This design comes from an exercise in tuning for small area on the open sky130 flow, not from production work. Function was checked by simulation only, so behaviour that the tests miss may differ from the original. Some runs may be left out. An edit can pass the tests and still lose a function that they never use. The clock port is modelled as an ideal driver; clocking choices that lean on that would not hold on a real chip.

==> flow/design.v <==
`timescale 1ns / 1ps
module line_buffer #(
    parameter WIDTH=8,
    parameter DEPTH=512,
    parameter LINE_BITS=10
)
(
    input clk,
    input reset,     
    input [WIDTH-1:0] data_in,  
    input data_in_valid, 
    output [WIDTH-1:0]  data_out,
    output data_out_done
    );
reg [WIDTH-1:0] line [DEPTH-1:0];
reg [LINE_BITS-1:0] wrPntr;  
reg [LINE_BITS-1:0] rdPntr;  
reg [LINE_BITS-1:0] cnt;  
reg done;
assign data_out = line[rdPntr];
always @(posedge clk) begin
    if (reset) begin
        done <= 0;
    end
    else begin
        done <= (cnt == DEPTH) ? 1:0;
    end 
end   
assign data_out_done = done;        
always @(posedge clk) begin : counter
    if (reset) begin
        cnt <= 0;
    end else begin
        if (data_in_valid==1) begin
            cnt <= (cnt == DEPTH) ? cnt:cnt+1;
        end
    end
end
always @(posedge clk) begin : write_pointer_logic
    if(reset) begin
        wrPntr <= 0;
    end else begin 
        if(data_in_valid==1) begin 
            line[wrPntr] <= data_in;
            wrPntr <= (wrPntr == DEPTH-1) ? 0:wrPntr+1;
        end 
    end                    
end
always @(posedge clk) begin : read_pointer_logic
    if(reset) begin 
        rdPntr <= 0;
    end else begin
        if(data_in_valid==1) begin 
            if (cnt == DEPTH) begin
                rdPntr <= (rdPntr == DEPTH-1)? 0:rdPntr+1;
            end
        end
    end                    
end
endmodule
`timescale 1ns / 1ps
module buffer_controller #(
    parameter WIDTH = 8,
    parameter DEPTH = 512,  
    parameter LINE_BITS = 10   
)
(
    input clk,
    input reset,
    input [WIDTH-1:0] data_in,
    input  data_in_valid,
    output  [WIDTH-1 :0] data_out_0,
    output  [WIDTH-1 :0] data_out_1,
    output  [WIDTH-1 :0] data_out_2,
    output data_out_valid
);
wire [WIDTH-1:0] line0_data_out;
wire [WIDTH-1:0] line1_data_out;
wire line0_data_out_ready;
wire line1_data_out_ready;
line_buffer #(
    .WIDTH(WIDTH),
    .DEPTH(DEPTH),
    .LINE_BITS(LINE_BITS)
)
inst0
(
    .clk(clk),
    .reset(reset),     
    .data_in(data_in),  
    .data_in_valid(data_in_valid),    
    .data_out(line0_data_out),   
    .data_out_done(line0_data_out_ready)  
    );
line_buffer #(
    .WIDTH(WIDTH),
    .DEPTH(DEPTH),
    .LINE_BITS(LINE_BITS)
)
inst1
(
    .clk(clk),
    .reset(reset),     
    .data_in(line0_data_out),  
    .data_in_valid(line0_data_out_ready),    
    .data_out(line1_data_out),
    .data_out_done(line1_data_out_ready)
    );
assign data_out_0 = data_in;
assign data_out_1 = line0_data_out;
assign data_out_2 = line1_data_out;
assign data_out_valid = line0_data_out_ready;
endmodule
`timescale 1ns / 1ps
module data_modulate#(
    parameter WIDTH = 8,
    parameter ROWS = 512,  
    parameter COLS = 512,  
    parameter LINE_BITS = 10  
)    
(
    input clk,
    input reset,
    input  [WIDTH-1 :0] data_in_0,
    input  [WIDTH-1 :0] data_in_1,
    input  [WIDTH-1 :0] data_in_2,
    input data_in_valid,
    output  [WIDTH-1 :0] data_out_0,
    output  [WIDTH-1 :0] data_out_1,
    output  [WIDTH-1 :0] data_out_2,
    output  [WIDTH-1 :0] data_out_3,
    output  [WIDTH-1 :0] data_out_4,
    output  [WIDTH-1 :0] data_out_5,
    output  [WIDTH-1 :0] data_out_6,
    output  [WIDTH-1 :0] data_out_7,
    output  [WIDTH-1 :0] data_out_8,
    output  data_out_done
    );
reg [WIDTH-1 :0] data_0;
reg [WIDTH-1 :0] data_1;
reg [WIDTH-1 :0] data_2;
reg [WIDTH-1 :0] data_3;
reg [WIDTH-1 :0] data_4;
reg [WIDTH-1 :0] data_5;
reg [WIDTH-1 :0] data_6;
reg [WIDTH-1 :0] data_7;
reg [WIDTH-1 :0] data_8;
reg [WIDTH-1 :0] cnt;
reg [LINE_BITS-1:0] iRows, iCols;
reg [WIDTH-1 :0] data_out0;
reg [WIDTH-1 :0] data_out1;
reg [WIDTH-1 :0] data_out2;
reg [WIDTH-1 :0] data_out3;
reg [WIDTH-1 :0] data_out4;
reg [WIDTH-1 :0] data_out5;
reg [WIDTH-1 :0] data_out6;
reg [WIDTH-1 :0] data_out7;
reg [WIDTH-1 :0] data_out8;
assign data_out_0 = data_out0;  
assign data_out_1 = data_out1;
assign data_out_2 = data_out2;
assign data_out_3 = data_out3;
assign data_out_4 = data_out4;
assign data_out_5 = data_out5;
assign data_out_6 = data_out6;
assign data_out_7 = data_out7;
assign data_out_8 = data_out8;
always @(posedge clk) begin
    if (reset) begin
        iRows <= 0;
        iCols <= 0;
    end else begin
        if (data_out_done ==1) begin
            iCols <= (iCols ==COLS-1) ? 0:iCols+1;
            if (iCols ==COLS-1) begin
                iRows <= (iRows==ROWS-1) ? 0:iRows + 1;
            end 
        end 
    end  
end
assign data_out_done = (cnt ==2) ? 1:0;
always @(posedge clk) begin
    if (reset) begin
        cnt <= 0;
    end else begin
        if (data_in_valid ==1) begin
            cnt <= (cnt ==2)? cnt: cnt+1;
        end 
    end         
end
always @(*) begin
    if (reset) begin
        data_out0<=0;
        data_out1<=0;
        data_out2<=0;
        data_out3<=0;
        data_out4<=0;
        data_out5<=0;
        data_out6<=0;
        data_out7<=0;
        data_out8<=0;
    end  else begin
        data_out0<=0;
        data_out1<=0;
        data_out2<=0;
        data_out3<=0;
        data_out4<=0;
        data_out5<=0;
        data_out6<=0;
        data_out7<=0;
        data_out8<=0;
        if (data_out_done==1) begin
            if (iRows ==0 && iCols ==0) 
            begin  
                data_out0<=0;
                data_out1<=0;
                data_out2<=0;
                data_out3<=0;
                data_out4<=data_4;
                data_out5<=data_5;
                data_out6<=0;
                data_out7<=data_7;
                data_out8<=data_8;
            end 
            else if (iRows ==0 && iCols >0 && iCols < COLS-1) 
            begin   
                data_out0<=0;
                data_out1<=0;
                data_out2<=0;
                data_out3<=data_3;
                data_out4<=data_4;
                data_out5<=data_5;
                data_out6<=data_6;
                data_out7<=data_7;
                data_out8<=data_8;
            end 
            else if (iRows ==0 && iCols == COLS-1) 
            begin   
                data_out0<=0;
                data_out1<=0;
                data_out2<=0;
                data_out3<=data_3;
                data_out4<=data_4;
                data_out5<=0;
                data_out6<=data_6;
                data_out7<=data_7;
                data_out8<=0;
            end 
            else if (iRows >0 && iRows < ROWS-1 && iCols ==0) 
            begin   
                data_out0<=0;
                data_out1<=data_1;
                data_out2<=data_2;
                data_out3<=0;
                data_out4<=data_4;
                data_out5<=data_5;
                data_out6<=0;
                data_out7<=data_7;
                data_out8<=data_8;
            end
            else if (iRows >0 && iRows < ROWS-1 && iCols >0 && iCols < COLS-1) 
            begin   
                data_out0<=data_0;
                data_out1<=data_1;
                data_out2<=data_2;
                data_out3<=data_3;
                data_out4<=data_4;
                data_out5<=data_5;
                data_out6<=data_6;
                data_out7<=data_7;
                data_out8<=data_8;
            end                        
            else if (iRows > 0 && iRows < ROWS-1 &&  iCols == COLS-1) 
            begin   
                data_out0<=data_0;
                data_out1<=data_1;
                data_out2<=0;
                data_out3<=data_3;
                data_out4<=data_4;
                data_out5<=0;
                data_out6<=data_6;
                data_out7<=data_7;
                data_out8<=0;
            end                        
            else if (iRows ==ROWS-1 && iCols ==0) 
            begin   
                data_out0<=0;
                data_out1<=data_1;
                data_out2<=data_2;
                data_out3<=0;
                data_out4<=data_4;
                data_out5<=data_5;
                data_out6<=0;
                data_out7<=0;
                data_out8<=0;
            end                        
            else if (iRows == ROWS-1  && iCols >0 && iCols < COLS-1) 
            begin   
                data_out0<=data_0;
                data_out1<=data_1;
                data_out2<=data_2;
                data_out3<=data_3;
                data_out4<=data_4;
                data_out5<=data_5;
                data_out6<=0;
                data_out7<=0;
                data_out8<=0;
            end                        
            else if (iRows ==ROWS-1  && iCols == COLS-1)
            begin   
                data_out0<=data_0;
                data_out1<=data_1;
                data_out2<=0;
                data_out3<=data_3;
                data_out4<=data_4;
                data_out5<=0;
                data_out6<=0;
                data_out7<=0;
                data_out8<=0;
            end                        
        end 
    end 
end 
always @(posedge clk) begin
    if (reset) begin
        data_0 <= 0;
        data_1 <= 0;
        data_2 <= 0;
        data_3 <= 0;
        data_4 <= 0;
        data_5 <= 0;
        data_6 <= 0;
        data_7 <= 0;
        data_8 <= 0;
    end else begin
        if (data_in_valid==1) begin
            data_0<= data_1;
            data_1<= data_2;
            data_2<= data_in_2;
            data_3<= data_4;
            data_4<= data_5;
            data_5<= data_in_1;
            data_6<= data_7;
            data_7<= data_8;
            data_8<= data_in_0;
        end  
    end
end 
endmodule
`timescale 1ns / 1ps
module filter_data_buffer #(
    parameter WIDTH = 8,
    parameter DEPTH = 512,
    parameter LINE_BITS = 10,
    parameter ROWS = 512,
    parameter COLS = 512
)
(
    input clk,
    input reset, 
    input [WIDTH-1:0] data_in,  
    input data_in_done,
    output  [WIDTH-1 :0] data_out_0,
    output  [WIDTH-1 :0] data_out_1,
    output  [WIDTH-1 :0] data_out_2,
    output  [WIDTH-1 :0] data_out_3,
    output  [WIDTH-1 :0] data_out_4,
    output  [WIDTH-1 :0] data_out_5,
    output  [WIDTH-1 :0] data_out_6,
    output  [WIDTH-1 :0] data_out_7,
    output  [WIDTH-1 :0] data_out_8,
    output   data_out_done
    );
wire [WIDTH-1 :0] double_line_fifo_data0;
wire [WIDTH-1 :0] double_line_fifo_data1;
wire [WIDTH-1 :0] double_line_fifo_data2;
wire double_line_fifo_done;
buffer_controller #(
    .WIDTH(WIDTH),
    .DEPTH(DEPTH), 
    .LINE_BITS(LINE_BITS) 
)
inst0
(
    .clk(clk),
    .reset(reset),
    .data_in(data_in),
    .data_in_valid(data_in_done),
    .data_out_0(double_line_fifo_data0),
    .data_out_1(double_line_fifo_data1),
    .data_out_2(double_line_fifo_data2),
    .data_out_valid(double_line_fifo_done)
);
data_modulate #(
    .WIDTH(WIDTH),
    .ROWS(ROWS),  
    .COLS(COLS),  
    .LINE_BITS(LINE_BITS)  
)    inst1
(
    .clk(clk),
    .reset(reset),
    .data_in_0(double_line_fifo_data0),
    .data_in_1(double_line_fifo_data1),
    .data_in_2(double_line_fifo_data2),
    .data_in_valid(double_line_fifo_done),
    .data_out_0(data_out_0),
    .data_out_1(data_out_1),
    .data_out_2(data_out_2),
    .data_out_3(data_out_3),
    .data_out_4(data_out_4),
    .data_out_5(data_out_5),
    .data_out_6(data_out_6),
    .data_out_7(data_out_7),
    .data_out_8(data_out_8),
    .data_out_done(data_out_done)
    );
endmodule
`timescale 1ns / 1ps
module mult_addition2 #(
    parameter WIDTH=8
)(
    input clk,
    input reset, 
    input  [WIDTH-1 :0] data_in_0,
    input  [WIDTH-1 :0] data_in_1,
    input  [WIDTH-1 :0] data_in_2,
    input  [WIDTH-1 :0] data_in_3,
    input  [WIDTH-1 :0] data_in_4,
    input  [WIDTH-1 :0] data_in_5,
    input  [WIDTH-1 :0] data_in_6,
    input  [WIDTH-1 :0] data_in_7,
    input  [WIDTH-1 :0] data_in_8,
    input  data_in_done,
    output reg [WIDTH-1 :0] data_out,
    output data_out_done     
    );
reg [11:0] g_p;
reg [11:0] g_n;
reg [11:0] g_d;
reg [11:0] d0, d1, d2, d3, d4, d5, d6, d7, d8;
reg [11:0] sum;
reg [3:0] done_shift;
always @(posedge clk) begin
    if (reset) begin 
        g_p <= 0;
        g_n <= 0;
    end  else begin 
        g_p <= (data_in_4 *4) + data_in_4;  
        g_n <= data_in_1 + data_in_3 + data_in_5 + data_in_7;  
    end
end 
always @(posedge clk) begin
    if (reset) begin 
        g_d <= 0;
    end  else begin 
        if (g_p>g_n) begin
            if (g_p-g_n >=255) begin
                g_d<= 255;
            end else begin
                g_d <= g_p-g_n;
            end
        end else begin
            g_d<= 0;
        end
    end 
end    
always @(posedge clk) begin
    if (reset) begin 
        sum <= 0;
    end  else begin 
        sum<= g_d;
    end 
end 
always @(posedge clk) begin
    if (reset) begin 
        data_out <= 0;
    end  else begin 
        data_out<= sum[7:0];
    end 
end 
always @(posedge clk) begin
    if (reset) begin 
        done_shift <= 0;
    end  else begin 
        done_shift<= {done_shift[2:0], data_in_done};
    end 
end    
assign data_out_done = done_shift[3];
endmodule
`timescale 1ns / 1ps
module filter_kernel #(
    parameter WIDTH = 8,
    parameter DEPTH = 6,
    parameter LINE_BITS = 10,
    parameter ROWS = 5,
    parameter COLS = 6
)
(
    input clk,     
    input reset,   
    input [WIDTH-1:0] data_in,
    input data_in_done,
    output [WIDTH-1:0] data_out,
    output data_out_done
    );
wire [WIDTH-1:0] data [0:8];    
wire filter_data_buffer_done;    
filter_data_buffer #(
    .WIDTH(WIDTH),
    .DEPTH(DEPTH),
    .LINE_BITS(LINE_BITS),
    .ROWS(ROWS),
    .COLS(COLS)
)
inst0
(
    .clk(clk),
    .reset(reset),
    .data_in(data_in),  
    .data_in_done(data_in_done),
    .data_out_0(data[0]),
    .data_out_1(data[1]),
    .data_out_2(data[2]),
    .data_out_3(data[3]),
    .data_out_4(data[4]),
    .data_out_5(data[5]),
    .data_out_6(data[6]),
    .data_out_7(data[7]),
    .data_out_8(data[8]),
    .data_out_done(filter_data_buffer_done)
    );
mult_addition2 #(
    .WIDTH(WIDTH)
)
inst1
(
    .clk(clk),
    .reset(reset),
    .data_in_0(data[0]),
    .data_in_1(data[1]),
    .data_in_2(data[2]),
    .data_in_3(data[3]),
    .data_in_4(data[4]),
    .data_in_5(data[5]),
    .data_in_6(data[6]),
    .data_in_7(data[7]),
    .data_in_8(data[8]),
    .data_in_done(filter_data_buffer_done),
    .data_out(data_out),
    .data_out_done(data_out_done)     
    );    
endmodule
`timescale 1ns / 1ps
module rgb2gray #(
    parameter WIDTH = 8
)
(
    input clk,
    input reset,
    input [WIDTH-1:0] r_data_in,
    input [WIDTH-1:0] g_data_in,
    input [WIDTH-1:0] b_data_in,
    input [1:0] mode,  
    input data_in_done,
    output reg [WIDTH-1:0] data_out,
    output reg data_out_done
    );
always @(posedge clk) 
begin 
    if (reset) 
    begin 
        data_out <= 0;
        data_out_done<= 0;
    end else 
        begin 
            if (data_in_done) 
            begin
                case (mode) 
                0: begin 
                    data_out<= r_data_in;
                end
                1: begin 
                    data_out<= g_data_in;
                end             
                2: begin 
                    data_out<= b_data_in;
                end             
                3: begin                                              
                    data_out <= (r_data_in>>2) + (r_data_in>>5) + (g_data_in>>1) + (g_data_in>>4) + (b_data_in>>4) + (b_data_in>>5);
                end
                endcase                                            
                data_out_done<= 1;
            end
            else 
            begin 
                data_out <=0;
                data_out_done<= 0;
            end  
        end
end 
endmodule
`timescale 1ns / 1ps
module channels2RGB #(
    parameter WIDTH = 8
)
(
    input clk,
    input reset,
    input [WIDTH-1:0] r_data_in,  
    input [WIDTH-1:0] g_data_in,  
    input [WIDTH-1:0] b_data_in,  
    input data_in_done, 
    output reg [WIDTH-1:0] r_data_out,
    output reg [WIDTH-1:0] g_data_out,
    output reg [WIDTH-1:0] b_data_out,
    output reg data_out_done
    );
always @(posedge clk) begin 
    if (reset) begin
        r_data_out <= 8'd0;
        g_data_out <= 8'd0;
        b_data_out <= 8'd0;
        data_out_done <= 1'b0;
    end else begin 
    if (data_in_done) begin 
        r_data_out <= r_data_in;
        g_data_out <= g_data_in;
        b_data_out <= b_data_in;
    end 
    data_out_done <= data_in_done;
    end
end     
endmodule
`timescale 1ns / 1ps
module filter_mod #( 
    parameter WIDTH = 8, 
    parameter DEPTH = 64,
    parameter LINE_BITS = 10,
    parameter ROWS = 48,
    parameter COLS = 64
)
(
    input clk,     
    input reset,   
    input [WIDTH-1:0] r_data_in,
    input [WIDTH-1:0] g_data_in,
    input [WIDTH-1:0] b_data_in,
    input data_in_done,
    output [WIDTH-1:0] r_data_out,
    output [WIDTH-1:0] g_data_out,
    output [WIDTH-1:0] b_data_out,
    output data_out_done
    );
wire [WIDTH-1:0] r_channel_i;
wire [WIDTH-1:0] g_channel_i;     
wire [WIDTH-1:0] b_channel_i;     
wire r_channel_i_done;
wire b_channel_i_done;
wire g_channel_i_done;
wire [WIDTH-1:0] r_channel_filtered_o;     
wire [WIDTH-1:0] g_channel_filtered_o;
wire [WIDTH-1:0] b_channel_filtered_o;
wire r_channel_filtered_o_done;
wire g_channel_filtered_o_done;
wire b_channel_filtered_o_done;
rgb2gray #(
    .WIDTH(WIDTH)
)
inst0
(
    .clk(clk),
    .reset(reset),
    .r_data_in(r_data_in),
    .g_data_in(g_data_in),
    .b_data_in(b_data_in),
    .mode(2'b00),
    .data_in_done(data_in_done),
    .data_out(r_channel_i),
    .data_out_done(r_channel_i_done)
    );
rgb2gray #(
    .WIDTH(WIDTH)
)
inst1
(
    .clk(clk),
    .reset(reset),
    .r_data_in(r_data_in),
    .g_data_in(g_data_in),
    .b_data_in(b_data_in),
    .mode(2'b01),
    .data_in_done(data_in_done),
    .data_out(g_channel_i),
    .data_out_done(g_channel_i_done)
    );
rgb2gray #(
    .WIDTH(WIDTH)
)
inst2
(
    .clk(clk),
    .reset(reset),
    .r_data_in(r_data_in),
    .g_data_in(g_data_in),
    .b_data_in(b_data_in),
    .mode(2'b10),
    .data_in_done(data_in_done),
    .data_out(b_channel_i),
    .data_out_done(b_channel_i_done)
    );    
filter_kernel #(
    .WIDTH(WIDTH),
    .DEPTH(DEPTH),
    .LINE_BITS(LINE_BITS),
    .ROWS(ROWS),
    .COLS(COLS)
)
inst3
(
    .clk(clk),
    .reset(reset),
    .data_in(r_channel_i),
    .data_in_done(r_channel_i_done),
    .data_out(r_channel_filtered_o),
    .data_out_done(r_channel_filtered_o_done)
    );    
filter_kernel #(
    .WIDTH(WIDTH),
    .DEPTH(DEPTH),
    .LINE_BITS(LINE_BITS),
    .ROWS(ROWS),
    .COLS(COLS)
)
inst4
(
    .clk(clk),
    .reset(reset),
    .data_in(g_channel_i),
    .data_in_done(g_channel_i_done),
    .data_out(g_channel_filtered_o),
    .data_out_done(g_channel_filtered_o_done)
    );    
filter_kernel #(
    .WIDTH(WIDTH),
    .DEPTH(DEPTH),
    .LINE_BITS(LINE_BITS),
    .ROWS(ROWS),
    .COLS(COLS)
)
inst5
(
    .clk(clk),
    .reset(reset),
    .data_in(b_channel_i),
    .data_in_done(b_channel_i_done),
    .data_out(b_channel_filtered_o),
    .data_out_done(b_channel_filtered_o_done)
    );    
channels2RGB #(
    .WIDTH(WIDTH)
)
inst6
(
    .clk(clk),
    .reset(reset),
    .r_data_in(b_channel_filtered_o),
    .g_data_in(g_channel_filtered_o),
    .b_data_in(r_channel_filtered_o),
    .data_in_done(r_channel_filtered_o_done),
    .r_data_out(r_data_out),
    .g_data_out(g_data_out),
    .b_data_out(b_data_out),
    .data_out_done(data_out_done)
    );
endmodule
==> flow/run.sh <==
#!/bin/bash
# synth_recipe.tcl (not shown) runs the flow's synth.tcl, then flattens the netlist and writes it again
# the make line also repeats each setting of config.mk as NAME=value (left out here)
make -C /OpenROAD-flow-scripts/flow DESIGN_CONFIG=/design/flow/config.mk WORK_HOME=/design/flow/orfs CLKGATE_MAP_FILE= SYNTH_SCRIPT=/design/flow/synth_recipe.tcl finish
==> flow/config.mk <==
export PLATFORM = sky130hd
export DESIGN_NAME = filter_mod
export DESIGN_NICKNAME = filter_mod
export VERILOG_FILES = /design/flow/design.v
export SDC_FILE = /design/flow/constraint.sdc
export NUM_CORES = 4
export LEC_CHECK = 0
export CAP_MARGIN = 20
export CORE_MARGIN = 2
export CORE_UTILIZATION = 40
export SLEW_MARGIN = 20
==> flow/constraint.sdc <==
create_clock -name core_clock -period 6.0 [get_ports {clk}]
set_input_delay 1.2000 -clock core_clock [delete_from_list [all_inputs] [get_ports {clk}]]
set_output_delay 1.2000 -clock core_clock [all_outputs]
set_load 0.01 [all_outputs]
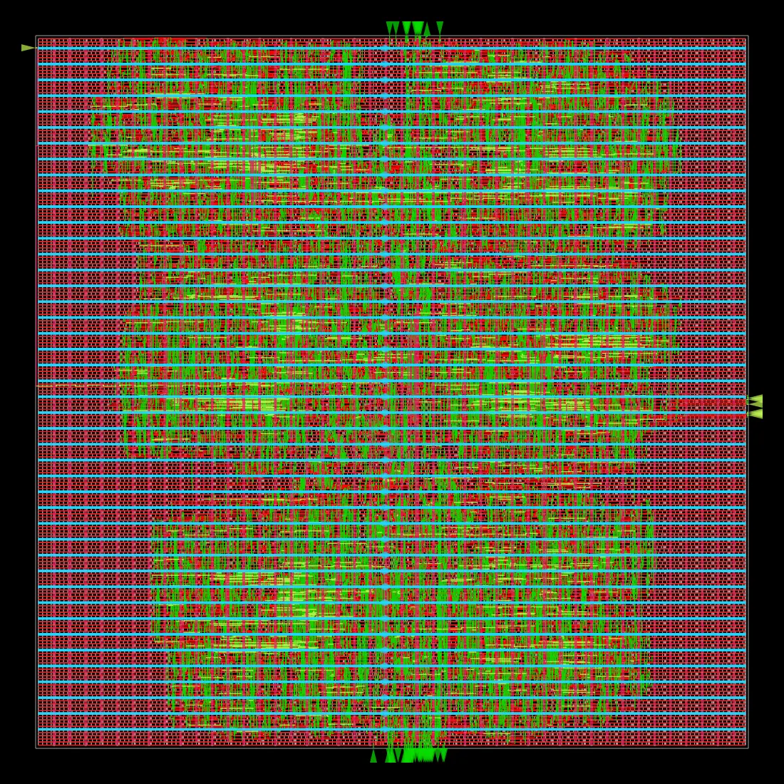
(run_1/final_all.png)
Die Footprint: 374000 sq um
Final Non-Filler Cells: 14136
die width: 612 um
io pins: 52

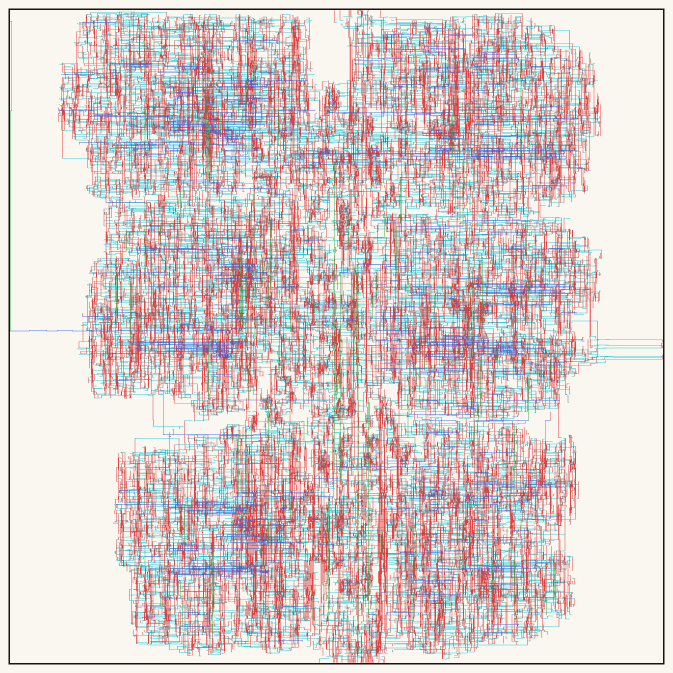
(run_1/metal_stack.png)
colour	layer	wire length
blue	met3	19200 um
red	met2	158 mm
green	met4	7400 um
cyan	met1	147 mm
drt wl/cell: 23.4 um
Routed WL: 331 mm

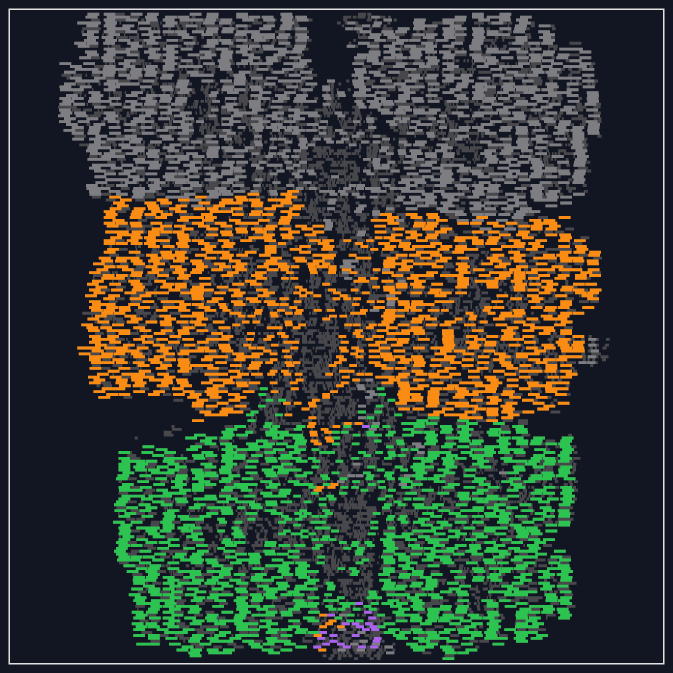
(run_1/hierarchy.png)
colour	scope	flops
purple	inst6	25
orange	inst4	1214
green	inst3	1218
not coloured	1257
Final Util: 0.452

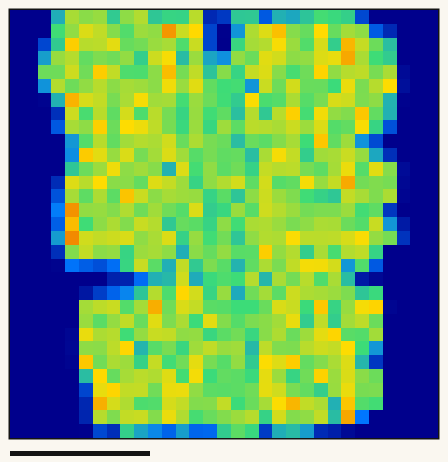
(run_1/density.png)
Scale bar: 200 um. The die is cut into 31 by 31 equal tiles; dark blue is low, red is high, 0 to 100% covered.
tiles over 75% full	3.9%
nearly empty tiles	24%
emptiest ninth of the die	lower left
mean over tiles	43%
fullest tile	84%
Initial Utilization: 0.401
CORE AREA: 368000 sq um

==> qor.csv, run 1 <==
metric,value,unit
min-delay worst type,reg2reg,
HP Start,inst4.inst1.sum[3],
post-route worst setup slack,0.764,ns
WP data required,6.77,ns
post-synthesis compound-gate area fraction,0.0317,
max_cap viols,0,
multi-input logic portion of the cell area,0.242,
Final min period,5.24,ns
vias in the first global route,78155,
antenna violations before repair,2,
# resized after CTS,0,
multiplexer share of the synthesized area,0.138,
Multi-Input Combinational,4498,
"Clk Latency, worst-skew pair",0.93,ns
top area cells in the synthesized netlist,"edfxtp_1 62%, mux4_2 10%, dfxtp_1 8.7%",
post-synth net total,9063,
Worst Hold Path Cells,1,
Port Buffers,51,
CP max stage delay,0.57,ns
met2 routed WL,158,mm
Non-clock buffers,195,
final hold slack,0.433,ns
RSZ-0062 raised after global routing,false,
"Cell Area, Synth",148000,sq um
ys async rst share,0,
Yosys top cell by area,edfxtp_1,
fraction of area in registers,0.633,
# fillers,31445,
"Non-Filler Cell Area, Final",166000,sq um
relative slew slack,0.267,
"most common cell after layout, fill and taps aside",edfxtp_1,
Critical Path Start Type,register,
H-tree depth,5,
Site Rows,223,
Top Usage Layer GRT,met2,
total gr overflow,0,
vias,77018,
"Hold Violations, Final",0,
Post-CTS Setup Repair Bufs,0,
"commonest cells after routing, fill and taps aside","3072 x edfxtp_1, 963 x nor2_1, 655 x mux4_2",
Worst-path clk slew,0.06,ns
CTS tree,built,
total track usage,0.174,
first-pass GRT wire length,498,mm
Via-to-Cell Ratio,5.45,
most frequent cells after synthesis,"3072 x edfxtp_1, 968 x nor2_1, 655 x mux4_2",
tap cells,4837,
outcome,finished clean,
Data buffer area share,0.0114,
crit path DAT,6.01,ns
CP top delay family,compound AO/OA/AOI/OAI gates,
Area Overhead vs Synth,12.5,%
# hold bufs at CTS,0,
DRT antenna net count,0,
hold path endpoint,inst4.inst1.data_out[3],
Post-Syn Area per Cell,16.7,sq um
"Slowest-stage cell, CP",a21boi_1,
==> inputs of run 2 (changes only) <==
==> flow/design.v (replaced) <==
`timescale 1ns / 1ps
module filter_mod #(
    parameter WIDTH = 8,
    parameter DEPTH = 64,
    parameter LINE_BITS = 10,
    parameter ROWS = 48,
    parameter COLS = 64
)
(
    input clk,
    input reset,
    input [WIDTH-1:0] r_data_in,
    input [WIDTH-1:0] g_data_in,
    input [WIDTH-1:0] b_data_in,
    input data_in_done,
    output [WIDTH-1:0] r_data_out,
    output [WIDTH-1:0] g_data_out,
    output [WIDTH-1:0] b_data_out,
    output data_out_done
);
localparam TAPS = 2 * COLS;
reg [3*WIDTH-1:0] hist [0:TAPS-1];
wire [3*WIDTH-1:0] pix_in = {r_data_in, g_data_in, b_data_in};
integer k;
always @(posedge clk) begin
    hist[0] <= pix_in;
    for (k = 1; k < TAPS; k = k + 1)
        hist[k] <= hist[k-1];
end
reg [5:0] col;       
reg [5:0] row;       
reg       line_in;   
reg       run;       
always @(posedge clk) begin
    if (reset) begin
        col <= 6'd0;
        row <= 6'd0;
        line_in <= 1'b0;
        run <= 1'b0;
    end else if (data_in_done) begin
        col <= col + 6'd1;
        if (run && col == 6'd0)
            row <= (row == ROWS-1) ? 6'd0 : row + 6'd1;
        if (col == COLS-1)
            line_in <= 1'b1;
        if (line_in)
            run <= 1'b1;
    end
end
assign data_out_done = data_in_done & run;
wire top_row = (row == 6'd0);
wire bot_row = (row == ROWS-1);
wire lft_col = (col == 6'd1);    
wire rgt_col = (col == 6'd0);    
wire [3*WIDTH-1:0] p_below  = pix_in;
wire [3*WIDTH-1:0] p_right  = hist[COLS-2];
wire [3*WIDTH-1:0] p_centre = hist[COLS-1];
wire [3*WIDTH-1:0] p_left   = hist[COLS];
wire [3*WIDTH-1:0] p_above  = hist[TAPS-1];
function [WIDTH-1:0] sharpen;
    input [WIDTH-1:0] c, l, r, a, b;
    reg [11:0] s;    
    begin
        s = {2'b00, c, 2'b00} + {4'b0000, c}
          - {4'b0000, l} - {4'b0000, r}
          - {4'b0000, a} - {4'b0000, b};
        if (s[11])
            sharpen = {WIDTH{1'b0}};
        else if (s[10:8] != 3'b000)
            sharpen = {WIDTH{1'b1}};
        else
            sharpen = s[7:0];
    end
endfunction
genvar ch;
generate
    for (ch = 0; ch < 3; ch = ch + 1) begin : chan
        wire [WIDTH-1:0] c = p_centre[ch*WIDTH +: WIDTH];
        wire [WIDTH-1:0] l = lft_col ? {WIDTH{1'b0}} : p_left[ch*WIDTH +: WIDTH];
        wire [WIDTH-1:0] r = rgt_col ? {WIDTH{1'b0}} : p_right[ch*WIDTH +: WIDTH];
        wire [WIDTH-1:0] a = top_row ? {WIDTH{1'b0}} : p_above[ch*WIDTH +: WIDTH];
        wire [WIDTH-1:0] b = bot_row ? {WIDTH{1'b0}} : p_below[ch*WIDTH +: WIDTH];
        wire [WIDTH-1:0] y = sharpen(c, l, r, a, b);
    end
endgenerate
assign r_data_out = chan[0].y;
assign g_data_out = chan[1].y;
assign b_data_out = chan[2].y;
endmodule
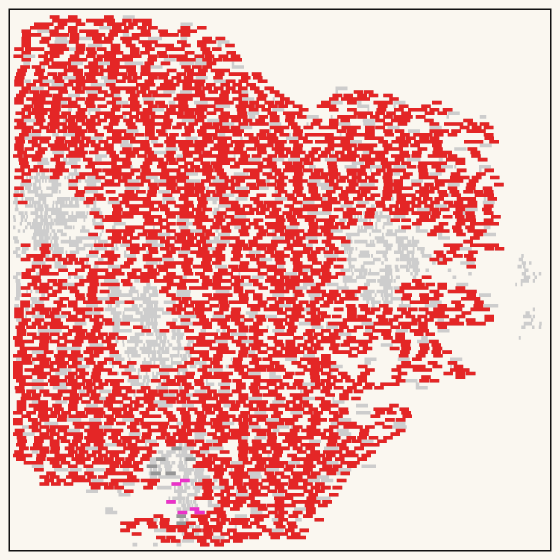
(run_2/registers.png)
colour	signal	flops
magenta	col	6
red	hist	3072
not coloured	8
fraction of area in registers: 0.764
Final Util: 0.489

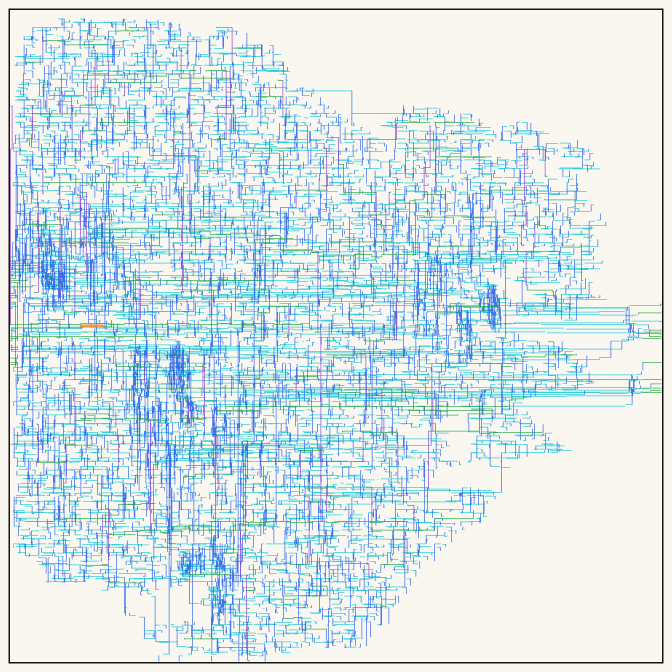
(run_2/metal_stack.png)
colour	layer	wire length
green	met3	4850 um
purple	met4	2530 um
orange	met5	12.9 um
blue	met2	30.1 mm
cyan	met1	42.0 mm
total track usage: 0.0968
Routed WL: 79.5 mm
vias: 24609
drt wl/cell: 12.2 um

==> run 2 against run 1 <==
Now fails the layout checks on negative setup slack. Design area is 51% lower. First-iteration DRC count is 87% lower. Worst setup slack worse by 1.4 ns. Via count is 68% lower. Register-to-register slack better by 3.2 ns. Largest cell class unchanged. Sequential cell count is 628 lower. Die area is 55% lower. Non-clock buffer count is 17 lower.
==> qor.csv, run 2 <==
metric,value,unit,change
outcome,"complete, but fails checks",,was finished clean
SO Faults,negative setup slack,,
multi-input logic portion of the cell area,0.0593,,was 0.242
ys async rst share,0,,unchanged
RSZ-0062 raised after global routing,true,,was false
multiplexer share of the synthesized area,0.000150,,was 0.138
vias in the first global route,25274,,was 78155
tap cells,2189,,was 4837
post-route worst setup slack,-0.636,ns,was 0.764 ns
top area cells in the synthesized netlist,"dfxtp_1 93%, fa_1 2.7%, ha_1 0.94%",,"was edfxtp_1 62%, mux4_2 10%, dfxtp_1 8.7%"
CTS tree,built,,unchanged
Via-to-Cell Ratio,3.77,,was 5.45
Port Buffers,51,,unchanged
# hold bufs at CTS,0,,unchanged
max_cap viols,0,,unchanged
CP top delay family,adder cells,,was compound AO/OA/AOI/OAI gates
Critical Path Start Type,register,,unchanged
Multi-Input Combinational,448,,was 4498
Post-CTS Setup Repair Bufs,19,,was 0
CP max stage delay,0.61,ns,was 0.57 ns
Worst Hold Path Cells,0,,was 1
"Cell Area, Synth",66600,sq um,was 148000 sq um
Top Usage Layer GRT,met1,,was met2
hold path endpoint,hist[124][17],,was inst4.inst1.data_out[3]
post-synthesis compound-gate area fraction,0.00956,,was 0.0317
final hold slack,0.275,ns,was 0.433 ns
Data buffer area share,0.0194,,was 0.0114
Final Setup Violations,24,,was 0
met2 routed WL,30.1,mm,was 158 mm
crit path DAT,5.44,ns,was 6.01 ns
# resized after CTS,205,,was 0
Non-clock buffers,178,,was 195
Worst-path clk slew,0.06,ns,about the same
Area Overhead vs Synth,21.4,%,was 12.5%
antenna violations before repair,4,,was 2
min-delay worst type,reg2reg,,unchanged
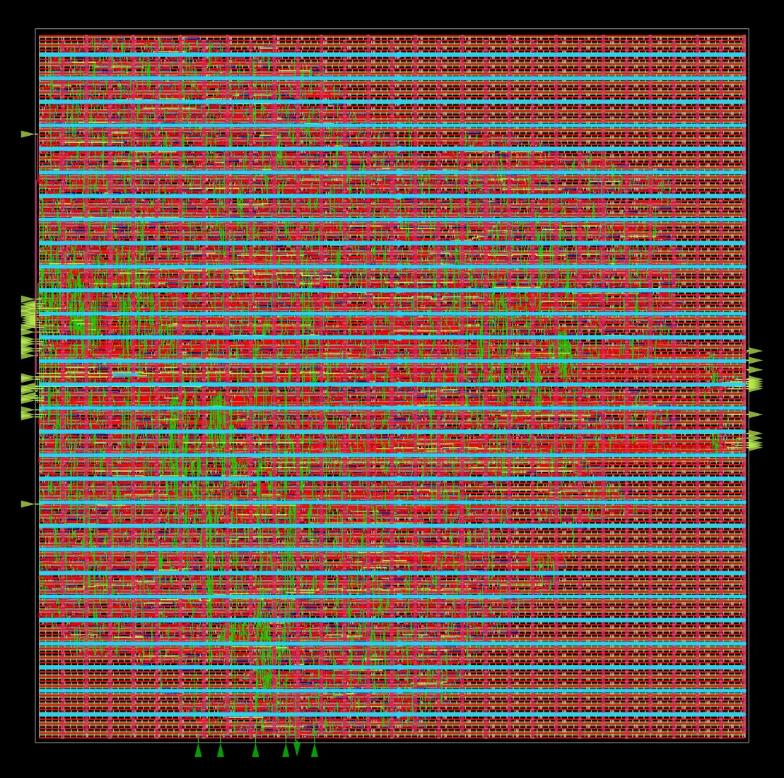
(run_2/final_all.png)
Die Span Y: 412 um
Non-Filler Cell Area, Final: 80800 sq um
die width: 412 um
Site Rows: 149
Final Non-Filler Cells: 6525

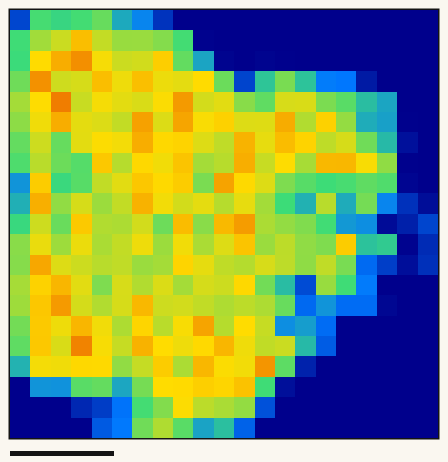
(run_2/density.png)
Scale bar: 100 um. The die is cut into 21 by 21 equal tiles; dark blue is low, red is high, 0 to 100% covered.
emptiest ninth of the die	lower right
mean over tiles	46%
fullest tile	86%
CORE AREA: 165000 sq um
Initial Utilization: 0.403

==> inputs of run 3 (changes only) <==
--- a/flow/design.v
+++ b/flow/design.v
@@ -49,3 +49,2 @@
 end
-assign data_out_done = data_in_done & run;
 wire top_row = (row == 6'd0);
@@ -85,5 +84,19 @@
 endgenerate
-assign r_data_out = chan[0].y;
-assign g_data_out = chan[1].y;
-assign b_data_out = chan[2].y;
+reg [WIDTH-1:0] r_q, g_q, b_q;
+reg done_q;
+always @(posedge clk) begin
+    r_q <= chan[0].y;
+    g_q <= chan[1].y;
+    b_q <= chan[2].y;
+end
+always @(posedge clk) begin
+    if (reset)
+        done_q <= 1'b0;
+    else
+        done_q <= data_in_done & run;
+end
+assign r_data_out = r_q;
+assign g_data_out = g_q;
+assign b_data_out = b_q;
+assign data_out_done = done_q;
 endmodule
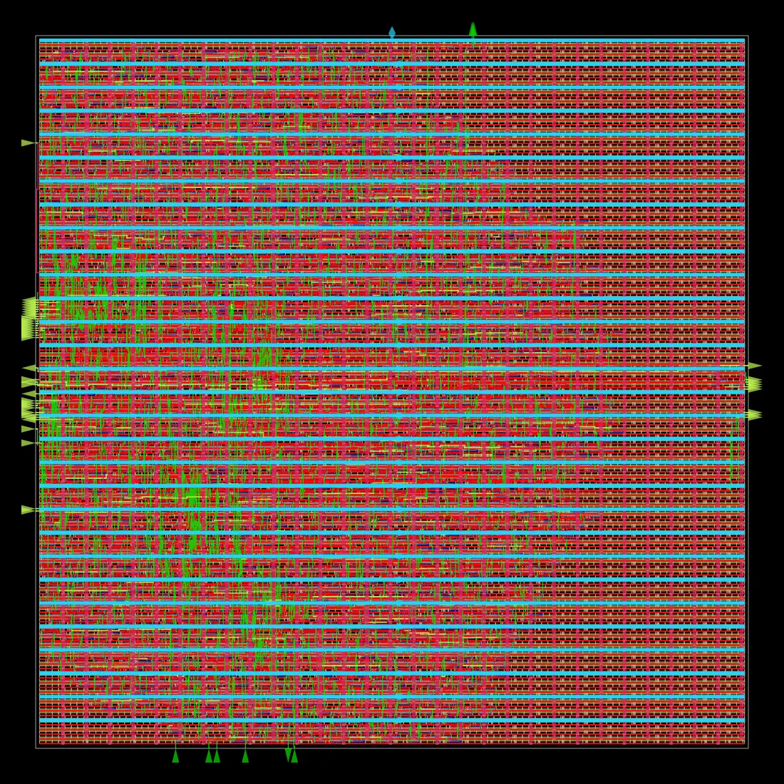
(run_3/final_all.png)
Die Span Y: 413 um
Routed WL: 78.1 mm
die width: 413 um
Final Util: 0.476
Die Footprint: 171000 sq um

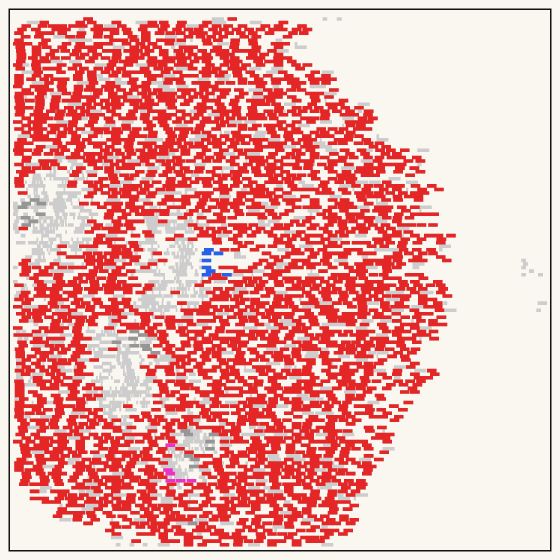
(run_3/registers.png)
colour	signal	flops
magenta	col	6
blue	g_q	8
red	hist	3072
not coloured	25
fraction of area in registers: 0.785

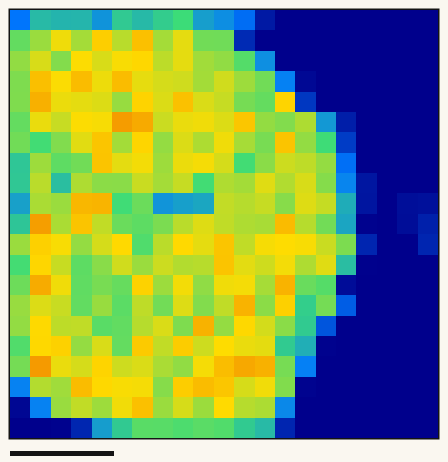
(run_3/density.png)
Scale bar: 100 um. The die is cut into 21 by 21 equal tiles; dark blue is low, red is high, 0 to 100% covered.
fullest tile	83%
tiles over 75% full	12%
mean over tiles	45%
nearly empty tiles	25%
CORE AREA: 167000 sq um
Initial Utilization: 0.402

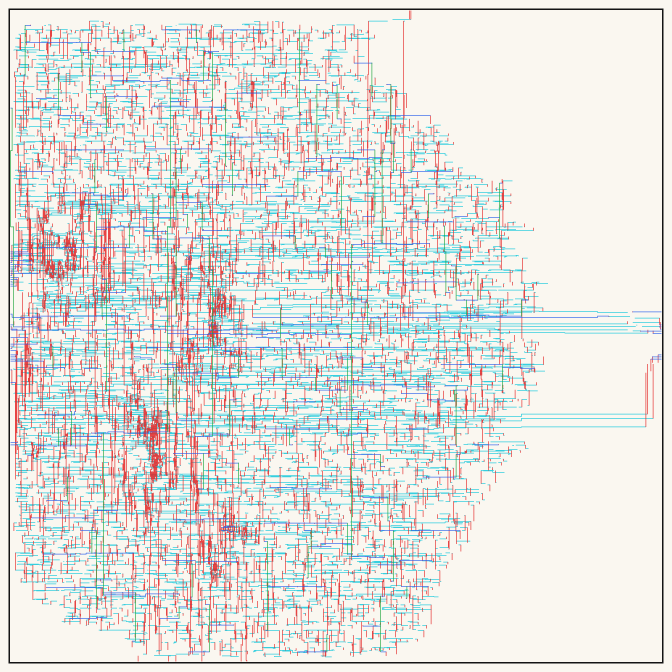
(run_3/metal_stack.png)
colour	layer	wire length
cyan	met1	41.6 mm
blue	met3	4010 um
green	met4	2610 um
red	met2	29.8 mm
total track usage: 0.0949
vias: 24213

==> run 3 against run 2 <==
Now clean on timing, DRC and antenna. Register-to-register slack got worse by 3.3 ns. Clock skew fell by 0.0097 ns. Highest routed layer is now met4. Sequential share of layout area rose by 2.0 points.
==> qor.csv, run 3 <==
metric,value,unit,change
Non-clock buffers,56,,was 178
ant diodes,4,,was 2
hold path endpoint,hist[7][9],,was hist[124][17]
"most common cell after layout, fill and taps aside",dfxtp_1,,unchanged
post-synth net total,3875,,was 3842
relative slew slack,0.327,,was 0.636
"Cell Area, Synth",67100,sq um,was 66600 sq um
tap cells,2204,,was 2189
Data buffer area share,0.00691,,was 0.0194
multi-input logic portion of the cell area,0.0533,,was 0.0593
Yosys top cell by area,dfxtp_1,,unchanged
post-synthesis simple-gate area fraction,0.0121,,was 0.0130
met2 routed WL,29.8,mm,was 30.1 mm
RSZ-0062 raised after global routing,false,,was true
Top Usage Layer GRT,met1,,unchanged
Post-CTS Setup Repair Bufs,0,,was 19
final hold slack,0.280,ns,was 0.275 ns
Reg area,62300,sq um,was 61800 sq um
drt wl/cell,12.1,um,was 12.2 um
antenna violations before repair,3,,was 4
min-delay worst type,reg2reg,,unchanged
top area cells in the synthesized netlist,"dfxtp_1 93%, fa_1 2.7%, ha_1 0.93%",,"was dfxtp_1 93%, fa_1 2.7%, ha_1 0.94%"
total gr overflow,0,,unchanged
"Slowest-stage cell, CP",nand2_1,,was fa_1
WP data required,6.69,ns,was 4.80 ns
Multi-Input Combinational,450,,was 448
HP Start,hist[6][9],,was hist[123][17]
Worst Hold Path Cells,0,,unchanged
"Non-Filler Cell Area, Final",79300,sq um,was 80800 sq um
ys async rst share,0,,unchanged
Critical Path Start Type,register,,unchanged
# resized after CTS,0,,was 205
multiplexer share of the synthesized area,0.000299,,was 0.000150
Port Buffers,51,,unchanged
Area Overhead vs Synth,18.3,%,was 21.4%
post-synthesis compound-gate area fraction,0.00944,,was 0.00956
vias in the first global route,24961,,was 25274
first-pass GRT wire length,128,mm,was 131 mm
CP top delay family,adder cells,,unchanged
"Hold Violations, Final",0,,unchanged
Final Non-Filler Cells,6429,,was 6525
# fillers,13892,,was 13653
crit path DAT,5.97,ns,was 5.44 ns
Site Rows,150,,was 149
DRT antenna net count,0,,unchanged
# hold bufs at CTS,0,,unchanged
CTS tree,built,,unchanged
outcome,finished clean,,"was complete, but fails checks"
CP max stage delay,0.67,ns,was 0.61 ns
post-route worst setup slack,0.719,ns,was -0.636 ns
"Clk Latency, worst-skew pair",0.88,ns,was 0.89 ns
"commonest cells after routing, fill and taps aside","3111 x dfxtp_1, 285 x clkbuf_16, 137 x inv_1",,"was 3080 x dfxtp_1, 297 x clkbuf_16, 120 x inv_1"
io pins,52,,unchanged
H-tree depth,5,,unchanged
Final Setup Violations,0,,was 24
==> inputs of run 4 (changes only) <==
--- a/flow/config.mk
+++ b/flow/config.mk
@@ -7,5 +7,9 @@
 export LEC_CHECK = 0
+export ABC_AREA = 1
 export CAP_MARGIN = 20
 export CORE_MARGIN = 2
-export CORE_UTILIZATION = 40
+export CORE_UTILIZATION = 70
+export CTS_CLUSTER_DIAMETER = 50
+export CTS_CLUSTER_SIZE = 30
+export PLACE_DENSITY = 0.8
 export SLEW_MARGIN = 20
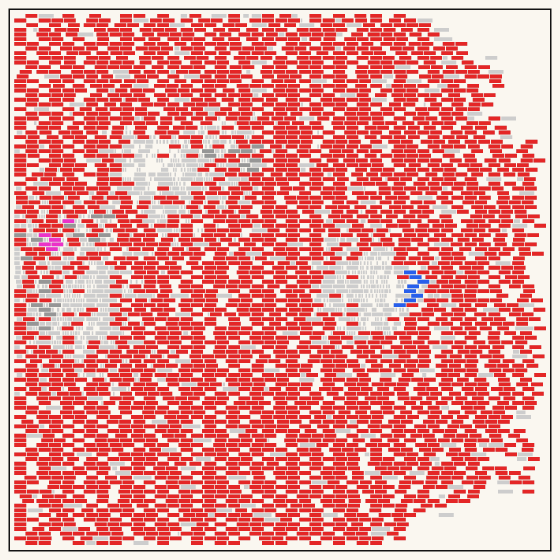
(run_4/registers.png)
Reg area: 62300 sq um
fraction of area in registers: 0.833
Final Util: 0.776

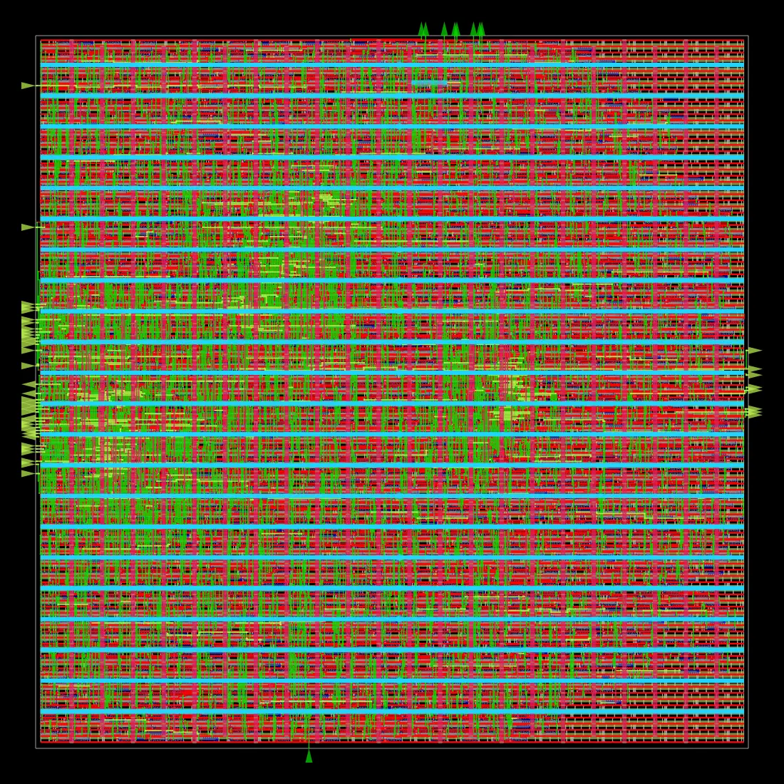
(run_4/final_all.png)
Die Span Y: 315 um
Site Rows: 114
die width: 315 um
Final Non-Filler Cells: 5483
Routed WL: 104 mm

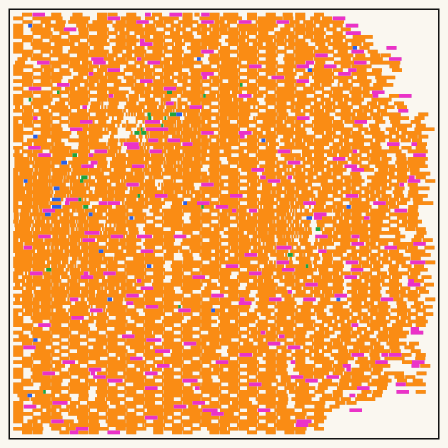
(run_4/drive_strength.png)
colour	size	cells
magenta	drive 6 and up	219
orange	drive 1 or less	3936
blue	drive 3 to 4	26
green	drive 2	26
post-route worst setup slack: 0.395 ns
Area Overhead vs Synth: 10.5%
Non-Filler Cell Area, Final: 74700 sq um
Non-clock buffers: 56

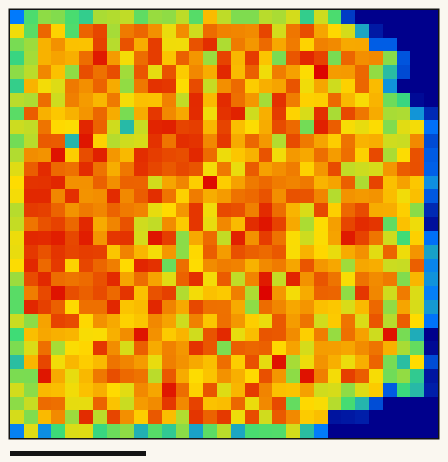
(run_4/density.png)
Scale bar: 100 um. The die is cut into 31 by 31 equal tiles; dark blue is low, red is high, 0 to 100% covered.
Initial Utilization: 0.702
CORE AREA: 96300 sq um

==> run 4 against run 3 <==
Routed wire length grew 33%. Maximum frequency decreased by 5.8%. Hold slack improved by 0.028 ns. Clock skew shrank 0.0096 ns. Critical endpoint is now r_q[4].
==> qor.csv, run 4 <==
metric,value,unit,change
# resized after CTS,0,,unchanged
multi-input logic portion of the cell area,0.0597,,was 0.0533
final hold slack,0.309,ns,was 0.280 ns
WP buf/inv,5,,was 3
Die Footprint,99100,sq um,was 171000 sq um
top cell category,sequential cells,,unchanged
vias in the first global route,28087,,was 24961
HP Start,hist[58][22],,was hist[6][9]
io pins,52,,unchanged
Nets,4275,,was 4205
min-delay worst type,reg2reg,,unchanged
YS warnings,2,,unchanged
number of flops mapped to enable cells by yosys,0,,unchanged
grt met2 use,0.365,,was 0.125
setup TNS,0,ns,unchanged
post-synthesis simple-gate area fraction,0.0226,,was 0.0121
DRT antenna net count,0,,unchanged
# hold bufs at CTS,0,,unchanged
met2 routed WL,51.5,mm,was 29.8 mm
crit path DAT,6.23,ns,was 5.97 ns
reg2reg setup slack,0.39,ns,was 0.72 ns
Critical Path Start Type,register,,unchanged
period utilisation layout,0.934,,was 0.880
CP max stage delay,0.58,ns,was 0.67 ns
total gr overflow,0,,unchanged
"Hold Violations, Final",0,,unchanged
largest net degree at the start of global routing,31,,was 27
most common cell in the netlist,dfxtp_1,,unchanged
"Most flops, register",hist,,unchanged
number of cells on the worst reg-to-reg path,23,,was 16
Clock Tree Buf Depth,3,,was 4
WP data required,6.62,ns,was 6.69 ns
Post-CTS Setup Repair Bufs,0,,unchanged
"Cell Area, Synth",67600,sq um,was 67100 sq um
critical path startpoint,row[1],,was col[5]
# fillers,4734,,was 13892
Final min period,5.61,ns,was 5.28 ns
Post-Syn Area per Cell,17.3,sq um,was 18.1 sq um
post-synthesis compound-gate area fraction,0.00451,,was 0.00944
tap cells,1276,,was 2204
CTS tree,built,,unchanged
CP top delay family,adder cells,,unchanged
first-pass GRT wire length,163,mm,was 128 mm
Worst Hold Path Cells,0,,unchanged
post-synth net total,4081,,was 3875
outcome,finished clean,,unchanged
share of layout cells above drive strength 1,0.0644,,was 0.104
"Slowest-stage cell, CP",fa_1,,was nand2_1
Data buffer area share,0.00733,,was 0.00691
Final Setup Violations,0,,unchanged
met3 WL post-DR,4.66,mm,was 4.01 mm
Residual DRC,0,,unchanged
top cell type's share of synthesized area,0.921,,was 0.929
ant diodes,0,,was 4
H-tree depth,4,,was 5
Port Buffers,51,,unchanged
Top Usage Layer GRT,met2,,was met1
Yosys top cell by area,dfxtp_1,,unchanged
max_cap viols,0,,unchanged
antenna violations before repair,1,,was 3
main combinational cell family by area after synthesis,adder cells,,unchanged
relative slew slack,0.523,,was 0.327
multiplexer share of the synthesized area,0,,was 0.000299
Worst-path clk slew,0.11,ns,was 0.06 ns
Non-clock inverters,229,,was 137
ys async rst share,0,,unchanged
Netlist cell types,33,,unchanged
RSZ-0062 raised after global routing,false,,unchanged
DRT iter0 DRCs,1639,,was 815
drt wl/cell,18.9,um,was 12.1 um
hold path endpoint,hist[59][22],,was hist[7][9]
vias,25494,,was 24213
Max Slew Vio Count,0,,unchanged
Worst-Margin Slew,0.713,ns,was 1.01 ns
"most common cell after layout, fill and taps aside",dfxtp_1,,unchanged
Inserted Clock Buffers,145,,was 282
Root Buffer,clkbuf_16,,unchanged
Placed Area,69700,sq um,was 70300 sq um
sequential element share of the synthesized area,0.921,,was 0.929
most frequent cells after synthesis,"3111 x dfxtp_1, 225 x inv_1, 224 x nand2_1",,"was 3111 x dfxtp_1, 137 x inv_1, 90 x fa_1"
"Clk Latency, worst-skew pair",0.80,ns,was 0.88 ns
Multi-Input Combinational,565,,was 450
top area cells in the synthesized netlist,"dfxtp_1 92%, fa_1 2.7%, inv_1 1.2%",,"was dfxtp_1 93%, fa_1 2.7%, ha_1 0.93%"
total track usage,0.217,,was 0.0949
Worst Skew,0.0360,ns,was 0.0456 ns
Yosys reg bits,3111,,unchanged
Largest register FFs,3072,,unchanged
"most used cell, CP",nand2_1,,
"Max FO, Critical Path",13,,was 15
reg-to-reg critical path startpoint,row[1],,was col[5]
Setup WS pre-CTS,0.875,ns,was 0.632 ns
Via-to-Cell Ratio,4.65,,was 3.77
"commonest cells after routing, fill and taps aside","3111 x dfxtp_1, 225 x inv_1, 224 x nand2_1",,"was 3111 x dfxtp_1, 285 x clkbuf_16, 137 x inv_1"
sequential cells,3111,,unchanged
==> run_4/metal_stack.png <==
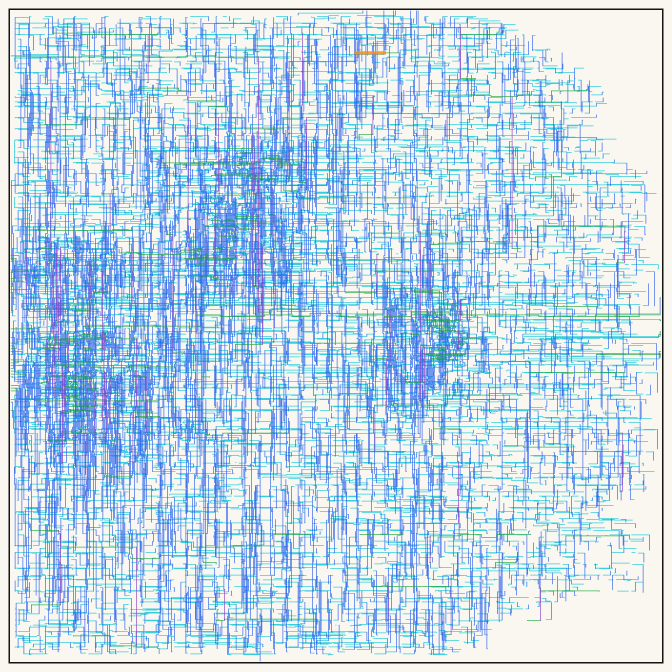

==> inputs of run 5 (changes only) <==
==> flow/flow/run.sh (new file) <==
#!/bin/bash
# The standard layout, with clock tree synthesis told not to add dummy loads.
set -euo pipefail
export CTS_ARGS="-sink_clustering_enable -repair_clock_nets -dont_use_dummy_load -sink_clustering_size 30 -sink_clustering_max_diameter 50"
bash standard.sh > standard_flow.log 2>&1
==> flow/standard.sh (new file) <==
#!/bin/bash
# synth_recipe.tcl (not shown) runs the flow's synth.tcl, then flattens the netlist and writes it again
# the make line also repeats each setting of config.mk as NAME=value (left out here)
make -C /OpenROAD-flow-scripts/flow DESIGN_CONFIG=/design/flow/config.mk WORK_HOME=/design/flow/orfs CLKGATE_MAP_FILE= SYNTH_SCRIPT=/design/flow/synth_recipe.tcl "${@:-finish}"
--- a/flow/config.mk
+++ b/flow/config.mk
@@ -11,4 +11,2 @@
 export CORE_UTILIZATION = 70
-export CTS_CLUSTER_DIAMETER = 50
-export CTS_CLUSTER_SIZE = 30
 export PLACE_DENSITY = 0.8
removed: flow/run.sh
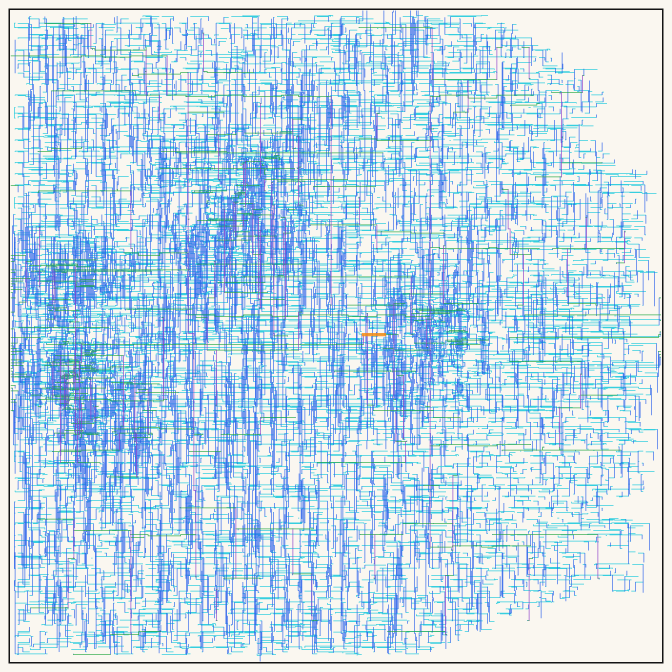
(run_5/metal_stack.png)
Routed WL: 98.6 mm
drt wl/cell: 18.3 um
vias: 24961
total track usage: 0.208

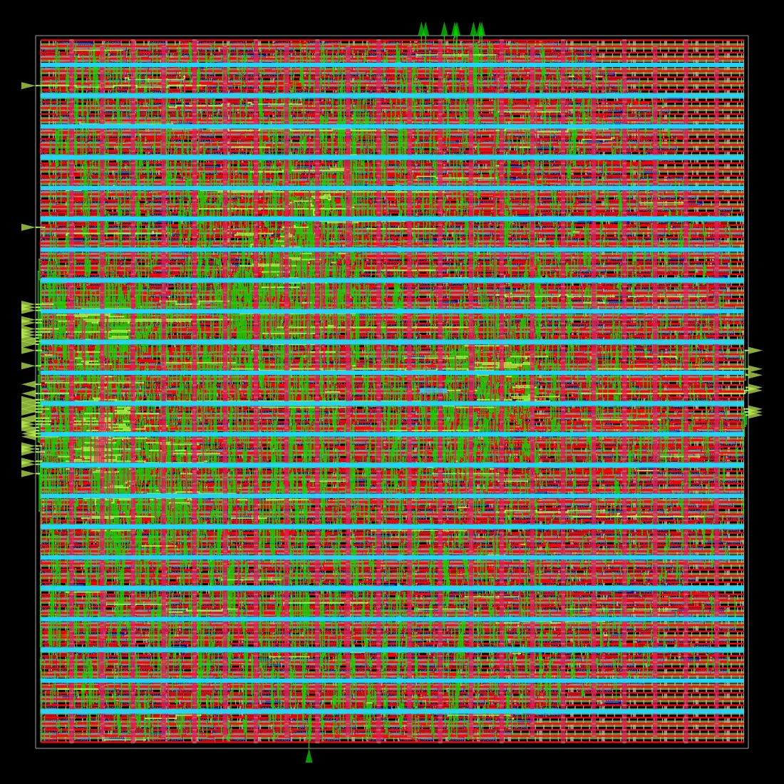
(run_5/final_all.png)
Die Footprint: 99100 sq um
Non-Filler Cell Area, Final: 73400 sq um

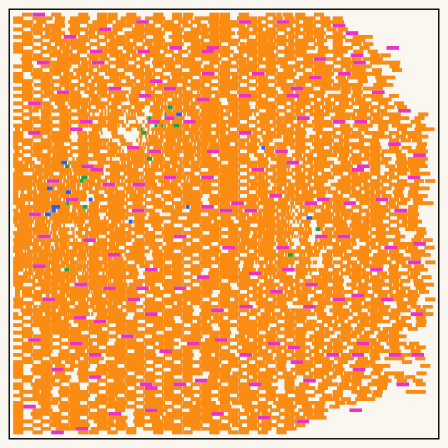
(run_5/drive_strength.png)
colour	size	cells
magenta	drive 6 and up	146
orange	drive 1 or less	3931
blue	drive 3 to 4	12
green	drive 2	17
post-route worst setup slack: 0.539 ns
Area Overhead vs Synth: 8.48%

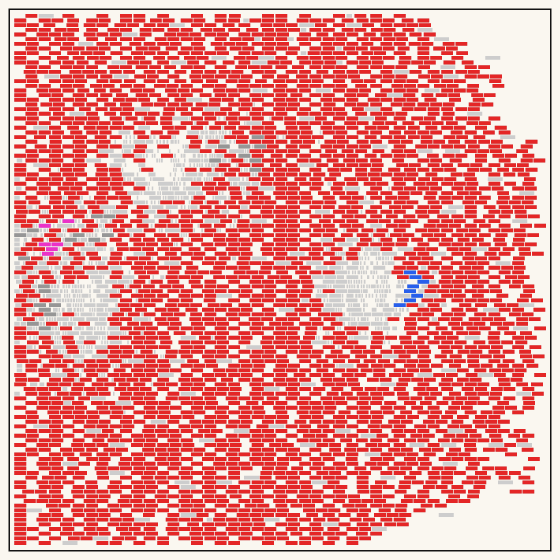
(run_5/registers.png)
fraction of area in registers: 0.849
Final Util: 0.762

==> run 5 against run 4 <==
Still clean. Die area did not move. Global-route usage shrank 0.94 points. Register-to-register slack gained 0.14 ns. Core utilization down 1.4 points. Routed wire length down 4.9%. Critical path depth increased by 2. Clock skew grew 0.050 ns. Sequential share of layout area rose by 1.6 points. Hold slack got worse by 0.058 ns. Final cell count down 1.8%. Via count fell by 2.1%. Critical path type unchanged. Largest cell class unchanged.
==> qor.csv, run 5 <==
metric,value,unit,change
outcome,finished clean,,unchanged
CP max stage delay,0.55,ns,was 0.58 ns
main combinational cell family by area after synthesis,adder cells,,unchanged
Non-clock buffers,56,,unchanged
DRT iter0 DRCs,1538,,was 1639
Worst Skew,0.0864,ns,was 0.0360 ns
WP buf/inv,7,,was 5
reg-to-reg critical path startpoint,row[1],,unchanged
min-delay worst type,reg2reg,,unchanged
first-pass GRT wire length,156,mm,was 163 mm
Worst-Margin Slew,0.699,ns,was 0.713 ns
number of flops mapped to enable cells by yosys,0,,unchanged
Post-CTS Setup Repair Bufs,0,,unchanged
met3 WL post-DR,4.37,mm,was 4.66 mm
Port Buffers,51,,unchanged
Clock Tree Buf Depth,3,,unchanged
Worst Hold Path Cells,0,,unchanged
io pins,52,,unchanged
most frequent cells after synthesis,"3111 x dfxtp_1, 225 x inv_1, 224 x nand2_1",,unchanged
post-synth net total,4081,,unchanged
RSZ-0062 raised after global routing,false,,unchanged
sequential element share of the synthesized area,0.921,,unchanged
# hold bufs at CTS,0,,unchanged
Initial Utilization,0.702,,unchanged
largest net degree at the start of global routing,31,,unchanged
number of cells on the worst reg-to-reg path,25,,was 23
top area cells in the synthesized netlist,"dfxtp_1 92%, fa_1 2.7%, inv_1 1.2%",,unchanged
H-tree depth,4,,unchanged
post-synthesis compound-gate area fraction,0.00451,,unchanged
grt met2 use,0.350,,was 0.365
Worst-path clk slew,0.10,ns,was 0.11 ns
post-synthesis simple-gate area fraction,0.0226,,unchanged
final hold slack,0.250,ns,was 0.309 ns
Final min period,5.46,ns,was 5.61 ns
multiplexer share of the synthesized area,0,,unchanged
antenna violations before repair,3,,was 1
"Max FO, Critical Path",13,,unchanged
Final Setup Violations,0,,unchanged
# fillers,4920,,was 4734
Data buffer area share,0.00747,,was 0.00733
CTS tree,built,,unchanged
Post-Syn Area per Cell,17.3,sq um,unchanged
DRT antenna net count,0,,unchanged
vias in the first global route,27222,,was 28087
Yosys reg bits,3111,,unchanged
top cell type's share of synthesized area,0.921,,unchanged
"Slowest-stage cell, CP",fa_1,,unchanged
Critical Path Start Type,register,,unchanged
sequential cells,3111,,unchanged
met2 routed WL,48.4,mm,was 51.5 mm
crit path DAT,6.13,ns,was 6.23 ns
Via-to-Cell Ratio,4.64,,was 4.65
Setup WS pre-CTS,0.875,ns,unchanged
total gr overflow,0,,unchanged
reg2reg setup slack,0.54,ns,was 0.39 ns
Die Span Y,315,um,unchanged
"most common cell after layout, fill and taps aside",dfxtp_1,,unchanged
Non-clock inverters,229,,unchanged
Nets,4275,,unchanged
multi-input logic portion of the cell area,0.0608,,was 0.0597
CORE AREA,96300,sq um,unchanged
period utilisation layout,0.910,,was 0.934
Inserted Clock Buffers,145,,unchanged
Netlist cell types,33,,unchanged
ys async rst share,0,,unchanged
Root Buffer,clkbuf_16,,unchanged
max_cap viols,0,,unchanged
"Clk Latency, worst-skew pair",0.77,ns,was 0.80 ns
WP data required,6.67,ns,was 6.62 ns
==> inputs of run 6 (changes only) <==
--- a/flow/config.mk
+++ b/flow/config.mk
@@ -7,7 +7,6 @@
 export LEC_CHECK = 0
-export ABC_AREA = 1
 export CAP_MARGIN = 20
 export CORE_MARGIN = 2
-export CORE_UTILIZATION = 70
-export PLACE_DENSITY = 0.8
+export CORE_UTILIZATION = 85
+export PLACE_DENSITY = 0.9
 export SLEW_MARGIN = 20
==> run 6 against run 5 <==
The run now fails in detailed placement (3_5_place_dp). Synthesized cell count down 5.3%. Synthesized area down 0.85%.
==> qor.csv, run 6 <==
metric,value,unit,change
outcome,did not finish,,was finished clean
Port Buffers,51,,unchanged
io pins,52,,unchanged
multiplexer share of the synthesized area,0.000299,,was 0
Last stage,detailed placement (3_5_place_dp),,
"Cell Area, Synth",67100,sq um,was 67600 sq um
Mapped Cells,3708,,was 3914
die width,285,um,was 315 um
post-synthesis simple-gate area fraction,0.0121,,was 0.0226
Post-Syn Area per Cell,18.1,sq um,was 17.3 sq um
Initial Utilization,0.854,,was 0.702
Die Span Y,285,um,was 315 um
number of flops mapped to enable cells by yosys,0,,unchanged
Netlist cell types,33,,unchanged
top cell type's share of synthesized area,0.929,,was 0.921
Placer Congestion,0.809,,was 0.777
xor/xnor share of the synthesized area,0.00509,,was 0.00298
post-synthesis compound-gate area fraction,0.00944,,was 0.00451
top area cells in the synthesized netlist,"dfxtp_1 93%, fa_1 2.7%, ha_1 0.93%",,"was dfxtp_1 92%, fa_1 2.7%, inv_1 1.2%"
most frequent cells after synthesis,"3111 x dfxtp_1, 137 x inv_1, 90 x fa_1",,"was 3111 x dfxtp_1, 225 x inv_1, 224 x nand2_1"
post-synth net total,3875,,was 4081
Yosys top cell by area,dfxtp_1,,unchanged
ys async rst share,0,,unchanged
main combinational cell family by area after synthesis,adder cells,,unchanged
Yosys reg bits,3111,,unchanged
most common flop cell mapped by yosys,dfxtp_1,,unchanged
sequential element share of the synthesized area,0.929,,was 0.921
Synth Area in Adders,0.0362,,was 0.0359
Site Rows,103,,was 114
YS warnings,2,,unchanged
Error,"Error: detail_place.tcl, 38 bad optional access",,
most common cell in the netlist,dfxtp_1,,unchanged
==> inputs of run 7 (changes only) <==
--- a/flow/design.v
+++ b/flow/design.v
@@ -31,4 +31,7 @@
 reg [5:0] row;       
-reg       line_in;   
-reg       run;       
+reg lft_col;         
+reg rgt_col;         
+reg top_row;         
+reg bot_row;         
+wire row_step = data_in_done & rgt_col;
 always @(posedge clk) begin
@@ -36,19 +39,21 @@
         col <= 6'd0;
-        row <= 6'd0;
-        line_in <= 1'b0;
-        run <= 1'b0;
-    end else if (data_in_done) begin
-        col <= col + 6'd1;
-        if (run && col == 6'd0)
+        row <= 6'd62;
+        lft_col <= 1'b0;
+        rgt_col <= 1'b1;
+        top_row <= 1'b0;
+        bot_row <= 1'b0;
+    end else begin
+        if (data_in_done) begin
+            col <= col + 6'd1;
+            lft_col <= rgt_col;
+            rgt_col <= (col == COLS-1);
+        end
+        if (row_step) begin
             row <= (row == ROWS-1) ? 6'd0 : row + 6'd1;
-        if (col == COLS-1)
-            line_in <= 1'b1;
-        if (line_in)
-            run <= 1'b1;
+            top_row <= (row == ROWS-1) | (row == 6'd63);
+            bot_row <= (row == ROWS-2);
+        end
     end
 end
-wire top_row = (row == 6'd0);
-wire bot_row = (row == ROWS-1);
-wire lft_col = (col == 6'd1);    
-wire rgt_col = (col == 6'd0);    
+wire run = ~(row[5] & row[4]);    
 wire [3*WIDTH-1:0] p_below  = pix_in;
==> flow/flow/run.sh (replaced) <==
#!/bin/bash
# The standard layout, with small port buffers and no CTS dummy loads.
set -euo pipefail
export BUFFER_PORTS_ARGS="-buffer_cell sky130_fd_sc_hd__buf_1"
export CTS_ARGS="-sink_clustering_enable -repair_clock_nets -dont_use_dummy_load -sink_clustering_size 30 -sink_clustering_max_diameter 50"
bash standard.sh > standard_flow.log 2>&1
--- a/flow/config.mk
+++ b/flow/config.mk
@@ -9,4 +9,4 @@
 export CORE_MARGIN = 2
-export CORE_UTILIZATION = 85
-export PLACE_DENSITY = 0.9
+export CORE_UTILIZATION = 75
+export PLACE_DENSITY = 0.85
 export SLEW_MARGIN = 20
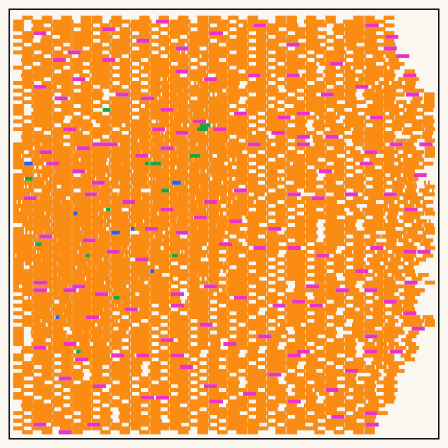
(run_7/drive_strength.png)
Non-clock buffers: 55
Non-Filler Cell Area, Final: 72400 sq um

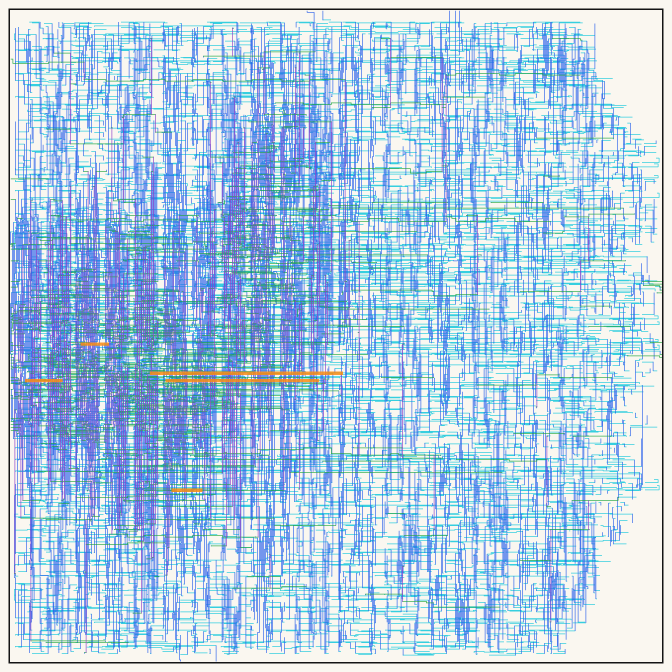
(run_7/metal_stack.png)
colour	layer	wire length
blue	met2	65.3 mm
orange	met5	199 um
green	met3	10600 um
cyan	met1	51.5 mm
purple	met4	10800 um
Routed WL: 138 mm
vias: 26556
total track usage: 0.311
drt wl/cell: 27.4 um

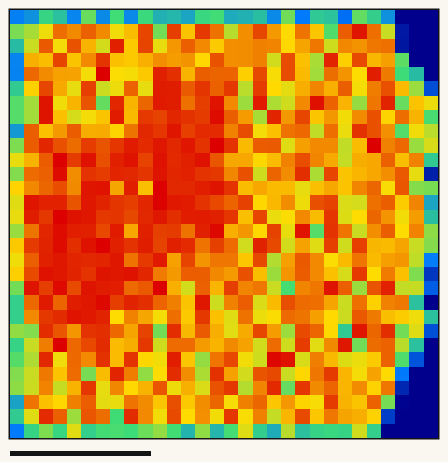
(run_7/density.png)
Scale bar: 100 um. The die is cut into 30 by 30 equal tiles; dark blue is low, red is high, 0 to 100% covered.
mean over tiles	77%
nearly empty tiles	3.0%
tiles over 75% full	69%
fullest tile	100%
Initial Utilization: 0.758
CORE AREA: 88600 sq um
Final Util: 0.817

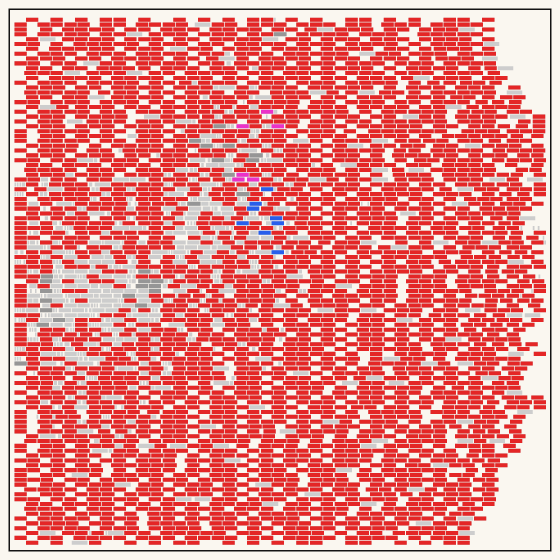
(run_7/registers.png)
fraction of area in registers: 0.861
Reg area: 62300 sq um

==> run 7 against run 6 <==
The layout now fails its checks (negative setup slack). Synthesized cell count decreased by 0.11%. Synthesized area up 0.21%.
==> qor.csv, run 7 <==
metric,value,unit,change
Placer Congestion,0.826,,was 0.809
Final Setup Violations,8,,
Die Footprint,92000,sq um,
post-synth net total,3869,,was 3875
Die Span Y,303,um,was 285 um
antenna violations before repair,13,,
crit path DAT,6.83,ns,
max_cap viols,0,,
# hold bufs at CTS,0,,
reg-to-reg critical path startpoint,bot_row,,
top cell type's share of synthesized area,0.927,,was 0.929
WP data required,6.59,ns,
CTS tree,built,,
WP buf/inv,4,,
CP top delay family,adder cells,,
post-route worst setup slack,-0.247,ns,
"Slowest-stage cell, CP",nor2b_1,,
"Cell Area, Synth",67200,sq um,was 67100 sq um
ant diodes,6,,
ys async rst share,0,,unchanged
top area cells in the synthesized netlist,"dfxtp_1 93%, fa_1 2.7%, ha_1 0.89%",,"was dfxtp_1 93%, fa_1 2.7%, ha_1 0.93%"
top cell category,sequential cells,,
first-pass GRT wire length,200,mm,
tap cells,1165,,
Max Slew Vio Count,0,,
Clock Tree Buf Depth,3,,
Mapped Cells,3704,,was 3708
share of layout cells above drive strength 1,0.0417,,
Critical Path Start Type,register,,
Post-CTS Setup Repair Bufs,0,,
critical path startpoint,bot_row,,
Setup WS pre-CTS,0.645,ns,
outcome,"complete, but fails checks",,was did not finish
YS warnings,2,,unchanged
Final Non-Filler Cells,5059,,
HP Start,hist[33][15],,
Via-to-Cell Ratio,5.25,,
multiplexer share of the synthesized area,0.000149,,was 0.000299
reg2reg setup slack,-0.25,ns,
period utilisation layout,1.04,,
# fillers,3507,,
Yosys reg bits,3113,,was 3111
H-tree depth,4,,
Multi-Input Combinational,449,,
Placed Area,68800,sq um,
Worst-Margin Slew,0.964,ns,
Synth Area in Adders,0.0357,,was 0.0362
io pins,52,,unchanged
multi-input logic portion of the cell area,0.0602,,
Yosys top cell by area,dfxtp_1,,unchanged
die width,303,um,was 285 um
Worst Skew,0.0787,ns,
hold path endpoint,hist[34][15],,
Port Buffers,51,,unchanged
met2 routed WL,65.3,mm,
DRT antenna net count,0,,
Inserted Clock Buffers,141,,
post-synthesis compound-gate area fraction,0.00989,,was 0.00944
SO Faults,negative setup slack,,
relative slew slack,0.357,,
Worst Hold Path Cells,0,,
Non-clock inverters,130,,
RSZ-0062 raised after global routing,false,,
grt met2 use,0.498,,
number of flops mapped to enable cells by yosys,0,,unchanged
"Most flops, register",hist,,
total gr overflow,0,,
==> inputs of run 8 (changes only) <==
==> flow/flow/run.sh (replaced) <==
#!/bin/bash
# The standard layout, with small port buffers, smaller clock tree buffers above the
# leaves and no CTS dummy loads.
set -euo pipefail
export BUFFER_PORTS_ARGS="-buffer_cell sky130_fd_sc_hd__buf_1"
export CTS_ARGS="-sink_clustering_enable -repair_clock_nets -dont_use_dummy_load -root_buf sky130_fd_sc_hd__clkbuf_16 -tree_buf sky130_fd_sc_hd__clkbuf_8 -sink_clustering_buffer sky130_fd_sc_hd__clkbuf_16 -sink_clustering_size 30 -sink_clustering_max_diameter 40"
bash standard.sh > standard_flow.log 2>&1
--- a/flow/config.mk
+++ b/flow/config.mk
@@ -11,2 +11,3 @@
 export PLACE_DENSITY = 0.85
+export SETUP_SLACK_MARGIN = 0.4
 export SLEW_MARGIN = 20
==> run 8 against run 7 <==
The flow now stops in global routing (5_1_grt). Synthesized cell count unchanged. Synthesized area unchanged.
==> qor.csv, run 8 <==
metric,value,unit,change
Post-Syn Area per Cell,18.1,sq um,unchanged
xor/xnor share of the synthesized area,0.00508,,unchanged
Yosys top cell by area,dfxtp_1,,unchanged
sequential element share of the synthesized area,0.927,,unchanged
ys async rst share,0,,unchanged
# resized after CTS,6,,was 1
post-synthesis simple-gate area fraction,0.0139,,unchanged
most frequent cells after synthesis,"3113 x dfxtp_1, 130 x inv_1, 90 x fa_1",,unchanged
multiplexer share of the synthesized area,0.000149,,unchanged
Error,[ERROR DPL-0033] detailed placement checks failed during check placement.,,
Placed Area,68800,sq um,unchanged
YS warnings,2,,unchanged
top cell type's share of synthesized area,0.927,,unchanged
main combinational cell family by area after synthesis,adder cells,,unchanged
Clock Tree Buf Depth,3,,unchanged
worst endpoint type,register data pin,,
Placer Congestion,0.826,,unchanged
Post-DP HPWL,66.6,mm,unchanged
Synth Area in Adders,0.0357,,unchanged
die width,303,um,unchanged
Die Span Y,303,um,unchanged
H-tree depth,4,,unchanged
Yosys reg bits,3113,,unchanged
Site Rows,109,,unchanged
largest net degree at the start of global routing,31,,
Mapped Cells,3704,,unchanged
Last stage,global routing (5_1_grt),,
Port Buffers,51,,unchanged
antenna violations before repair,26,,
top area cells in the synthesized netlist,"dfxtp_1 93%, fa_1 2.7%, ha_1 0.89%",,unchanged
outcome,did not finish,,"was complete, but fails checks"
post-synth net total,3869,,unchanged
Root Buffer,clkbuf_16,,unchanged
number of flops mapped to enable cells by yosys,0,,unchanged
"Cell Area, Synth",67200,sq um,unchanged
Inserted Clock Buffers,173,,was 141
# hold bufs at CTS,0,,unchanged
most common flop cell mapped by yosys,dfxtp_1,,unchanged
Initial Utilization,0.758,,unchanged
clock sink total,3113,,unchanged
post-synthesis compound-gate area fraction,0.00989,,unchanged
io pins,52,,unchanged
worst-path endpoint after global-route repair_timing,r_q[7]$_SDFF_PN0_/D,,
Setup WS pre-CTS,0.645,ns,unchanged
Inst Count DP,4912,,unchanged
Post-CTS Setup Repair Bufs,0,,unchanged
Netlist cell types,35,,unchanged
most common cell in the netlist,dfxtp_1,,unchanged
==> inputs of run 9 (changes only) <==
--- a/flow/config.mk
+++ b/flow/config.mk
@@ -9,4 +9,3 @@
 export CORE_MARGIN = 2
-export CORE_UTILIZATION = 75
-export PLACE_DENSITY = 0.85
+export CORE_UTILIZATION = 55
 export SETUP_SLACK_MARGIN = 0.4
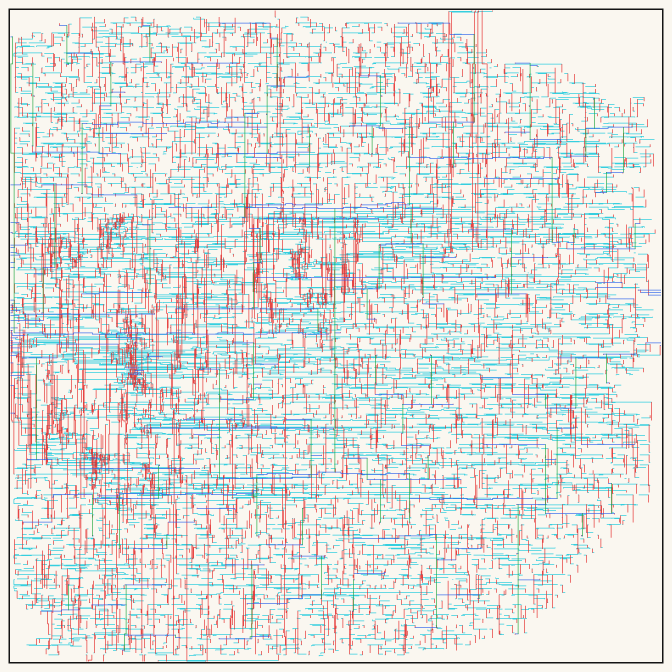
(run_9/metal_stack.png)
colour	layer	wire length
red	met2	27.2 mm
blue	met3	3580 um
green	met4	2070 um
cyan	met1	40.7 mm
drt wl/cell: 13.2 um
total track usage: 0.124
Routed WL: 73.6 mm
vias: 23200

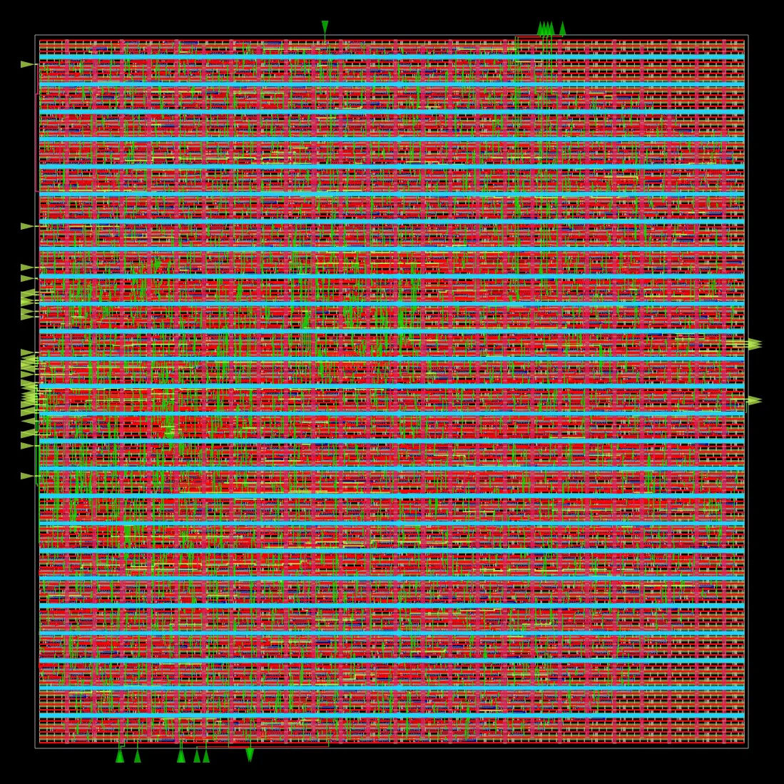
(run_9/final_all.png)
Site Rows: 128
Non-Filler Cell Area, Final: 74600 sq um
Final Non-Filler Cells: 5591
Final Util: 0.614
Die Footprint: 125000 sq um

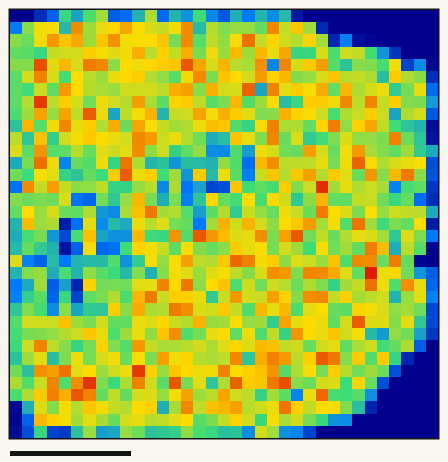
(run_9/density.png)
Scale bar: 100 um. The die is cut into 35 by 35 equal tiles; dark blue is low, red is high, 0 to 100% covered.
CORE AREA: 122000 sq um
Initial Utilization: 0.553

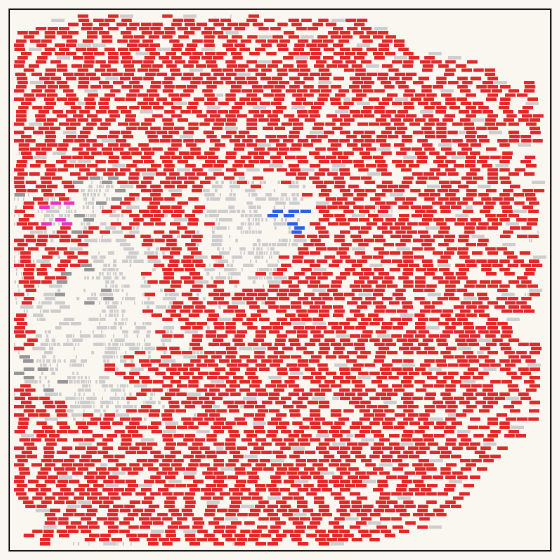
(run_9/registers.png)
colour	signal	flops
red	hist	3072
magenta	col	6
blue	g_q	8
Reg area: 62300 sq um
fraction of area in registers: 0.835

==> run 9 against run 8 <==
The run now finishes clean. Synthesized area did not move. Synthesized cell count did not move.
==> qor.csv, run 9 <==
metric,value,unit,change
tap cells,1625,,
Post-CTS Setup Repair Bufs,0,,unchanged
sequential element share of the synthesized area,0.927,,unchanged
first-pass GRT wire length,122,mm,
WP data required,6.62,ns,
hold path endpoint,hist[111][11],,
outcome,finished clean,,was did not finish
Via-to-Cell Ratio,4.15,,
RSZ-0062 raised after global routing,false,,
DRT iter0 DRCs,948,,
Worst Hold Path Cells,0,,
die width,354,um,was 303 um
Synth Area in Adders,0.0357,,unchanged
Worst Skew,0.0699,ns,
Largest register FFs,3072,,
setup TNS,0,ns,
Worst-path clk slew,0.07,ns,
Final Setup Violations,0,,
reg2reg setup slack,1.31,ns,
Top Usage Layer GRT,met1,,
Mapped Cells,3704,,unchanged
grt met2 use,0.163,,
Setup WS pre-CTS,0.984,ns,was 0.645 ns
final hold slack,0.258,ns,
DRT antenna net count,0,,
HP Start,hist[110][11],,
most frequent cells after synthesis,"3113 x dfxtp_1, 130 x inv_1, 90 x fa_1",,unchanged
Placer Congestion,0.762,,was 0.826
Non-clock inverters,130,,
reg-to-reg critical path startpoint,lft_col,,
clock sink total,3113,,unchanged
top cell category,sequential cells,,
CP max stage delay,0.74,ns,
Inst Count DP,5373,,was 4912
# resized after CTS,0,,was 6
total gr overflow,0,,
WP buf/inv,3,,
Netlist cell types,35,,unchanged
"Cell Area, Synth",67200,sq um,unchanged
Worst-Margin Slew,0.774,ns,
Yosys reg bits,3113,,unchanged
Area Overhead vs Synth,11.0,%,
largest net degree at the start of global routing,31,,
Critical Path Start Type,register,,
CP top delay family,adder cells,,
crit path DAT,5.31,ns,
CTS tree,built,,
Nets,4130,,
"Clk Latency, worst-skew pair",0.81,ns,
YS warnings,2,,unchanged
xor/xnor share of the synthesized area,0.00508,,unchanged
share of layout cells above drive strength 1,0.0580,,
Post-DP HPWL,42.4,mm,was 66.6 mm
post-synth net total,3869,,unchanged
Data buffer area share,0.00307,,
Placed Area,69400,sq um,was 68800 sq um
most common flop cell mapped by yosys,dfxtp_1,,unchanged
Non-clock buffers,56,,
"commonest cells after routing, fill and taps aside","3113 x dfxtp_1, 199 x clkbuf_16, 130 x inv_1",,
sequential cells,3113,,
antenna violations before repair,6,,
Port Buffers,51,,unchanged
Max Slew Vio Count,0,,
"most common cell after layout, fill and taps aside",dfxtp_1,,
post-route worst setup slack,1.31,ns,
ant diodes,3,,
post-synthesis simple-gate area fraction,0.0139,,unchanged
==> inputs of run 10 (changes only) <==
==> flow/flow/run.sh (replaced) <==
#!/bin/bash
# The standard layout, with small port buffers, smaller clock tree buffers above the
# leaves and no CTS dummy loads.
set -euo pipefail
export BUFFER_PORTS_ARGS="-buffer_cell sky130_fd_sc_hd__buf_1"
export CTS_ARGS="-sink_clustering_enable -repair_clock_nets -dont_use_dummy_load -root_buf sky130_fd_sc_hd__clkbuf_16 -tree_buf sky130_fd_sc_hd__clkbuf_8 -sink_clustering_buffer sky130_fd_sc_hd__clkbuf_16 -sink_clustering_size 30 -sink_clustering_max_diameter 70"
bash standard.sh > standard_flow.log 2>&1
--- a/flow/config.mk
+++ b/flow/config.mk
@@ -9,4 +9,4 @@
 export CORE_MARGIN = 2
-export CORE_UTILIZATION = 55
-export SETUP_SLACK_MARGIN = 0.4
+export CORE_UTILIZATION = 60
+export SETUP_SLACK_MARGIN = 0.3
 export SLEW_MARGIN = 20
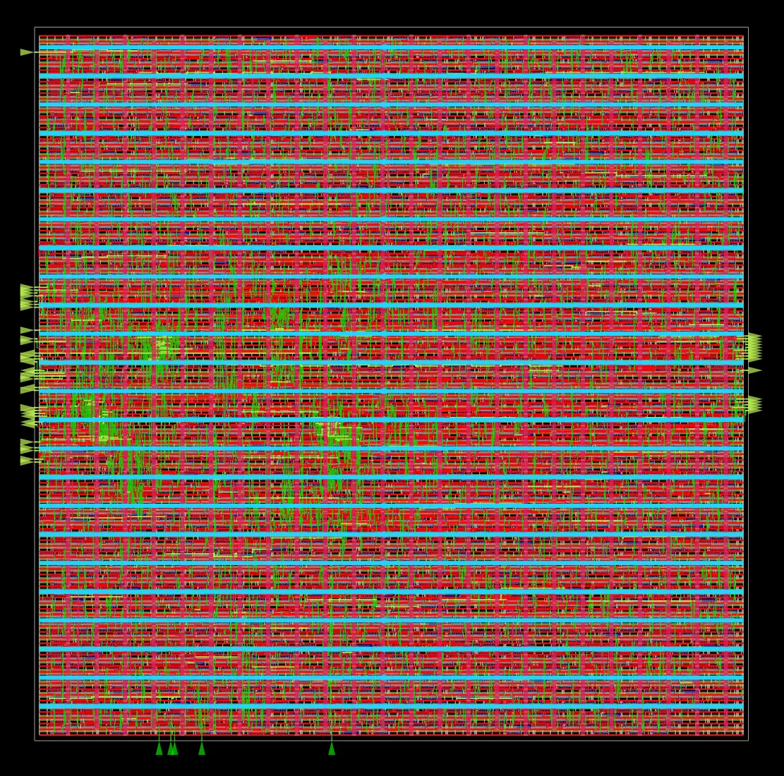
(run_10/final_all.png)
Site Rows: 122
die width: 339 um
Final Non-Filler Cells: 5355

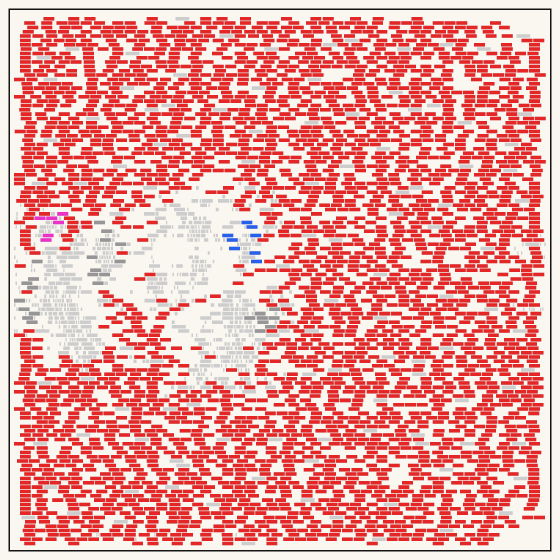
(run_10/registers.png)
colour	signal	flops	where
magenta	col	6	middle left
blue	g_q	8	centre
red	hist	3072	spread over the die
not coloured	27
Final Util: 0.651
fraction of area in registers: 0.863

==> run 10 against run 9 <==
Worst setup slack got worse by 0.13 ns. Non-clock buffer count decreased by 1. Via count down 1.7%. Maximum frequency is 2.8% lower. Sequential cell count did not move. Clock skew up 0.014 ns. Routed wire length increased by 2.1%. Synthesized area unchanged.
==> qor.csv, run 10 <==
metric,value,unit,change
Inst Count DP,5235,,was 5373
Non-clock inverters,130,,unchanged
ant diodes,2,,was 3
outcome,finished clean,,unchanged
Critical Path Start Type,register,,unchanged
final hold slack,0.253,ns,was 0.258 ns
period utilisation layout,0.804,,was 0.782
Multi-Input Combinational,449,,unchanged
first-pass GRT wire length,123,mm,was 122 mm
"Max FO, Critical Path",17,,was 15
"most used cell, CP",fa_1,,
Top Usage Layer GRT,met1,,unchanged
Placed Area,69200,sq um,was 69400 sq um
WP buf/inv,3,,unchanged
multiplexer share of the synthesized area,0.000149,,unchanged
total gr overflow,0,,unchanged
Mapped Cells,3704,,unchanged
largest net degree at the start of global routing,31,,unchanged
top cell category,sequential cells,,unchanged
# resized after CTS,0,,unchanged
HP Start,hist[69][3],,was hist[110][11]
Final min period,4.83,ns,was 4.69 ns
io pins,52,,unchanged
# fillers,7680,,was 8878
Yosys top cell by area,dfxtp_1,,unchanged
Worst Skew,0.0843,ns,was 0.0699 ns
hold path endpoint,hist[70][3],,was hist[111][11]
Setup WS pre-CTS,0.959,ns,was 0.984 ns
"commonest cells after routing, fill and taps aside","3113 x dfxtp_1, 130 x inv_1, 118 x clkbuf_16",,"was 3113 x dfxtp_1, 199 x clkbuf_16, 130 x inv_1"
most common cell in the netlist,dfxtp_1,,unchanged
"most common cell after layout, fill and taps aside",dfxtp_1,,unchanged
# hold bufs at CTS,0,,unchanged
setup TNS,0,ns,unchanged
CTS tree,built,,unchanged
xor/xnor share of the synthesized area,0.00508,,unchanged
Final Setup Violations,0,,unchanged
Worst-path clk slew,0.10,ns,was 0.07 ns
H-tree depth,3,,was 4
main combinational cell family by area after synthesis,adder cells,,unchanged
number of cells on the worst reg-to-reg path,14,,unchanged
Clock Tree Buf Depth,3,,unchanged
"Non-Filler Cell Area, Final",72200,sq um,was 74600 sq um
post-route worst setup slack,1.17,ns,was 1.31 ns
"Hold Violations, Final",0,,unchanged
WP data required,6.52,ns,was 6.62 ns
"Slowest-stage cell, CP",dfxtp_1,,unchanged
grt met2 use,0.179,,was 0.163
antenna violations before repair,8,,was 6
Die Footprint,115000,sq um,was 125000 sq um
sequential element share of the synthesized area,0.927,,unchanged
Placer Congestion,0.800,,was 0.762
ys async rst share,0,,unchanged
min-delay worst type,reg2reg,,unchanged
Largest register FFs,3072,,unchanged
Data buffer area share,0.00307,,about the same
CP max stage delay,0.90,ns,was 0.74 ns
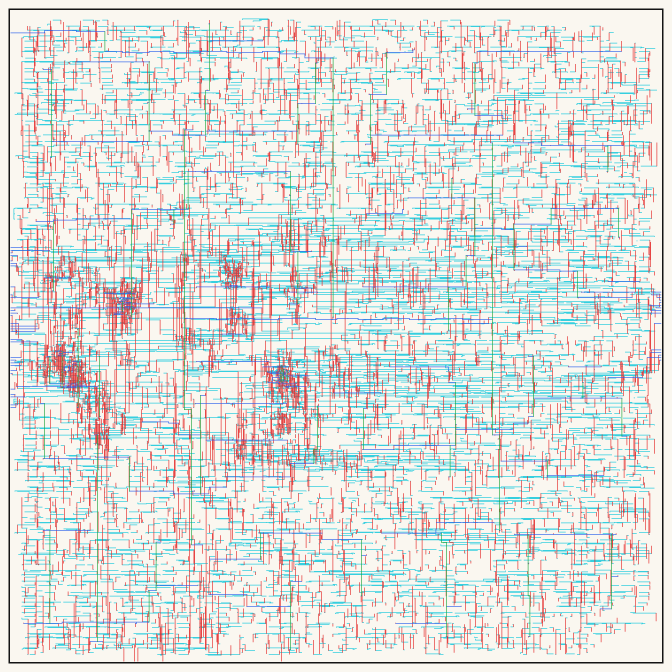
(run_10/metal_stack.png)
colour	layer	wire length
cyan	met1	42.2 mm
green	met4	2000 um
red	met2	27.9 mm
blue	met3	3020 um
drt wl/cell: 14.0 um
vias: 22806
Routed WL: 75.1 mm
total track usage: 0.134

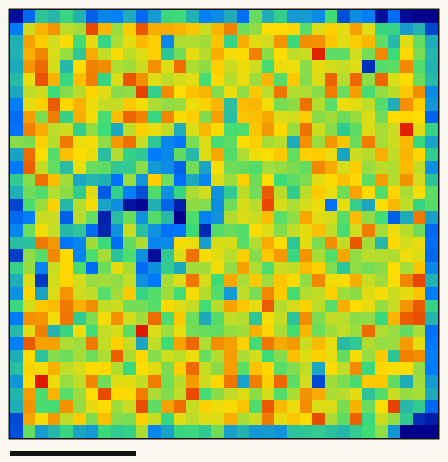
(run_10/density.png)
Scale bar: 100 um. The die is cut into 34 by 34 equal tiles; dark blue is low, red is high, 0 to 100% covered.
Initial Utilization: 0.606
CORE AREA: 111000 sq um

==> inputs of run 11 (changes only) <==
--- a/flow/design.v
+++ b/flow/design.v
@@ -31,7 +31,2 @@
 reg [5:0] row;       
-reg lft_col;         
-reg rgt_col;         
-reg top_row;         
-reg bot_row;         
-wire row_step = data_in_done & rgt_col;
 always @(posedge clk) begin
@@ -40,17 +35,6 @@
         row <= 6'd62;
-        lft_col <= 1'b0;
-        rgt_col <= 1'b1;
-        top_row <= 1'b0;
-        bot_row <= 1'b0;
-    end else begin
-        if (data_in_done) begin
-            col <= col + 6'd1;
-            lft_col <= rgt_col;
-            rgt_col <= (col == COLS-1);
-        end
-        if (row_step) begin
+    end else if (data_in_done) begin
+        col <= col + 6'd1;
+        if (col == 6'd0)
             row <= (row == ROWS-1) ? 6'd0 : row + 6'd1;
-            top_row <= (row == ROWS-1) | (row == 6'd63);
-            bot_row <= (row == ROWS-2);
-        end
     end
@@ -58,2 +42,6 @@
 wire run = ~(row[5] & row[4]);    
+wire top_row = (row == 6'd0);
+wire bot_row = (row == ROWS-1);
+wire lft_col = (col == 6'd1);    
+wire rgt_col = (col == 6'd0);    
 wire [3*WIDTH-1:0] p_below  = pix_in;
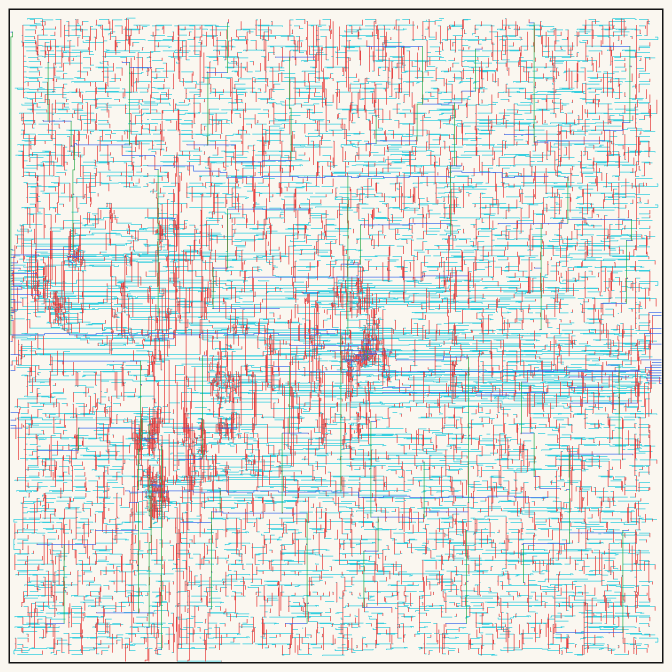
(run_11/metal_stack.png)
drt wl/cell: 13.7 um
total track usage: 0.133
vias: 22831
Routed WL: 73.6 mm

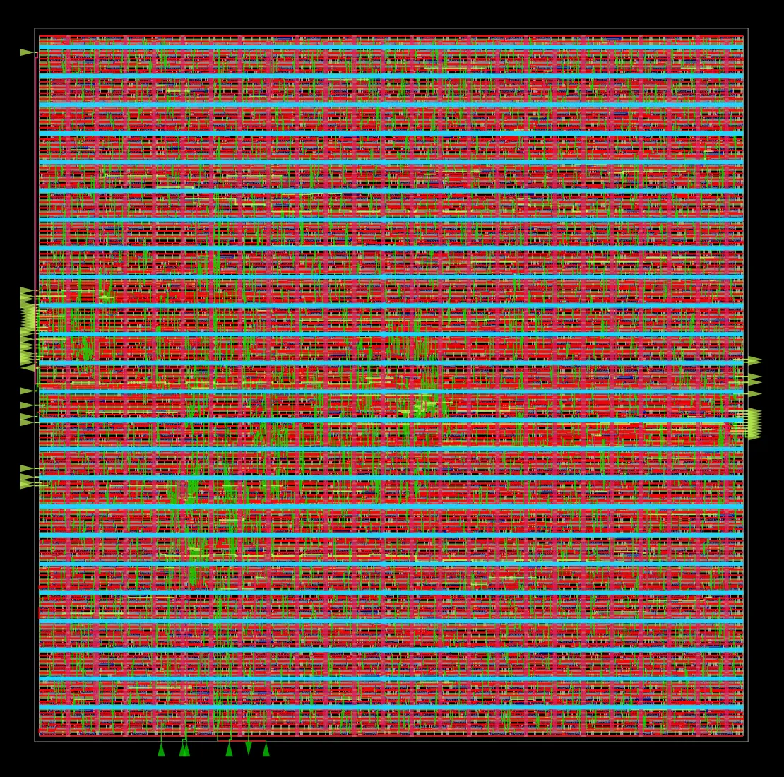
(run_11/final_all.png)
Die Footprint: 114000 sq um
Non-Filler Cell Area, Final: 72100 sq um
Final Non-Filler Cells: 5360
Die Span Y: 338 um

==> run 11 against run 10 <==
Synthesized cell count is essentially flat. Core utilization is essentially flat. Still clean. Maximum frequency down 6.3%. Worst setup slack worse by 0.32 ns.
==> qor.csv, run 11 <==
metric,value,unit,change
outcome,finished clean,,unchanged
# hold bufs at CTS,0,,unchanged
Final min period,5.15,ns,was 4.83 ns
first-pass GRT wire length,122,mm,was 123 mm
top area cells in the synthesized netlist,"dfxtp_1 93%, fa_1 2.7%, ha_1 0.93%",,"was dfxtp_1 93%, fa_1 2.7%, ha_1 0.89%"
number of cells on the worst reg-to-reg path,17,,was 14
largest net degree at the start of global routing,31,,unchanged
Synth Area in Adders,0.0362,,was 0.0357
met2 routed WL,27.7,mm,was 27.9 mm
H-tree depth,3,,unchanged
most common cell in the netlist,dfxtp_1,,unchanged
Top Usage Layer GRT,met1,,unchanged
Post-Syn Area per Cell,18.1,sq um,about the same
YS warnings,2,,unchanged
Non-clock inverters,139,,was 130
relative slew slack,0.593,,was 0.400
"Slowest-stage cell, CP",fa_1,,was dfxtp_1
# fillers,7608,,was 7680
CORE AREA,111000,sq um,about the same
total gr overflow,0,,unchanged
multiplexer share of the synthesized area,0.000149,,about the same
WP buf/inv,4,,was 3
reg2reg setup slack,0.85,ns,was 1.17 ns
post-route worst setup slack,0.853,ns,was 1.17 ns
tap cells,1488,,unchanged
share of layout cells above drive strength 1,0.0351,,was 0.0342
CP max stage delay,0.51,ns,was 0.90 ns
CP top delay family,adder cells,,unchanged
sequential cells,3109,,was 3113
critical path startpoint,row[0],,was rgt_col
die width,338,um,was 339 um
"commonest cells after routing, fill and taps aside","3109 x dfxtp_1, 139 x inv_1, 121 x clkbuf_16",,"was 3113 x dfxtp_1, 130 x inv_1, 118 x clkbuf_16"
most frequent cells after synthesis,"3109 x dfxtp_1, 139 x inv_1, 90 x fa_1",,"was 3113 x dfxtp_1, 130 x inv_1, 90 x fa_1"
Multi-Input Combinational,447,,was 449
post-synth net total,3872,,was 3869
number of flops mapped to enable cells by yosys,0,,unchanged
post-synthesis simple-gate area fraction,0.0119,,was 0.0139
HP Start,hist[65][21],,was hist[69][3]
CTS tree,built,,unchanged
final hold slack,0.243,ns,was 0.253 ns
DRT iter0 DRCs,1054,,was 1132
Inserted Clock Buffers,121,,was 118
antenna violations before repair,3,,was 8
Post-DP HPWL,43.6,mm,was 43.9 mm
Final Setup Violations,0,,unchanged
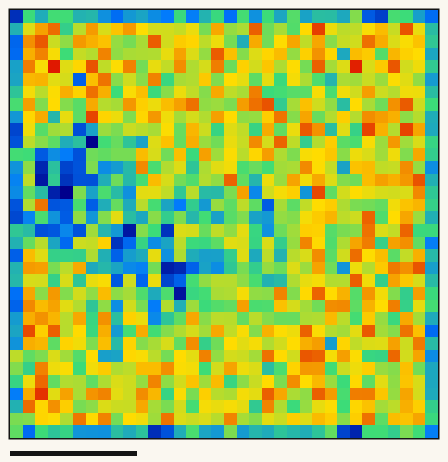
(run_11/density.png)
Scale bar: 100 um. The die is cut into 34 by 34 equal tiles; dark blue is low, red is high, 0 to 100% covered.
tiles over 75% full	26%
nearly empty tiles	0.20%
emptiest ninth of the die	middle left
fullest tile	97%
mean over tiles	61%
Final Util: 0.651
Initial Utilization: 0.606

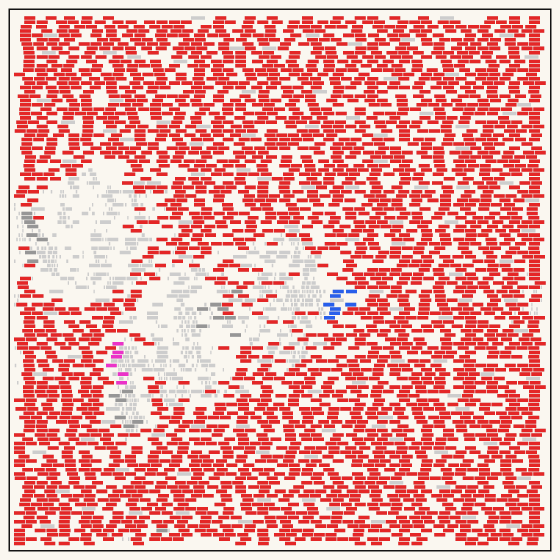
(run_11/registers.png)
fraction of area in registers: 0.863
Reg area: 62200 sq um

==> inputs of run 12 (changes only) <==
==> flow/flow/run.sh (replaced) <==
#!/bin/bash
# The standard layout with three changes that leave every register as the standard
# synthesis makes it:
#  - carry lookahead mapped with Yosys's own Brent-Kung $lcu instead of Kogge-Stone
#    (SYNTH_OPERATIONS_ARGS set, so synth.tcl adds no -extra-map),
#  - redundant inverters between full adders removed from the synthesised netlist
#    (flow/invpush.py: a full adder is self-dual),
#  - small port buffers, and clock tree synthesis without dummy loads.
# Each step's output goes to a log file of its own in this folder.
set -euo pipefail
export BUFFER_PORTS_ARGS="-buffer_cell sky130_fd_sc_hd__buf_1"
export CTS_ARGS="-sink_clustering_enable -repair_clock_nets -dont_use_dummy_load -root_buf sky130_fd_sc_hd__clkbuf_16 -tree_buf sky130_fd_sc_hd__clkbuf_8 -sink_clustering_buffer sky130_fd_sc_hd__clkbuf_16 -sink_clustering_size 32 -sink_clustering_max_diameter 70"
export SYNTH_OPERATIONS_ARGS="-nofsm"
RES=orfs/results/sky130hd/filter_mod/base
bash standard.sh synth > flow_synth.log 2>&1
cp $RES/1_2_yosys.v 1_2_yosys.orig.v
python3 flow/invpush.py 1_2_yosys.orig.v $RES/1_2_yosys.v > flow_invpush.log 2>&1
rm -f $RES/1_synth.odb $RES/1_synth.sdc
bash standard.sh finish > flow_finish.log 2>&1
==> flow/flow/invpush.py (new file) <==
#!/usr/bin/env python3
"""Remove redundant inverters around full adders in a flat Yosys netlist.

A full adder is self-dual: FA(~a, ~b, ~c) = (~cout, ~sum). Each fa_1 may thus be
"flipped" (inputs and outputs complemented) without changing the function.
This chooses flips greedily to minimise the number of inverters, then rewrites the
netlist with one inverter per signal that still needs its complement.

usage: invpush.py IN.v OUT.v
"""
import re
import sys
from collections import defaultdict

INV = "sky130_fd_sc_hd__inv_1"
FA = "sky130_fd_sc_hd__fa_1"
OUT_PINS = {"X", "Y", "Q", "Q_N", "SUM", "COUT", "HI", "LO"}

src = open(sys.argv[1]).read()
cell_re = re.compile(r"^(\s*)(sky130_fd_sc_hd__\w+)\s+(\S+)\s*\((.*?)\);\s*$", re.S | re.M)
pin_re = re.compile(r"\.(\w+)\(\s*(\\\S+\s|[^()\s]+)\s*\)")

mod_start = src.index("module ")
mod_end = src.rindex("endmodule")
header_end = src.index(");", mod_start) + 2
header = src[mod_start:header_end]
ports = set()
for m in re.finditer(r"^\s*(input|output|inout)\s+(\[[^\]]*\]\s*)?(\\\S+\s|[^\s;]+)\s*;", src, re.M):
    ports.add(m.group(3).strip())

cells = []
for m in cell_re.finditer(src):
    pins = [(p, n.strip()) for p, n in pin_re.findall(m.group(4))]
    cells.append({"type": m.group(2), "name": m.group(3), "pins": pins, "span": m.span()})

def base_name(net):
    # strip bit select for port membership tests
    return re.sub(r"\s*\[\d+\]$", "", net)

def is_port(net):
    return base_name(net) in ports or net in ports

driver = {}
for i, c in enumerate(cells):
    for p, n in c["pins"]:
        if p in OUT_PINS:
            driver[n] = (i, p)

# inverters that may be removed: internal input and output nets
removable = set()
for i, c in enumerate(cells):
    if c["type"] == INV:
        d = dict(c["pins"])
        if not is_port(d["Y"]) and not is_port(d["A"]):
            removable.add(i)

def resolve(net):
    par = 0
    seen = 0
    while net in driver and driver[net][0] in removable and seen < 100:
        i = driver[net][0]
        net = dict(cells[i]["pins"])["A"]
        par ^= 1
        seen += 1
    return net, par

# loads per base net: (cell index, pin, parity)
loads = defaultdict(list)
for i, c in enumerate(cells):
    if i in removable:
        continue
    for p, n in c["pins"]:
        if p not in OUT_PINS:
            b, par = resolve(n)
            loads[b].append((i, p, par))

# flippable full adders: output nets internal
flippable = set()
for i, c in enumerate(cells):
    if c["type"] == FA and not any(is_port(n) for p, n in c["pins"]):
        flippable.add(i)
flip = defaultdict(int)

def base_of_driver_pin(i, p):
    return dict(cells[i]["pins"])[p]

def net_cost(b):
    prov = 0
    if b in driver and driver[b][0] in flippable:
        prov = flip[driver[b][0]]
    for (i, p, par) in loads[b]:
        need = par ^ (flip[i] if i in flippable else 0)
        if need != prov:
            return 1
    return 0

def cell_nets(i):
    nets = set()
    for p, n in cells[i]["pins"]:
        if p in OUT_PINS:
            nets.add(n)
        else:
            nets.add(resolve(n)[0])
    return nets

before = sum(net_cost(b) for b in list(loads.keys()))
improved = True
while improved:
    improved = False
    for i in sorted(flippable):
        nets = cell_nets(i)
        c0 = sum(net_cost(b) for b in nets)
        flip[i] ^= 1
        c1 = sum(net_cost(b) for b in nets)
        if c1 < c0:
            improved = True
        else:
            flip[i] ^= 1
after = sum(net_cost(b) for b in list(loads.keys()))

# rewrite connections
new_pins = {i: dict(c["pins"]) for i, c in enumerate(cells)}
new_invs = []
k = 0
for b in list(loads.keys()):
    prov = flip[driver[b][0]] if (b in driver and driver[b][0] in flippable) else 0
    comp = None
    for (i, p, par) in loads[b]:
        need = par ^ (flip[i] if i in flippable else 0)
        if need == prov:
            new_pins[i][p] = b
        else:
            if comp is None:
                comp = "_ipush%d_" % k
                k += 1
                new_invs.append((comp, b))
            new_pins[i][p] = comp

def fmt(typ, name, pins, indent="  "):
    body = ",\n".join("%s  .%s(%s)" % (indent, p, n if not n.startswith("\\") else n + " ") for p, n in pins)
    return "%s%s %s (\n%s\n%s);" % (indent, typ, name, body, indent)

out = []
pos = 0
for i, c in enumerate(cells):
    s, e = c["span"]
    out.append(src[pos:s])
    if i not in removable:
        order = [p for p, n in c["pins"]]
        out.append("\n" + fmt(c["type"], c["name"], [(p, new_pins[i][p]) for p in order]))
    pos = e
tail = src[pos:]
extra_wires = "".join("  wire %s;\n" % w for w, _ in new_invs)
extra_cells = "".join("\n" + fmt(INV, "%s_c" % w[:-1] + "_", [("A", b if not b.startswith("\\") else b), ("Y", w)]) for w, b in new_invs)
tail = tail.replace("endmodule", extra_cells + "\nendmodule", 1)
text = "".join(out) + tail
# declare new wires right after the header
text = text[:header_end] + "\n" + extra_wires + text[header_end:]
open(sys.argv[2], "w").write(text)
print("invpush: %d removable inverters, signal complements %d -> %d, %d adders flipped"
      % (len(removable), before, after, sum(1 for i in flippable if flip[i])))
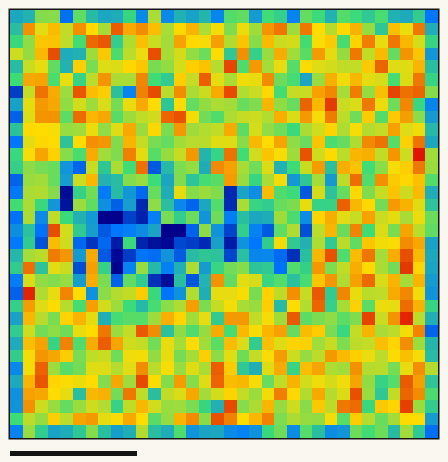
(run_12/density.png)
Scale bar: 100 um. The die is cut into 34 by 34 equal tiles; dark blue is low, red is high, 0 to 100% covered.
CORE AREA: 110000 sq um
Final Util: 0.649
Initial Utilization: 0.604

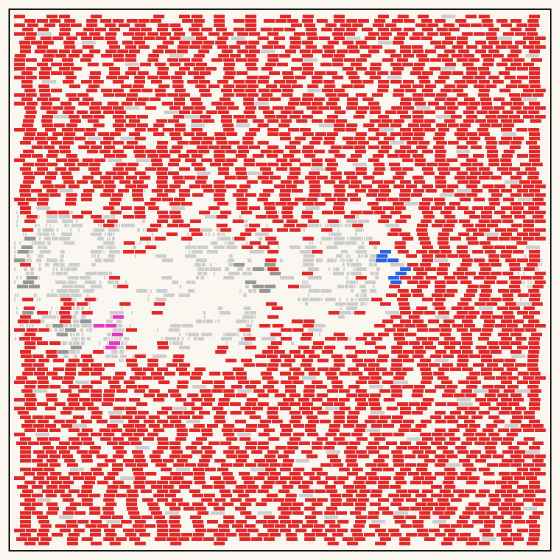
(run_12/registers.png)
colour	signal	flops
blue	g_q	8
magenta	col	6
red	hist	3072
fraction of area in registers: 0.869

==> run 12 against run 11 <==
Sequential share of layout area is 0.57 points higher. Critical path type unchanged. Non-clock buffer count is 4 higher. Critical path depth is 2 lower. Register-to-register slack worse by 0.12 ns. Worst setup slack worse by 0.12 ns. Synthesized area is 0.56% lower. Via count is 3.1% lower. Sequential cell count stayed put.
==> qor.csv, run 12 <==
metric,value,unit,change
outcome,finished clean,,unchanged
met2 routed WL,27.8,mm,was 27.7 mm
"Hold Violations, Final",0,,unchanged
top cell category,sequential cells,,unchanged
"Cell Area, Synth",66600,sq um,was 67000 sq um
relative slew slack,0.592,,was 0.593
min-delay worst type,reg2reg,,unchanged
Worst Hold Path Cells,0,,unchanged
HP Start,hist[12][3],,was hist[65][21]
Root Buffer,clkbuf_16,,unchanged
multi-input logic portion of the cell area,0.0570,,was 0.0585
Inst Count DP,5103,,was 5238
Multi-Input Combinational,374,,was 447
Top Usage Layer GRT,met1,,unchanged
met3 WL post-DR,3.23,mm,was 2.82 mm
Port Buffers,51,,unchanged
Non-clock inverters,75,,was 139
DRT antenna net count,0,,unchanged
max_cap viols,0,,unchanged
total gr overflow,0,,unchanged
Max Slew Vio Count,0,,unchanged
crit path DAT,5.84,ns,was 5.66 ns
H-tree depth,3,,unchanged
Setup WS pre-CTS,0.300,ns,was 0.905 ns
sequential cells,3109,,unchanged
post-route worst setup slack,0.728,ns,was 0.853 ns
io pins,52,,unchanged
number of cells on the worst reg-to-reg path,15,,was 17
"Clk Latency, worst-skew pair",0.70,ns,about the same
Critical Path Start Type,register,,unchanged
post-synth net total,3750,,was 3872
Non-clock buffers,59,,was 55
Largest register FFs,3072,,unchanged
largest net degree at the start of global routing,33,,was 31
Worst-Margin Slew,0.613,ns,was 0.610 ns
Final min period,5.27,ns,was 5.15 ns
ant diodes,5,,was 1
hold path endpoint,hist[13][3],,was hist[66][21]
CP top delay family,adder cells,,unchanged
DRT iter0 DRCs,1026,,was 1054
WP data required,6.57,ns,was 6.51 ns
share of layout cells above drive strength 1,0.0375,,was 0.0351
Residual DRC,0,,unchanged
CTS tree,built,,unchanged
Nets,3914,,was 4040
Worst-path clk slew,0.11,ns,was 0.10 ns
reg2reg setup slack,0.73,ns,was 0.85 ns
grt met2 use,0.181,,was 0.177
Inserted Clock Buffers,115,,was 121
antenna violations before repair,7,,was 3
Post-DP HPWL,42.7,mm,was 43.6 mm
setup TNS,0,ns,unchanged
"Max FO, Critical Path",10,,was 13
Worst Skew,0.0676,ns,was 0.0745 ns
Placer Congestion,0.777,,was 0.800
# resized after CTS,1,,was 0
"Most flops, register",hist,,unchanged
"commonest cells after routing, fill and taps aside","3109 x dfxtp_1, 115 x clkbuf_16, 105 x fa_1",,"was 3109 x dfxtp_1, 139 x inv_1, 121 x clkbuf_16"
first-pass GRT wire length,117,mm,was 122 mm
YS warnings,2,,unchanged
final hold slack,0.242,ns,was 0.243 ns
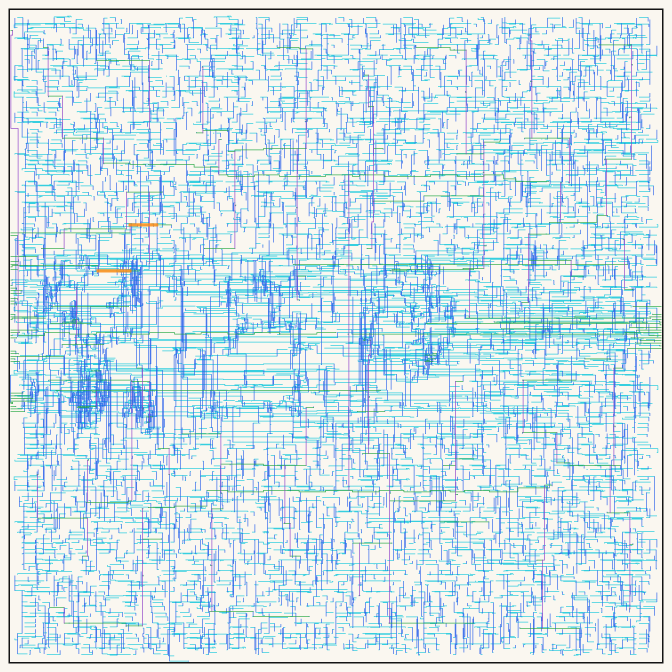
(run_12/metal_stack.png)
colour	layer	wire length
orange	met5	30.4 um
purple	met4	2140 um
blue	met2	27.8 mm
cyan	met1	39.5 mm
green	met3	3230 um
total track usage: 0.131
drt wl/cell: 13.9 um
vias: 22112
Routed WL: 72.8 mm

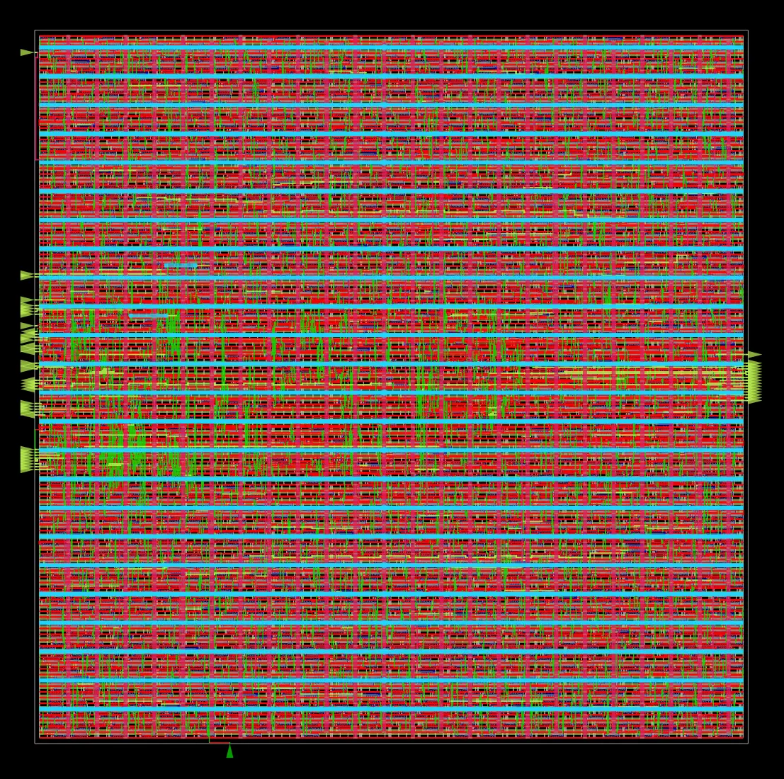
(run_12/final_all.png)
Non-Filler Cell Area, Final: 71600 sq um
Final Non-Filler Cells: 5225
die width: 337 um
Die Span Y: 337 um
Die Footprint: 114000 sq um

==> port drivers added, routing unchanged <==
Ports are ideal in the flow. The routed layouts listed here were re-timed in OpenROAD. Step 1, drivers: a clkbuf_16 drives clk and a buf_2 each remaining input, both assumed. Step 2 adds t to the input delays and takes it off the output delays; t is the mean of the earliest and latest rising clock arrival at the registers after step 1. Input paths then give back, and output paths get back, about the clock's delay inside the block. Slacks: ideal ports / drivers / drivers and shift; pairs: ideal ports / drivers.
| run | t (ns) | slack for setup (ns) | worst register clock-pin slew, ns | cell pins on the clock port's net |
|---|---|---|---|---|
| run 1 | 1.007 | 0.764 / 0.764 / 0.493 | 0.07 / 0.07 | 1 |
| run 2 | 0.923 | -0.636 / -0.704 / -0.461 | 0.06 / 0.06 | 1 |
| run 3 | 0.917 | 0.719 / 0.719 / 0.589 | 0.07 / 0.07 | 1 |
| run 4 | 0.839 | 0.395 / 0.395 / 0.395 | 0.11 / 0.11 | 1 |
| run 5 | 0.802 | 0.539 / 0.539 / 0.487 | 0.11 / 0.11 | 1 |
| run 7 | 0.816 | -0.247 / -0.247 / -0.881 | 0.12 / 0.12 | 1 |
| run 9 | 0.869 | 1.309 / 1.309 / 0.909 | 0.10 / 0.10 | 1 |
| run 10 | 0.762 | 1.175 / 1.175 / 0.890 | 0.11 / 0.11 | 1 |
| run 11 | 0.748 | 0.853 / 0.853 / 0.853 | 0.10 / 0.10 | 1 |
| run 12 | 0.750 | 0.728 / 0.728 / 0.545 | 0.11 / 0.11 | 1 |
The setup slack of run 7, which loses most, moves by 0.000 ns with the drivers and by -0.634 ns with both steps.
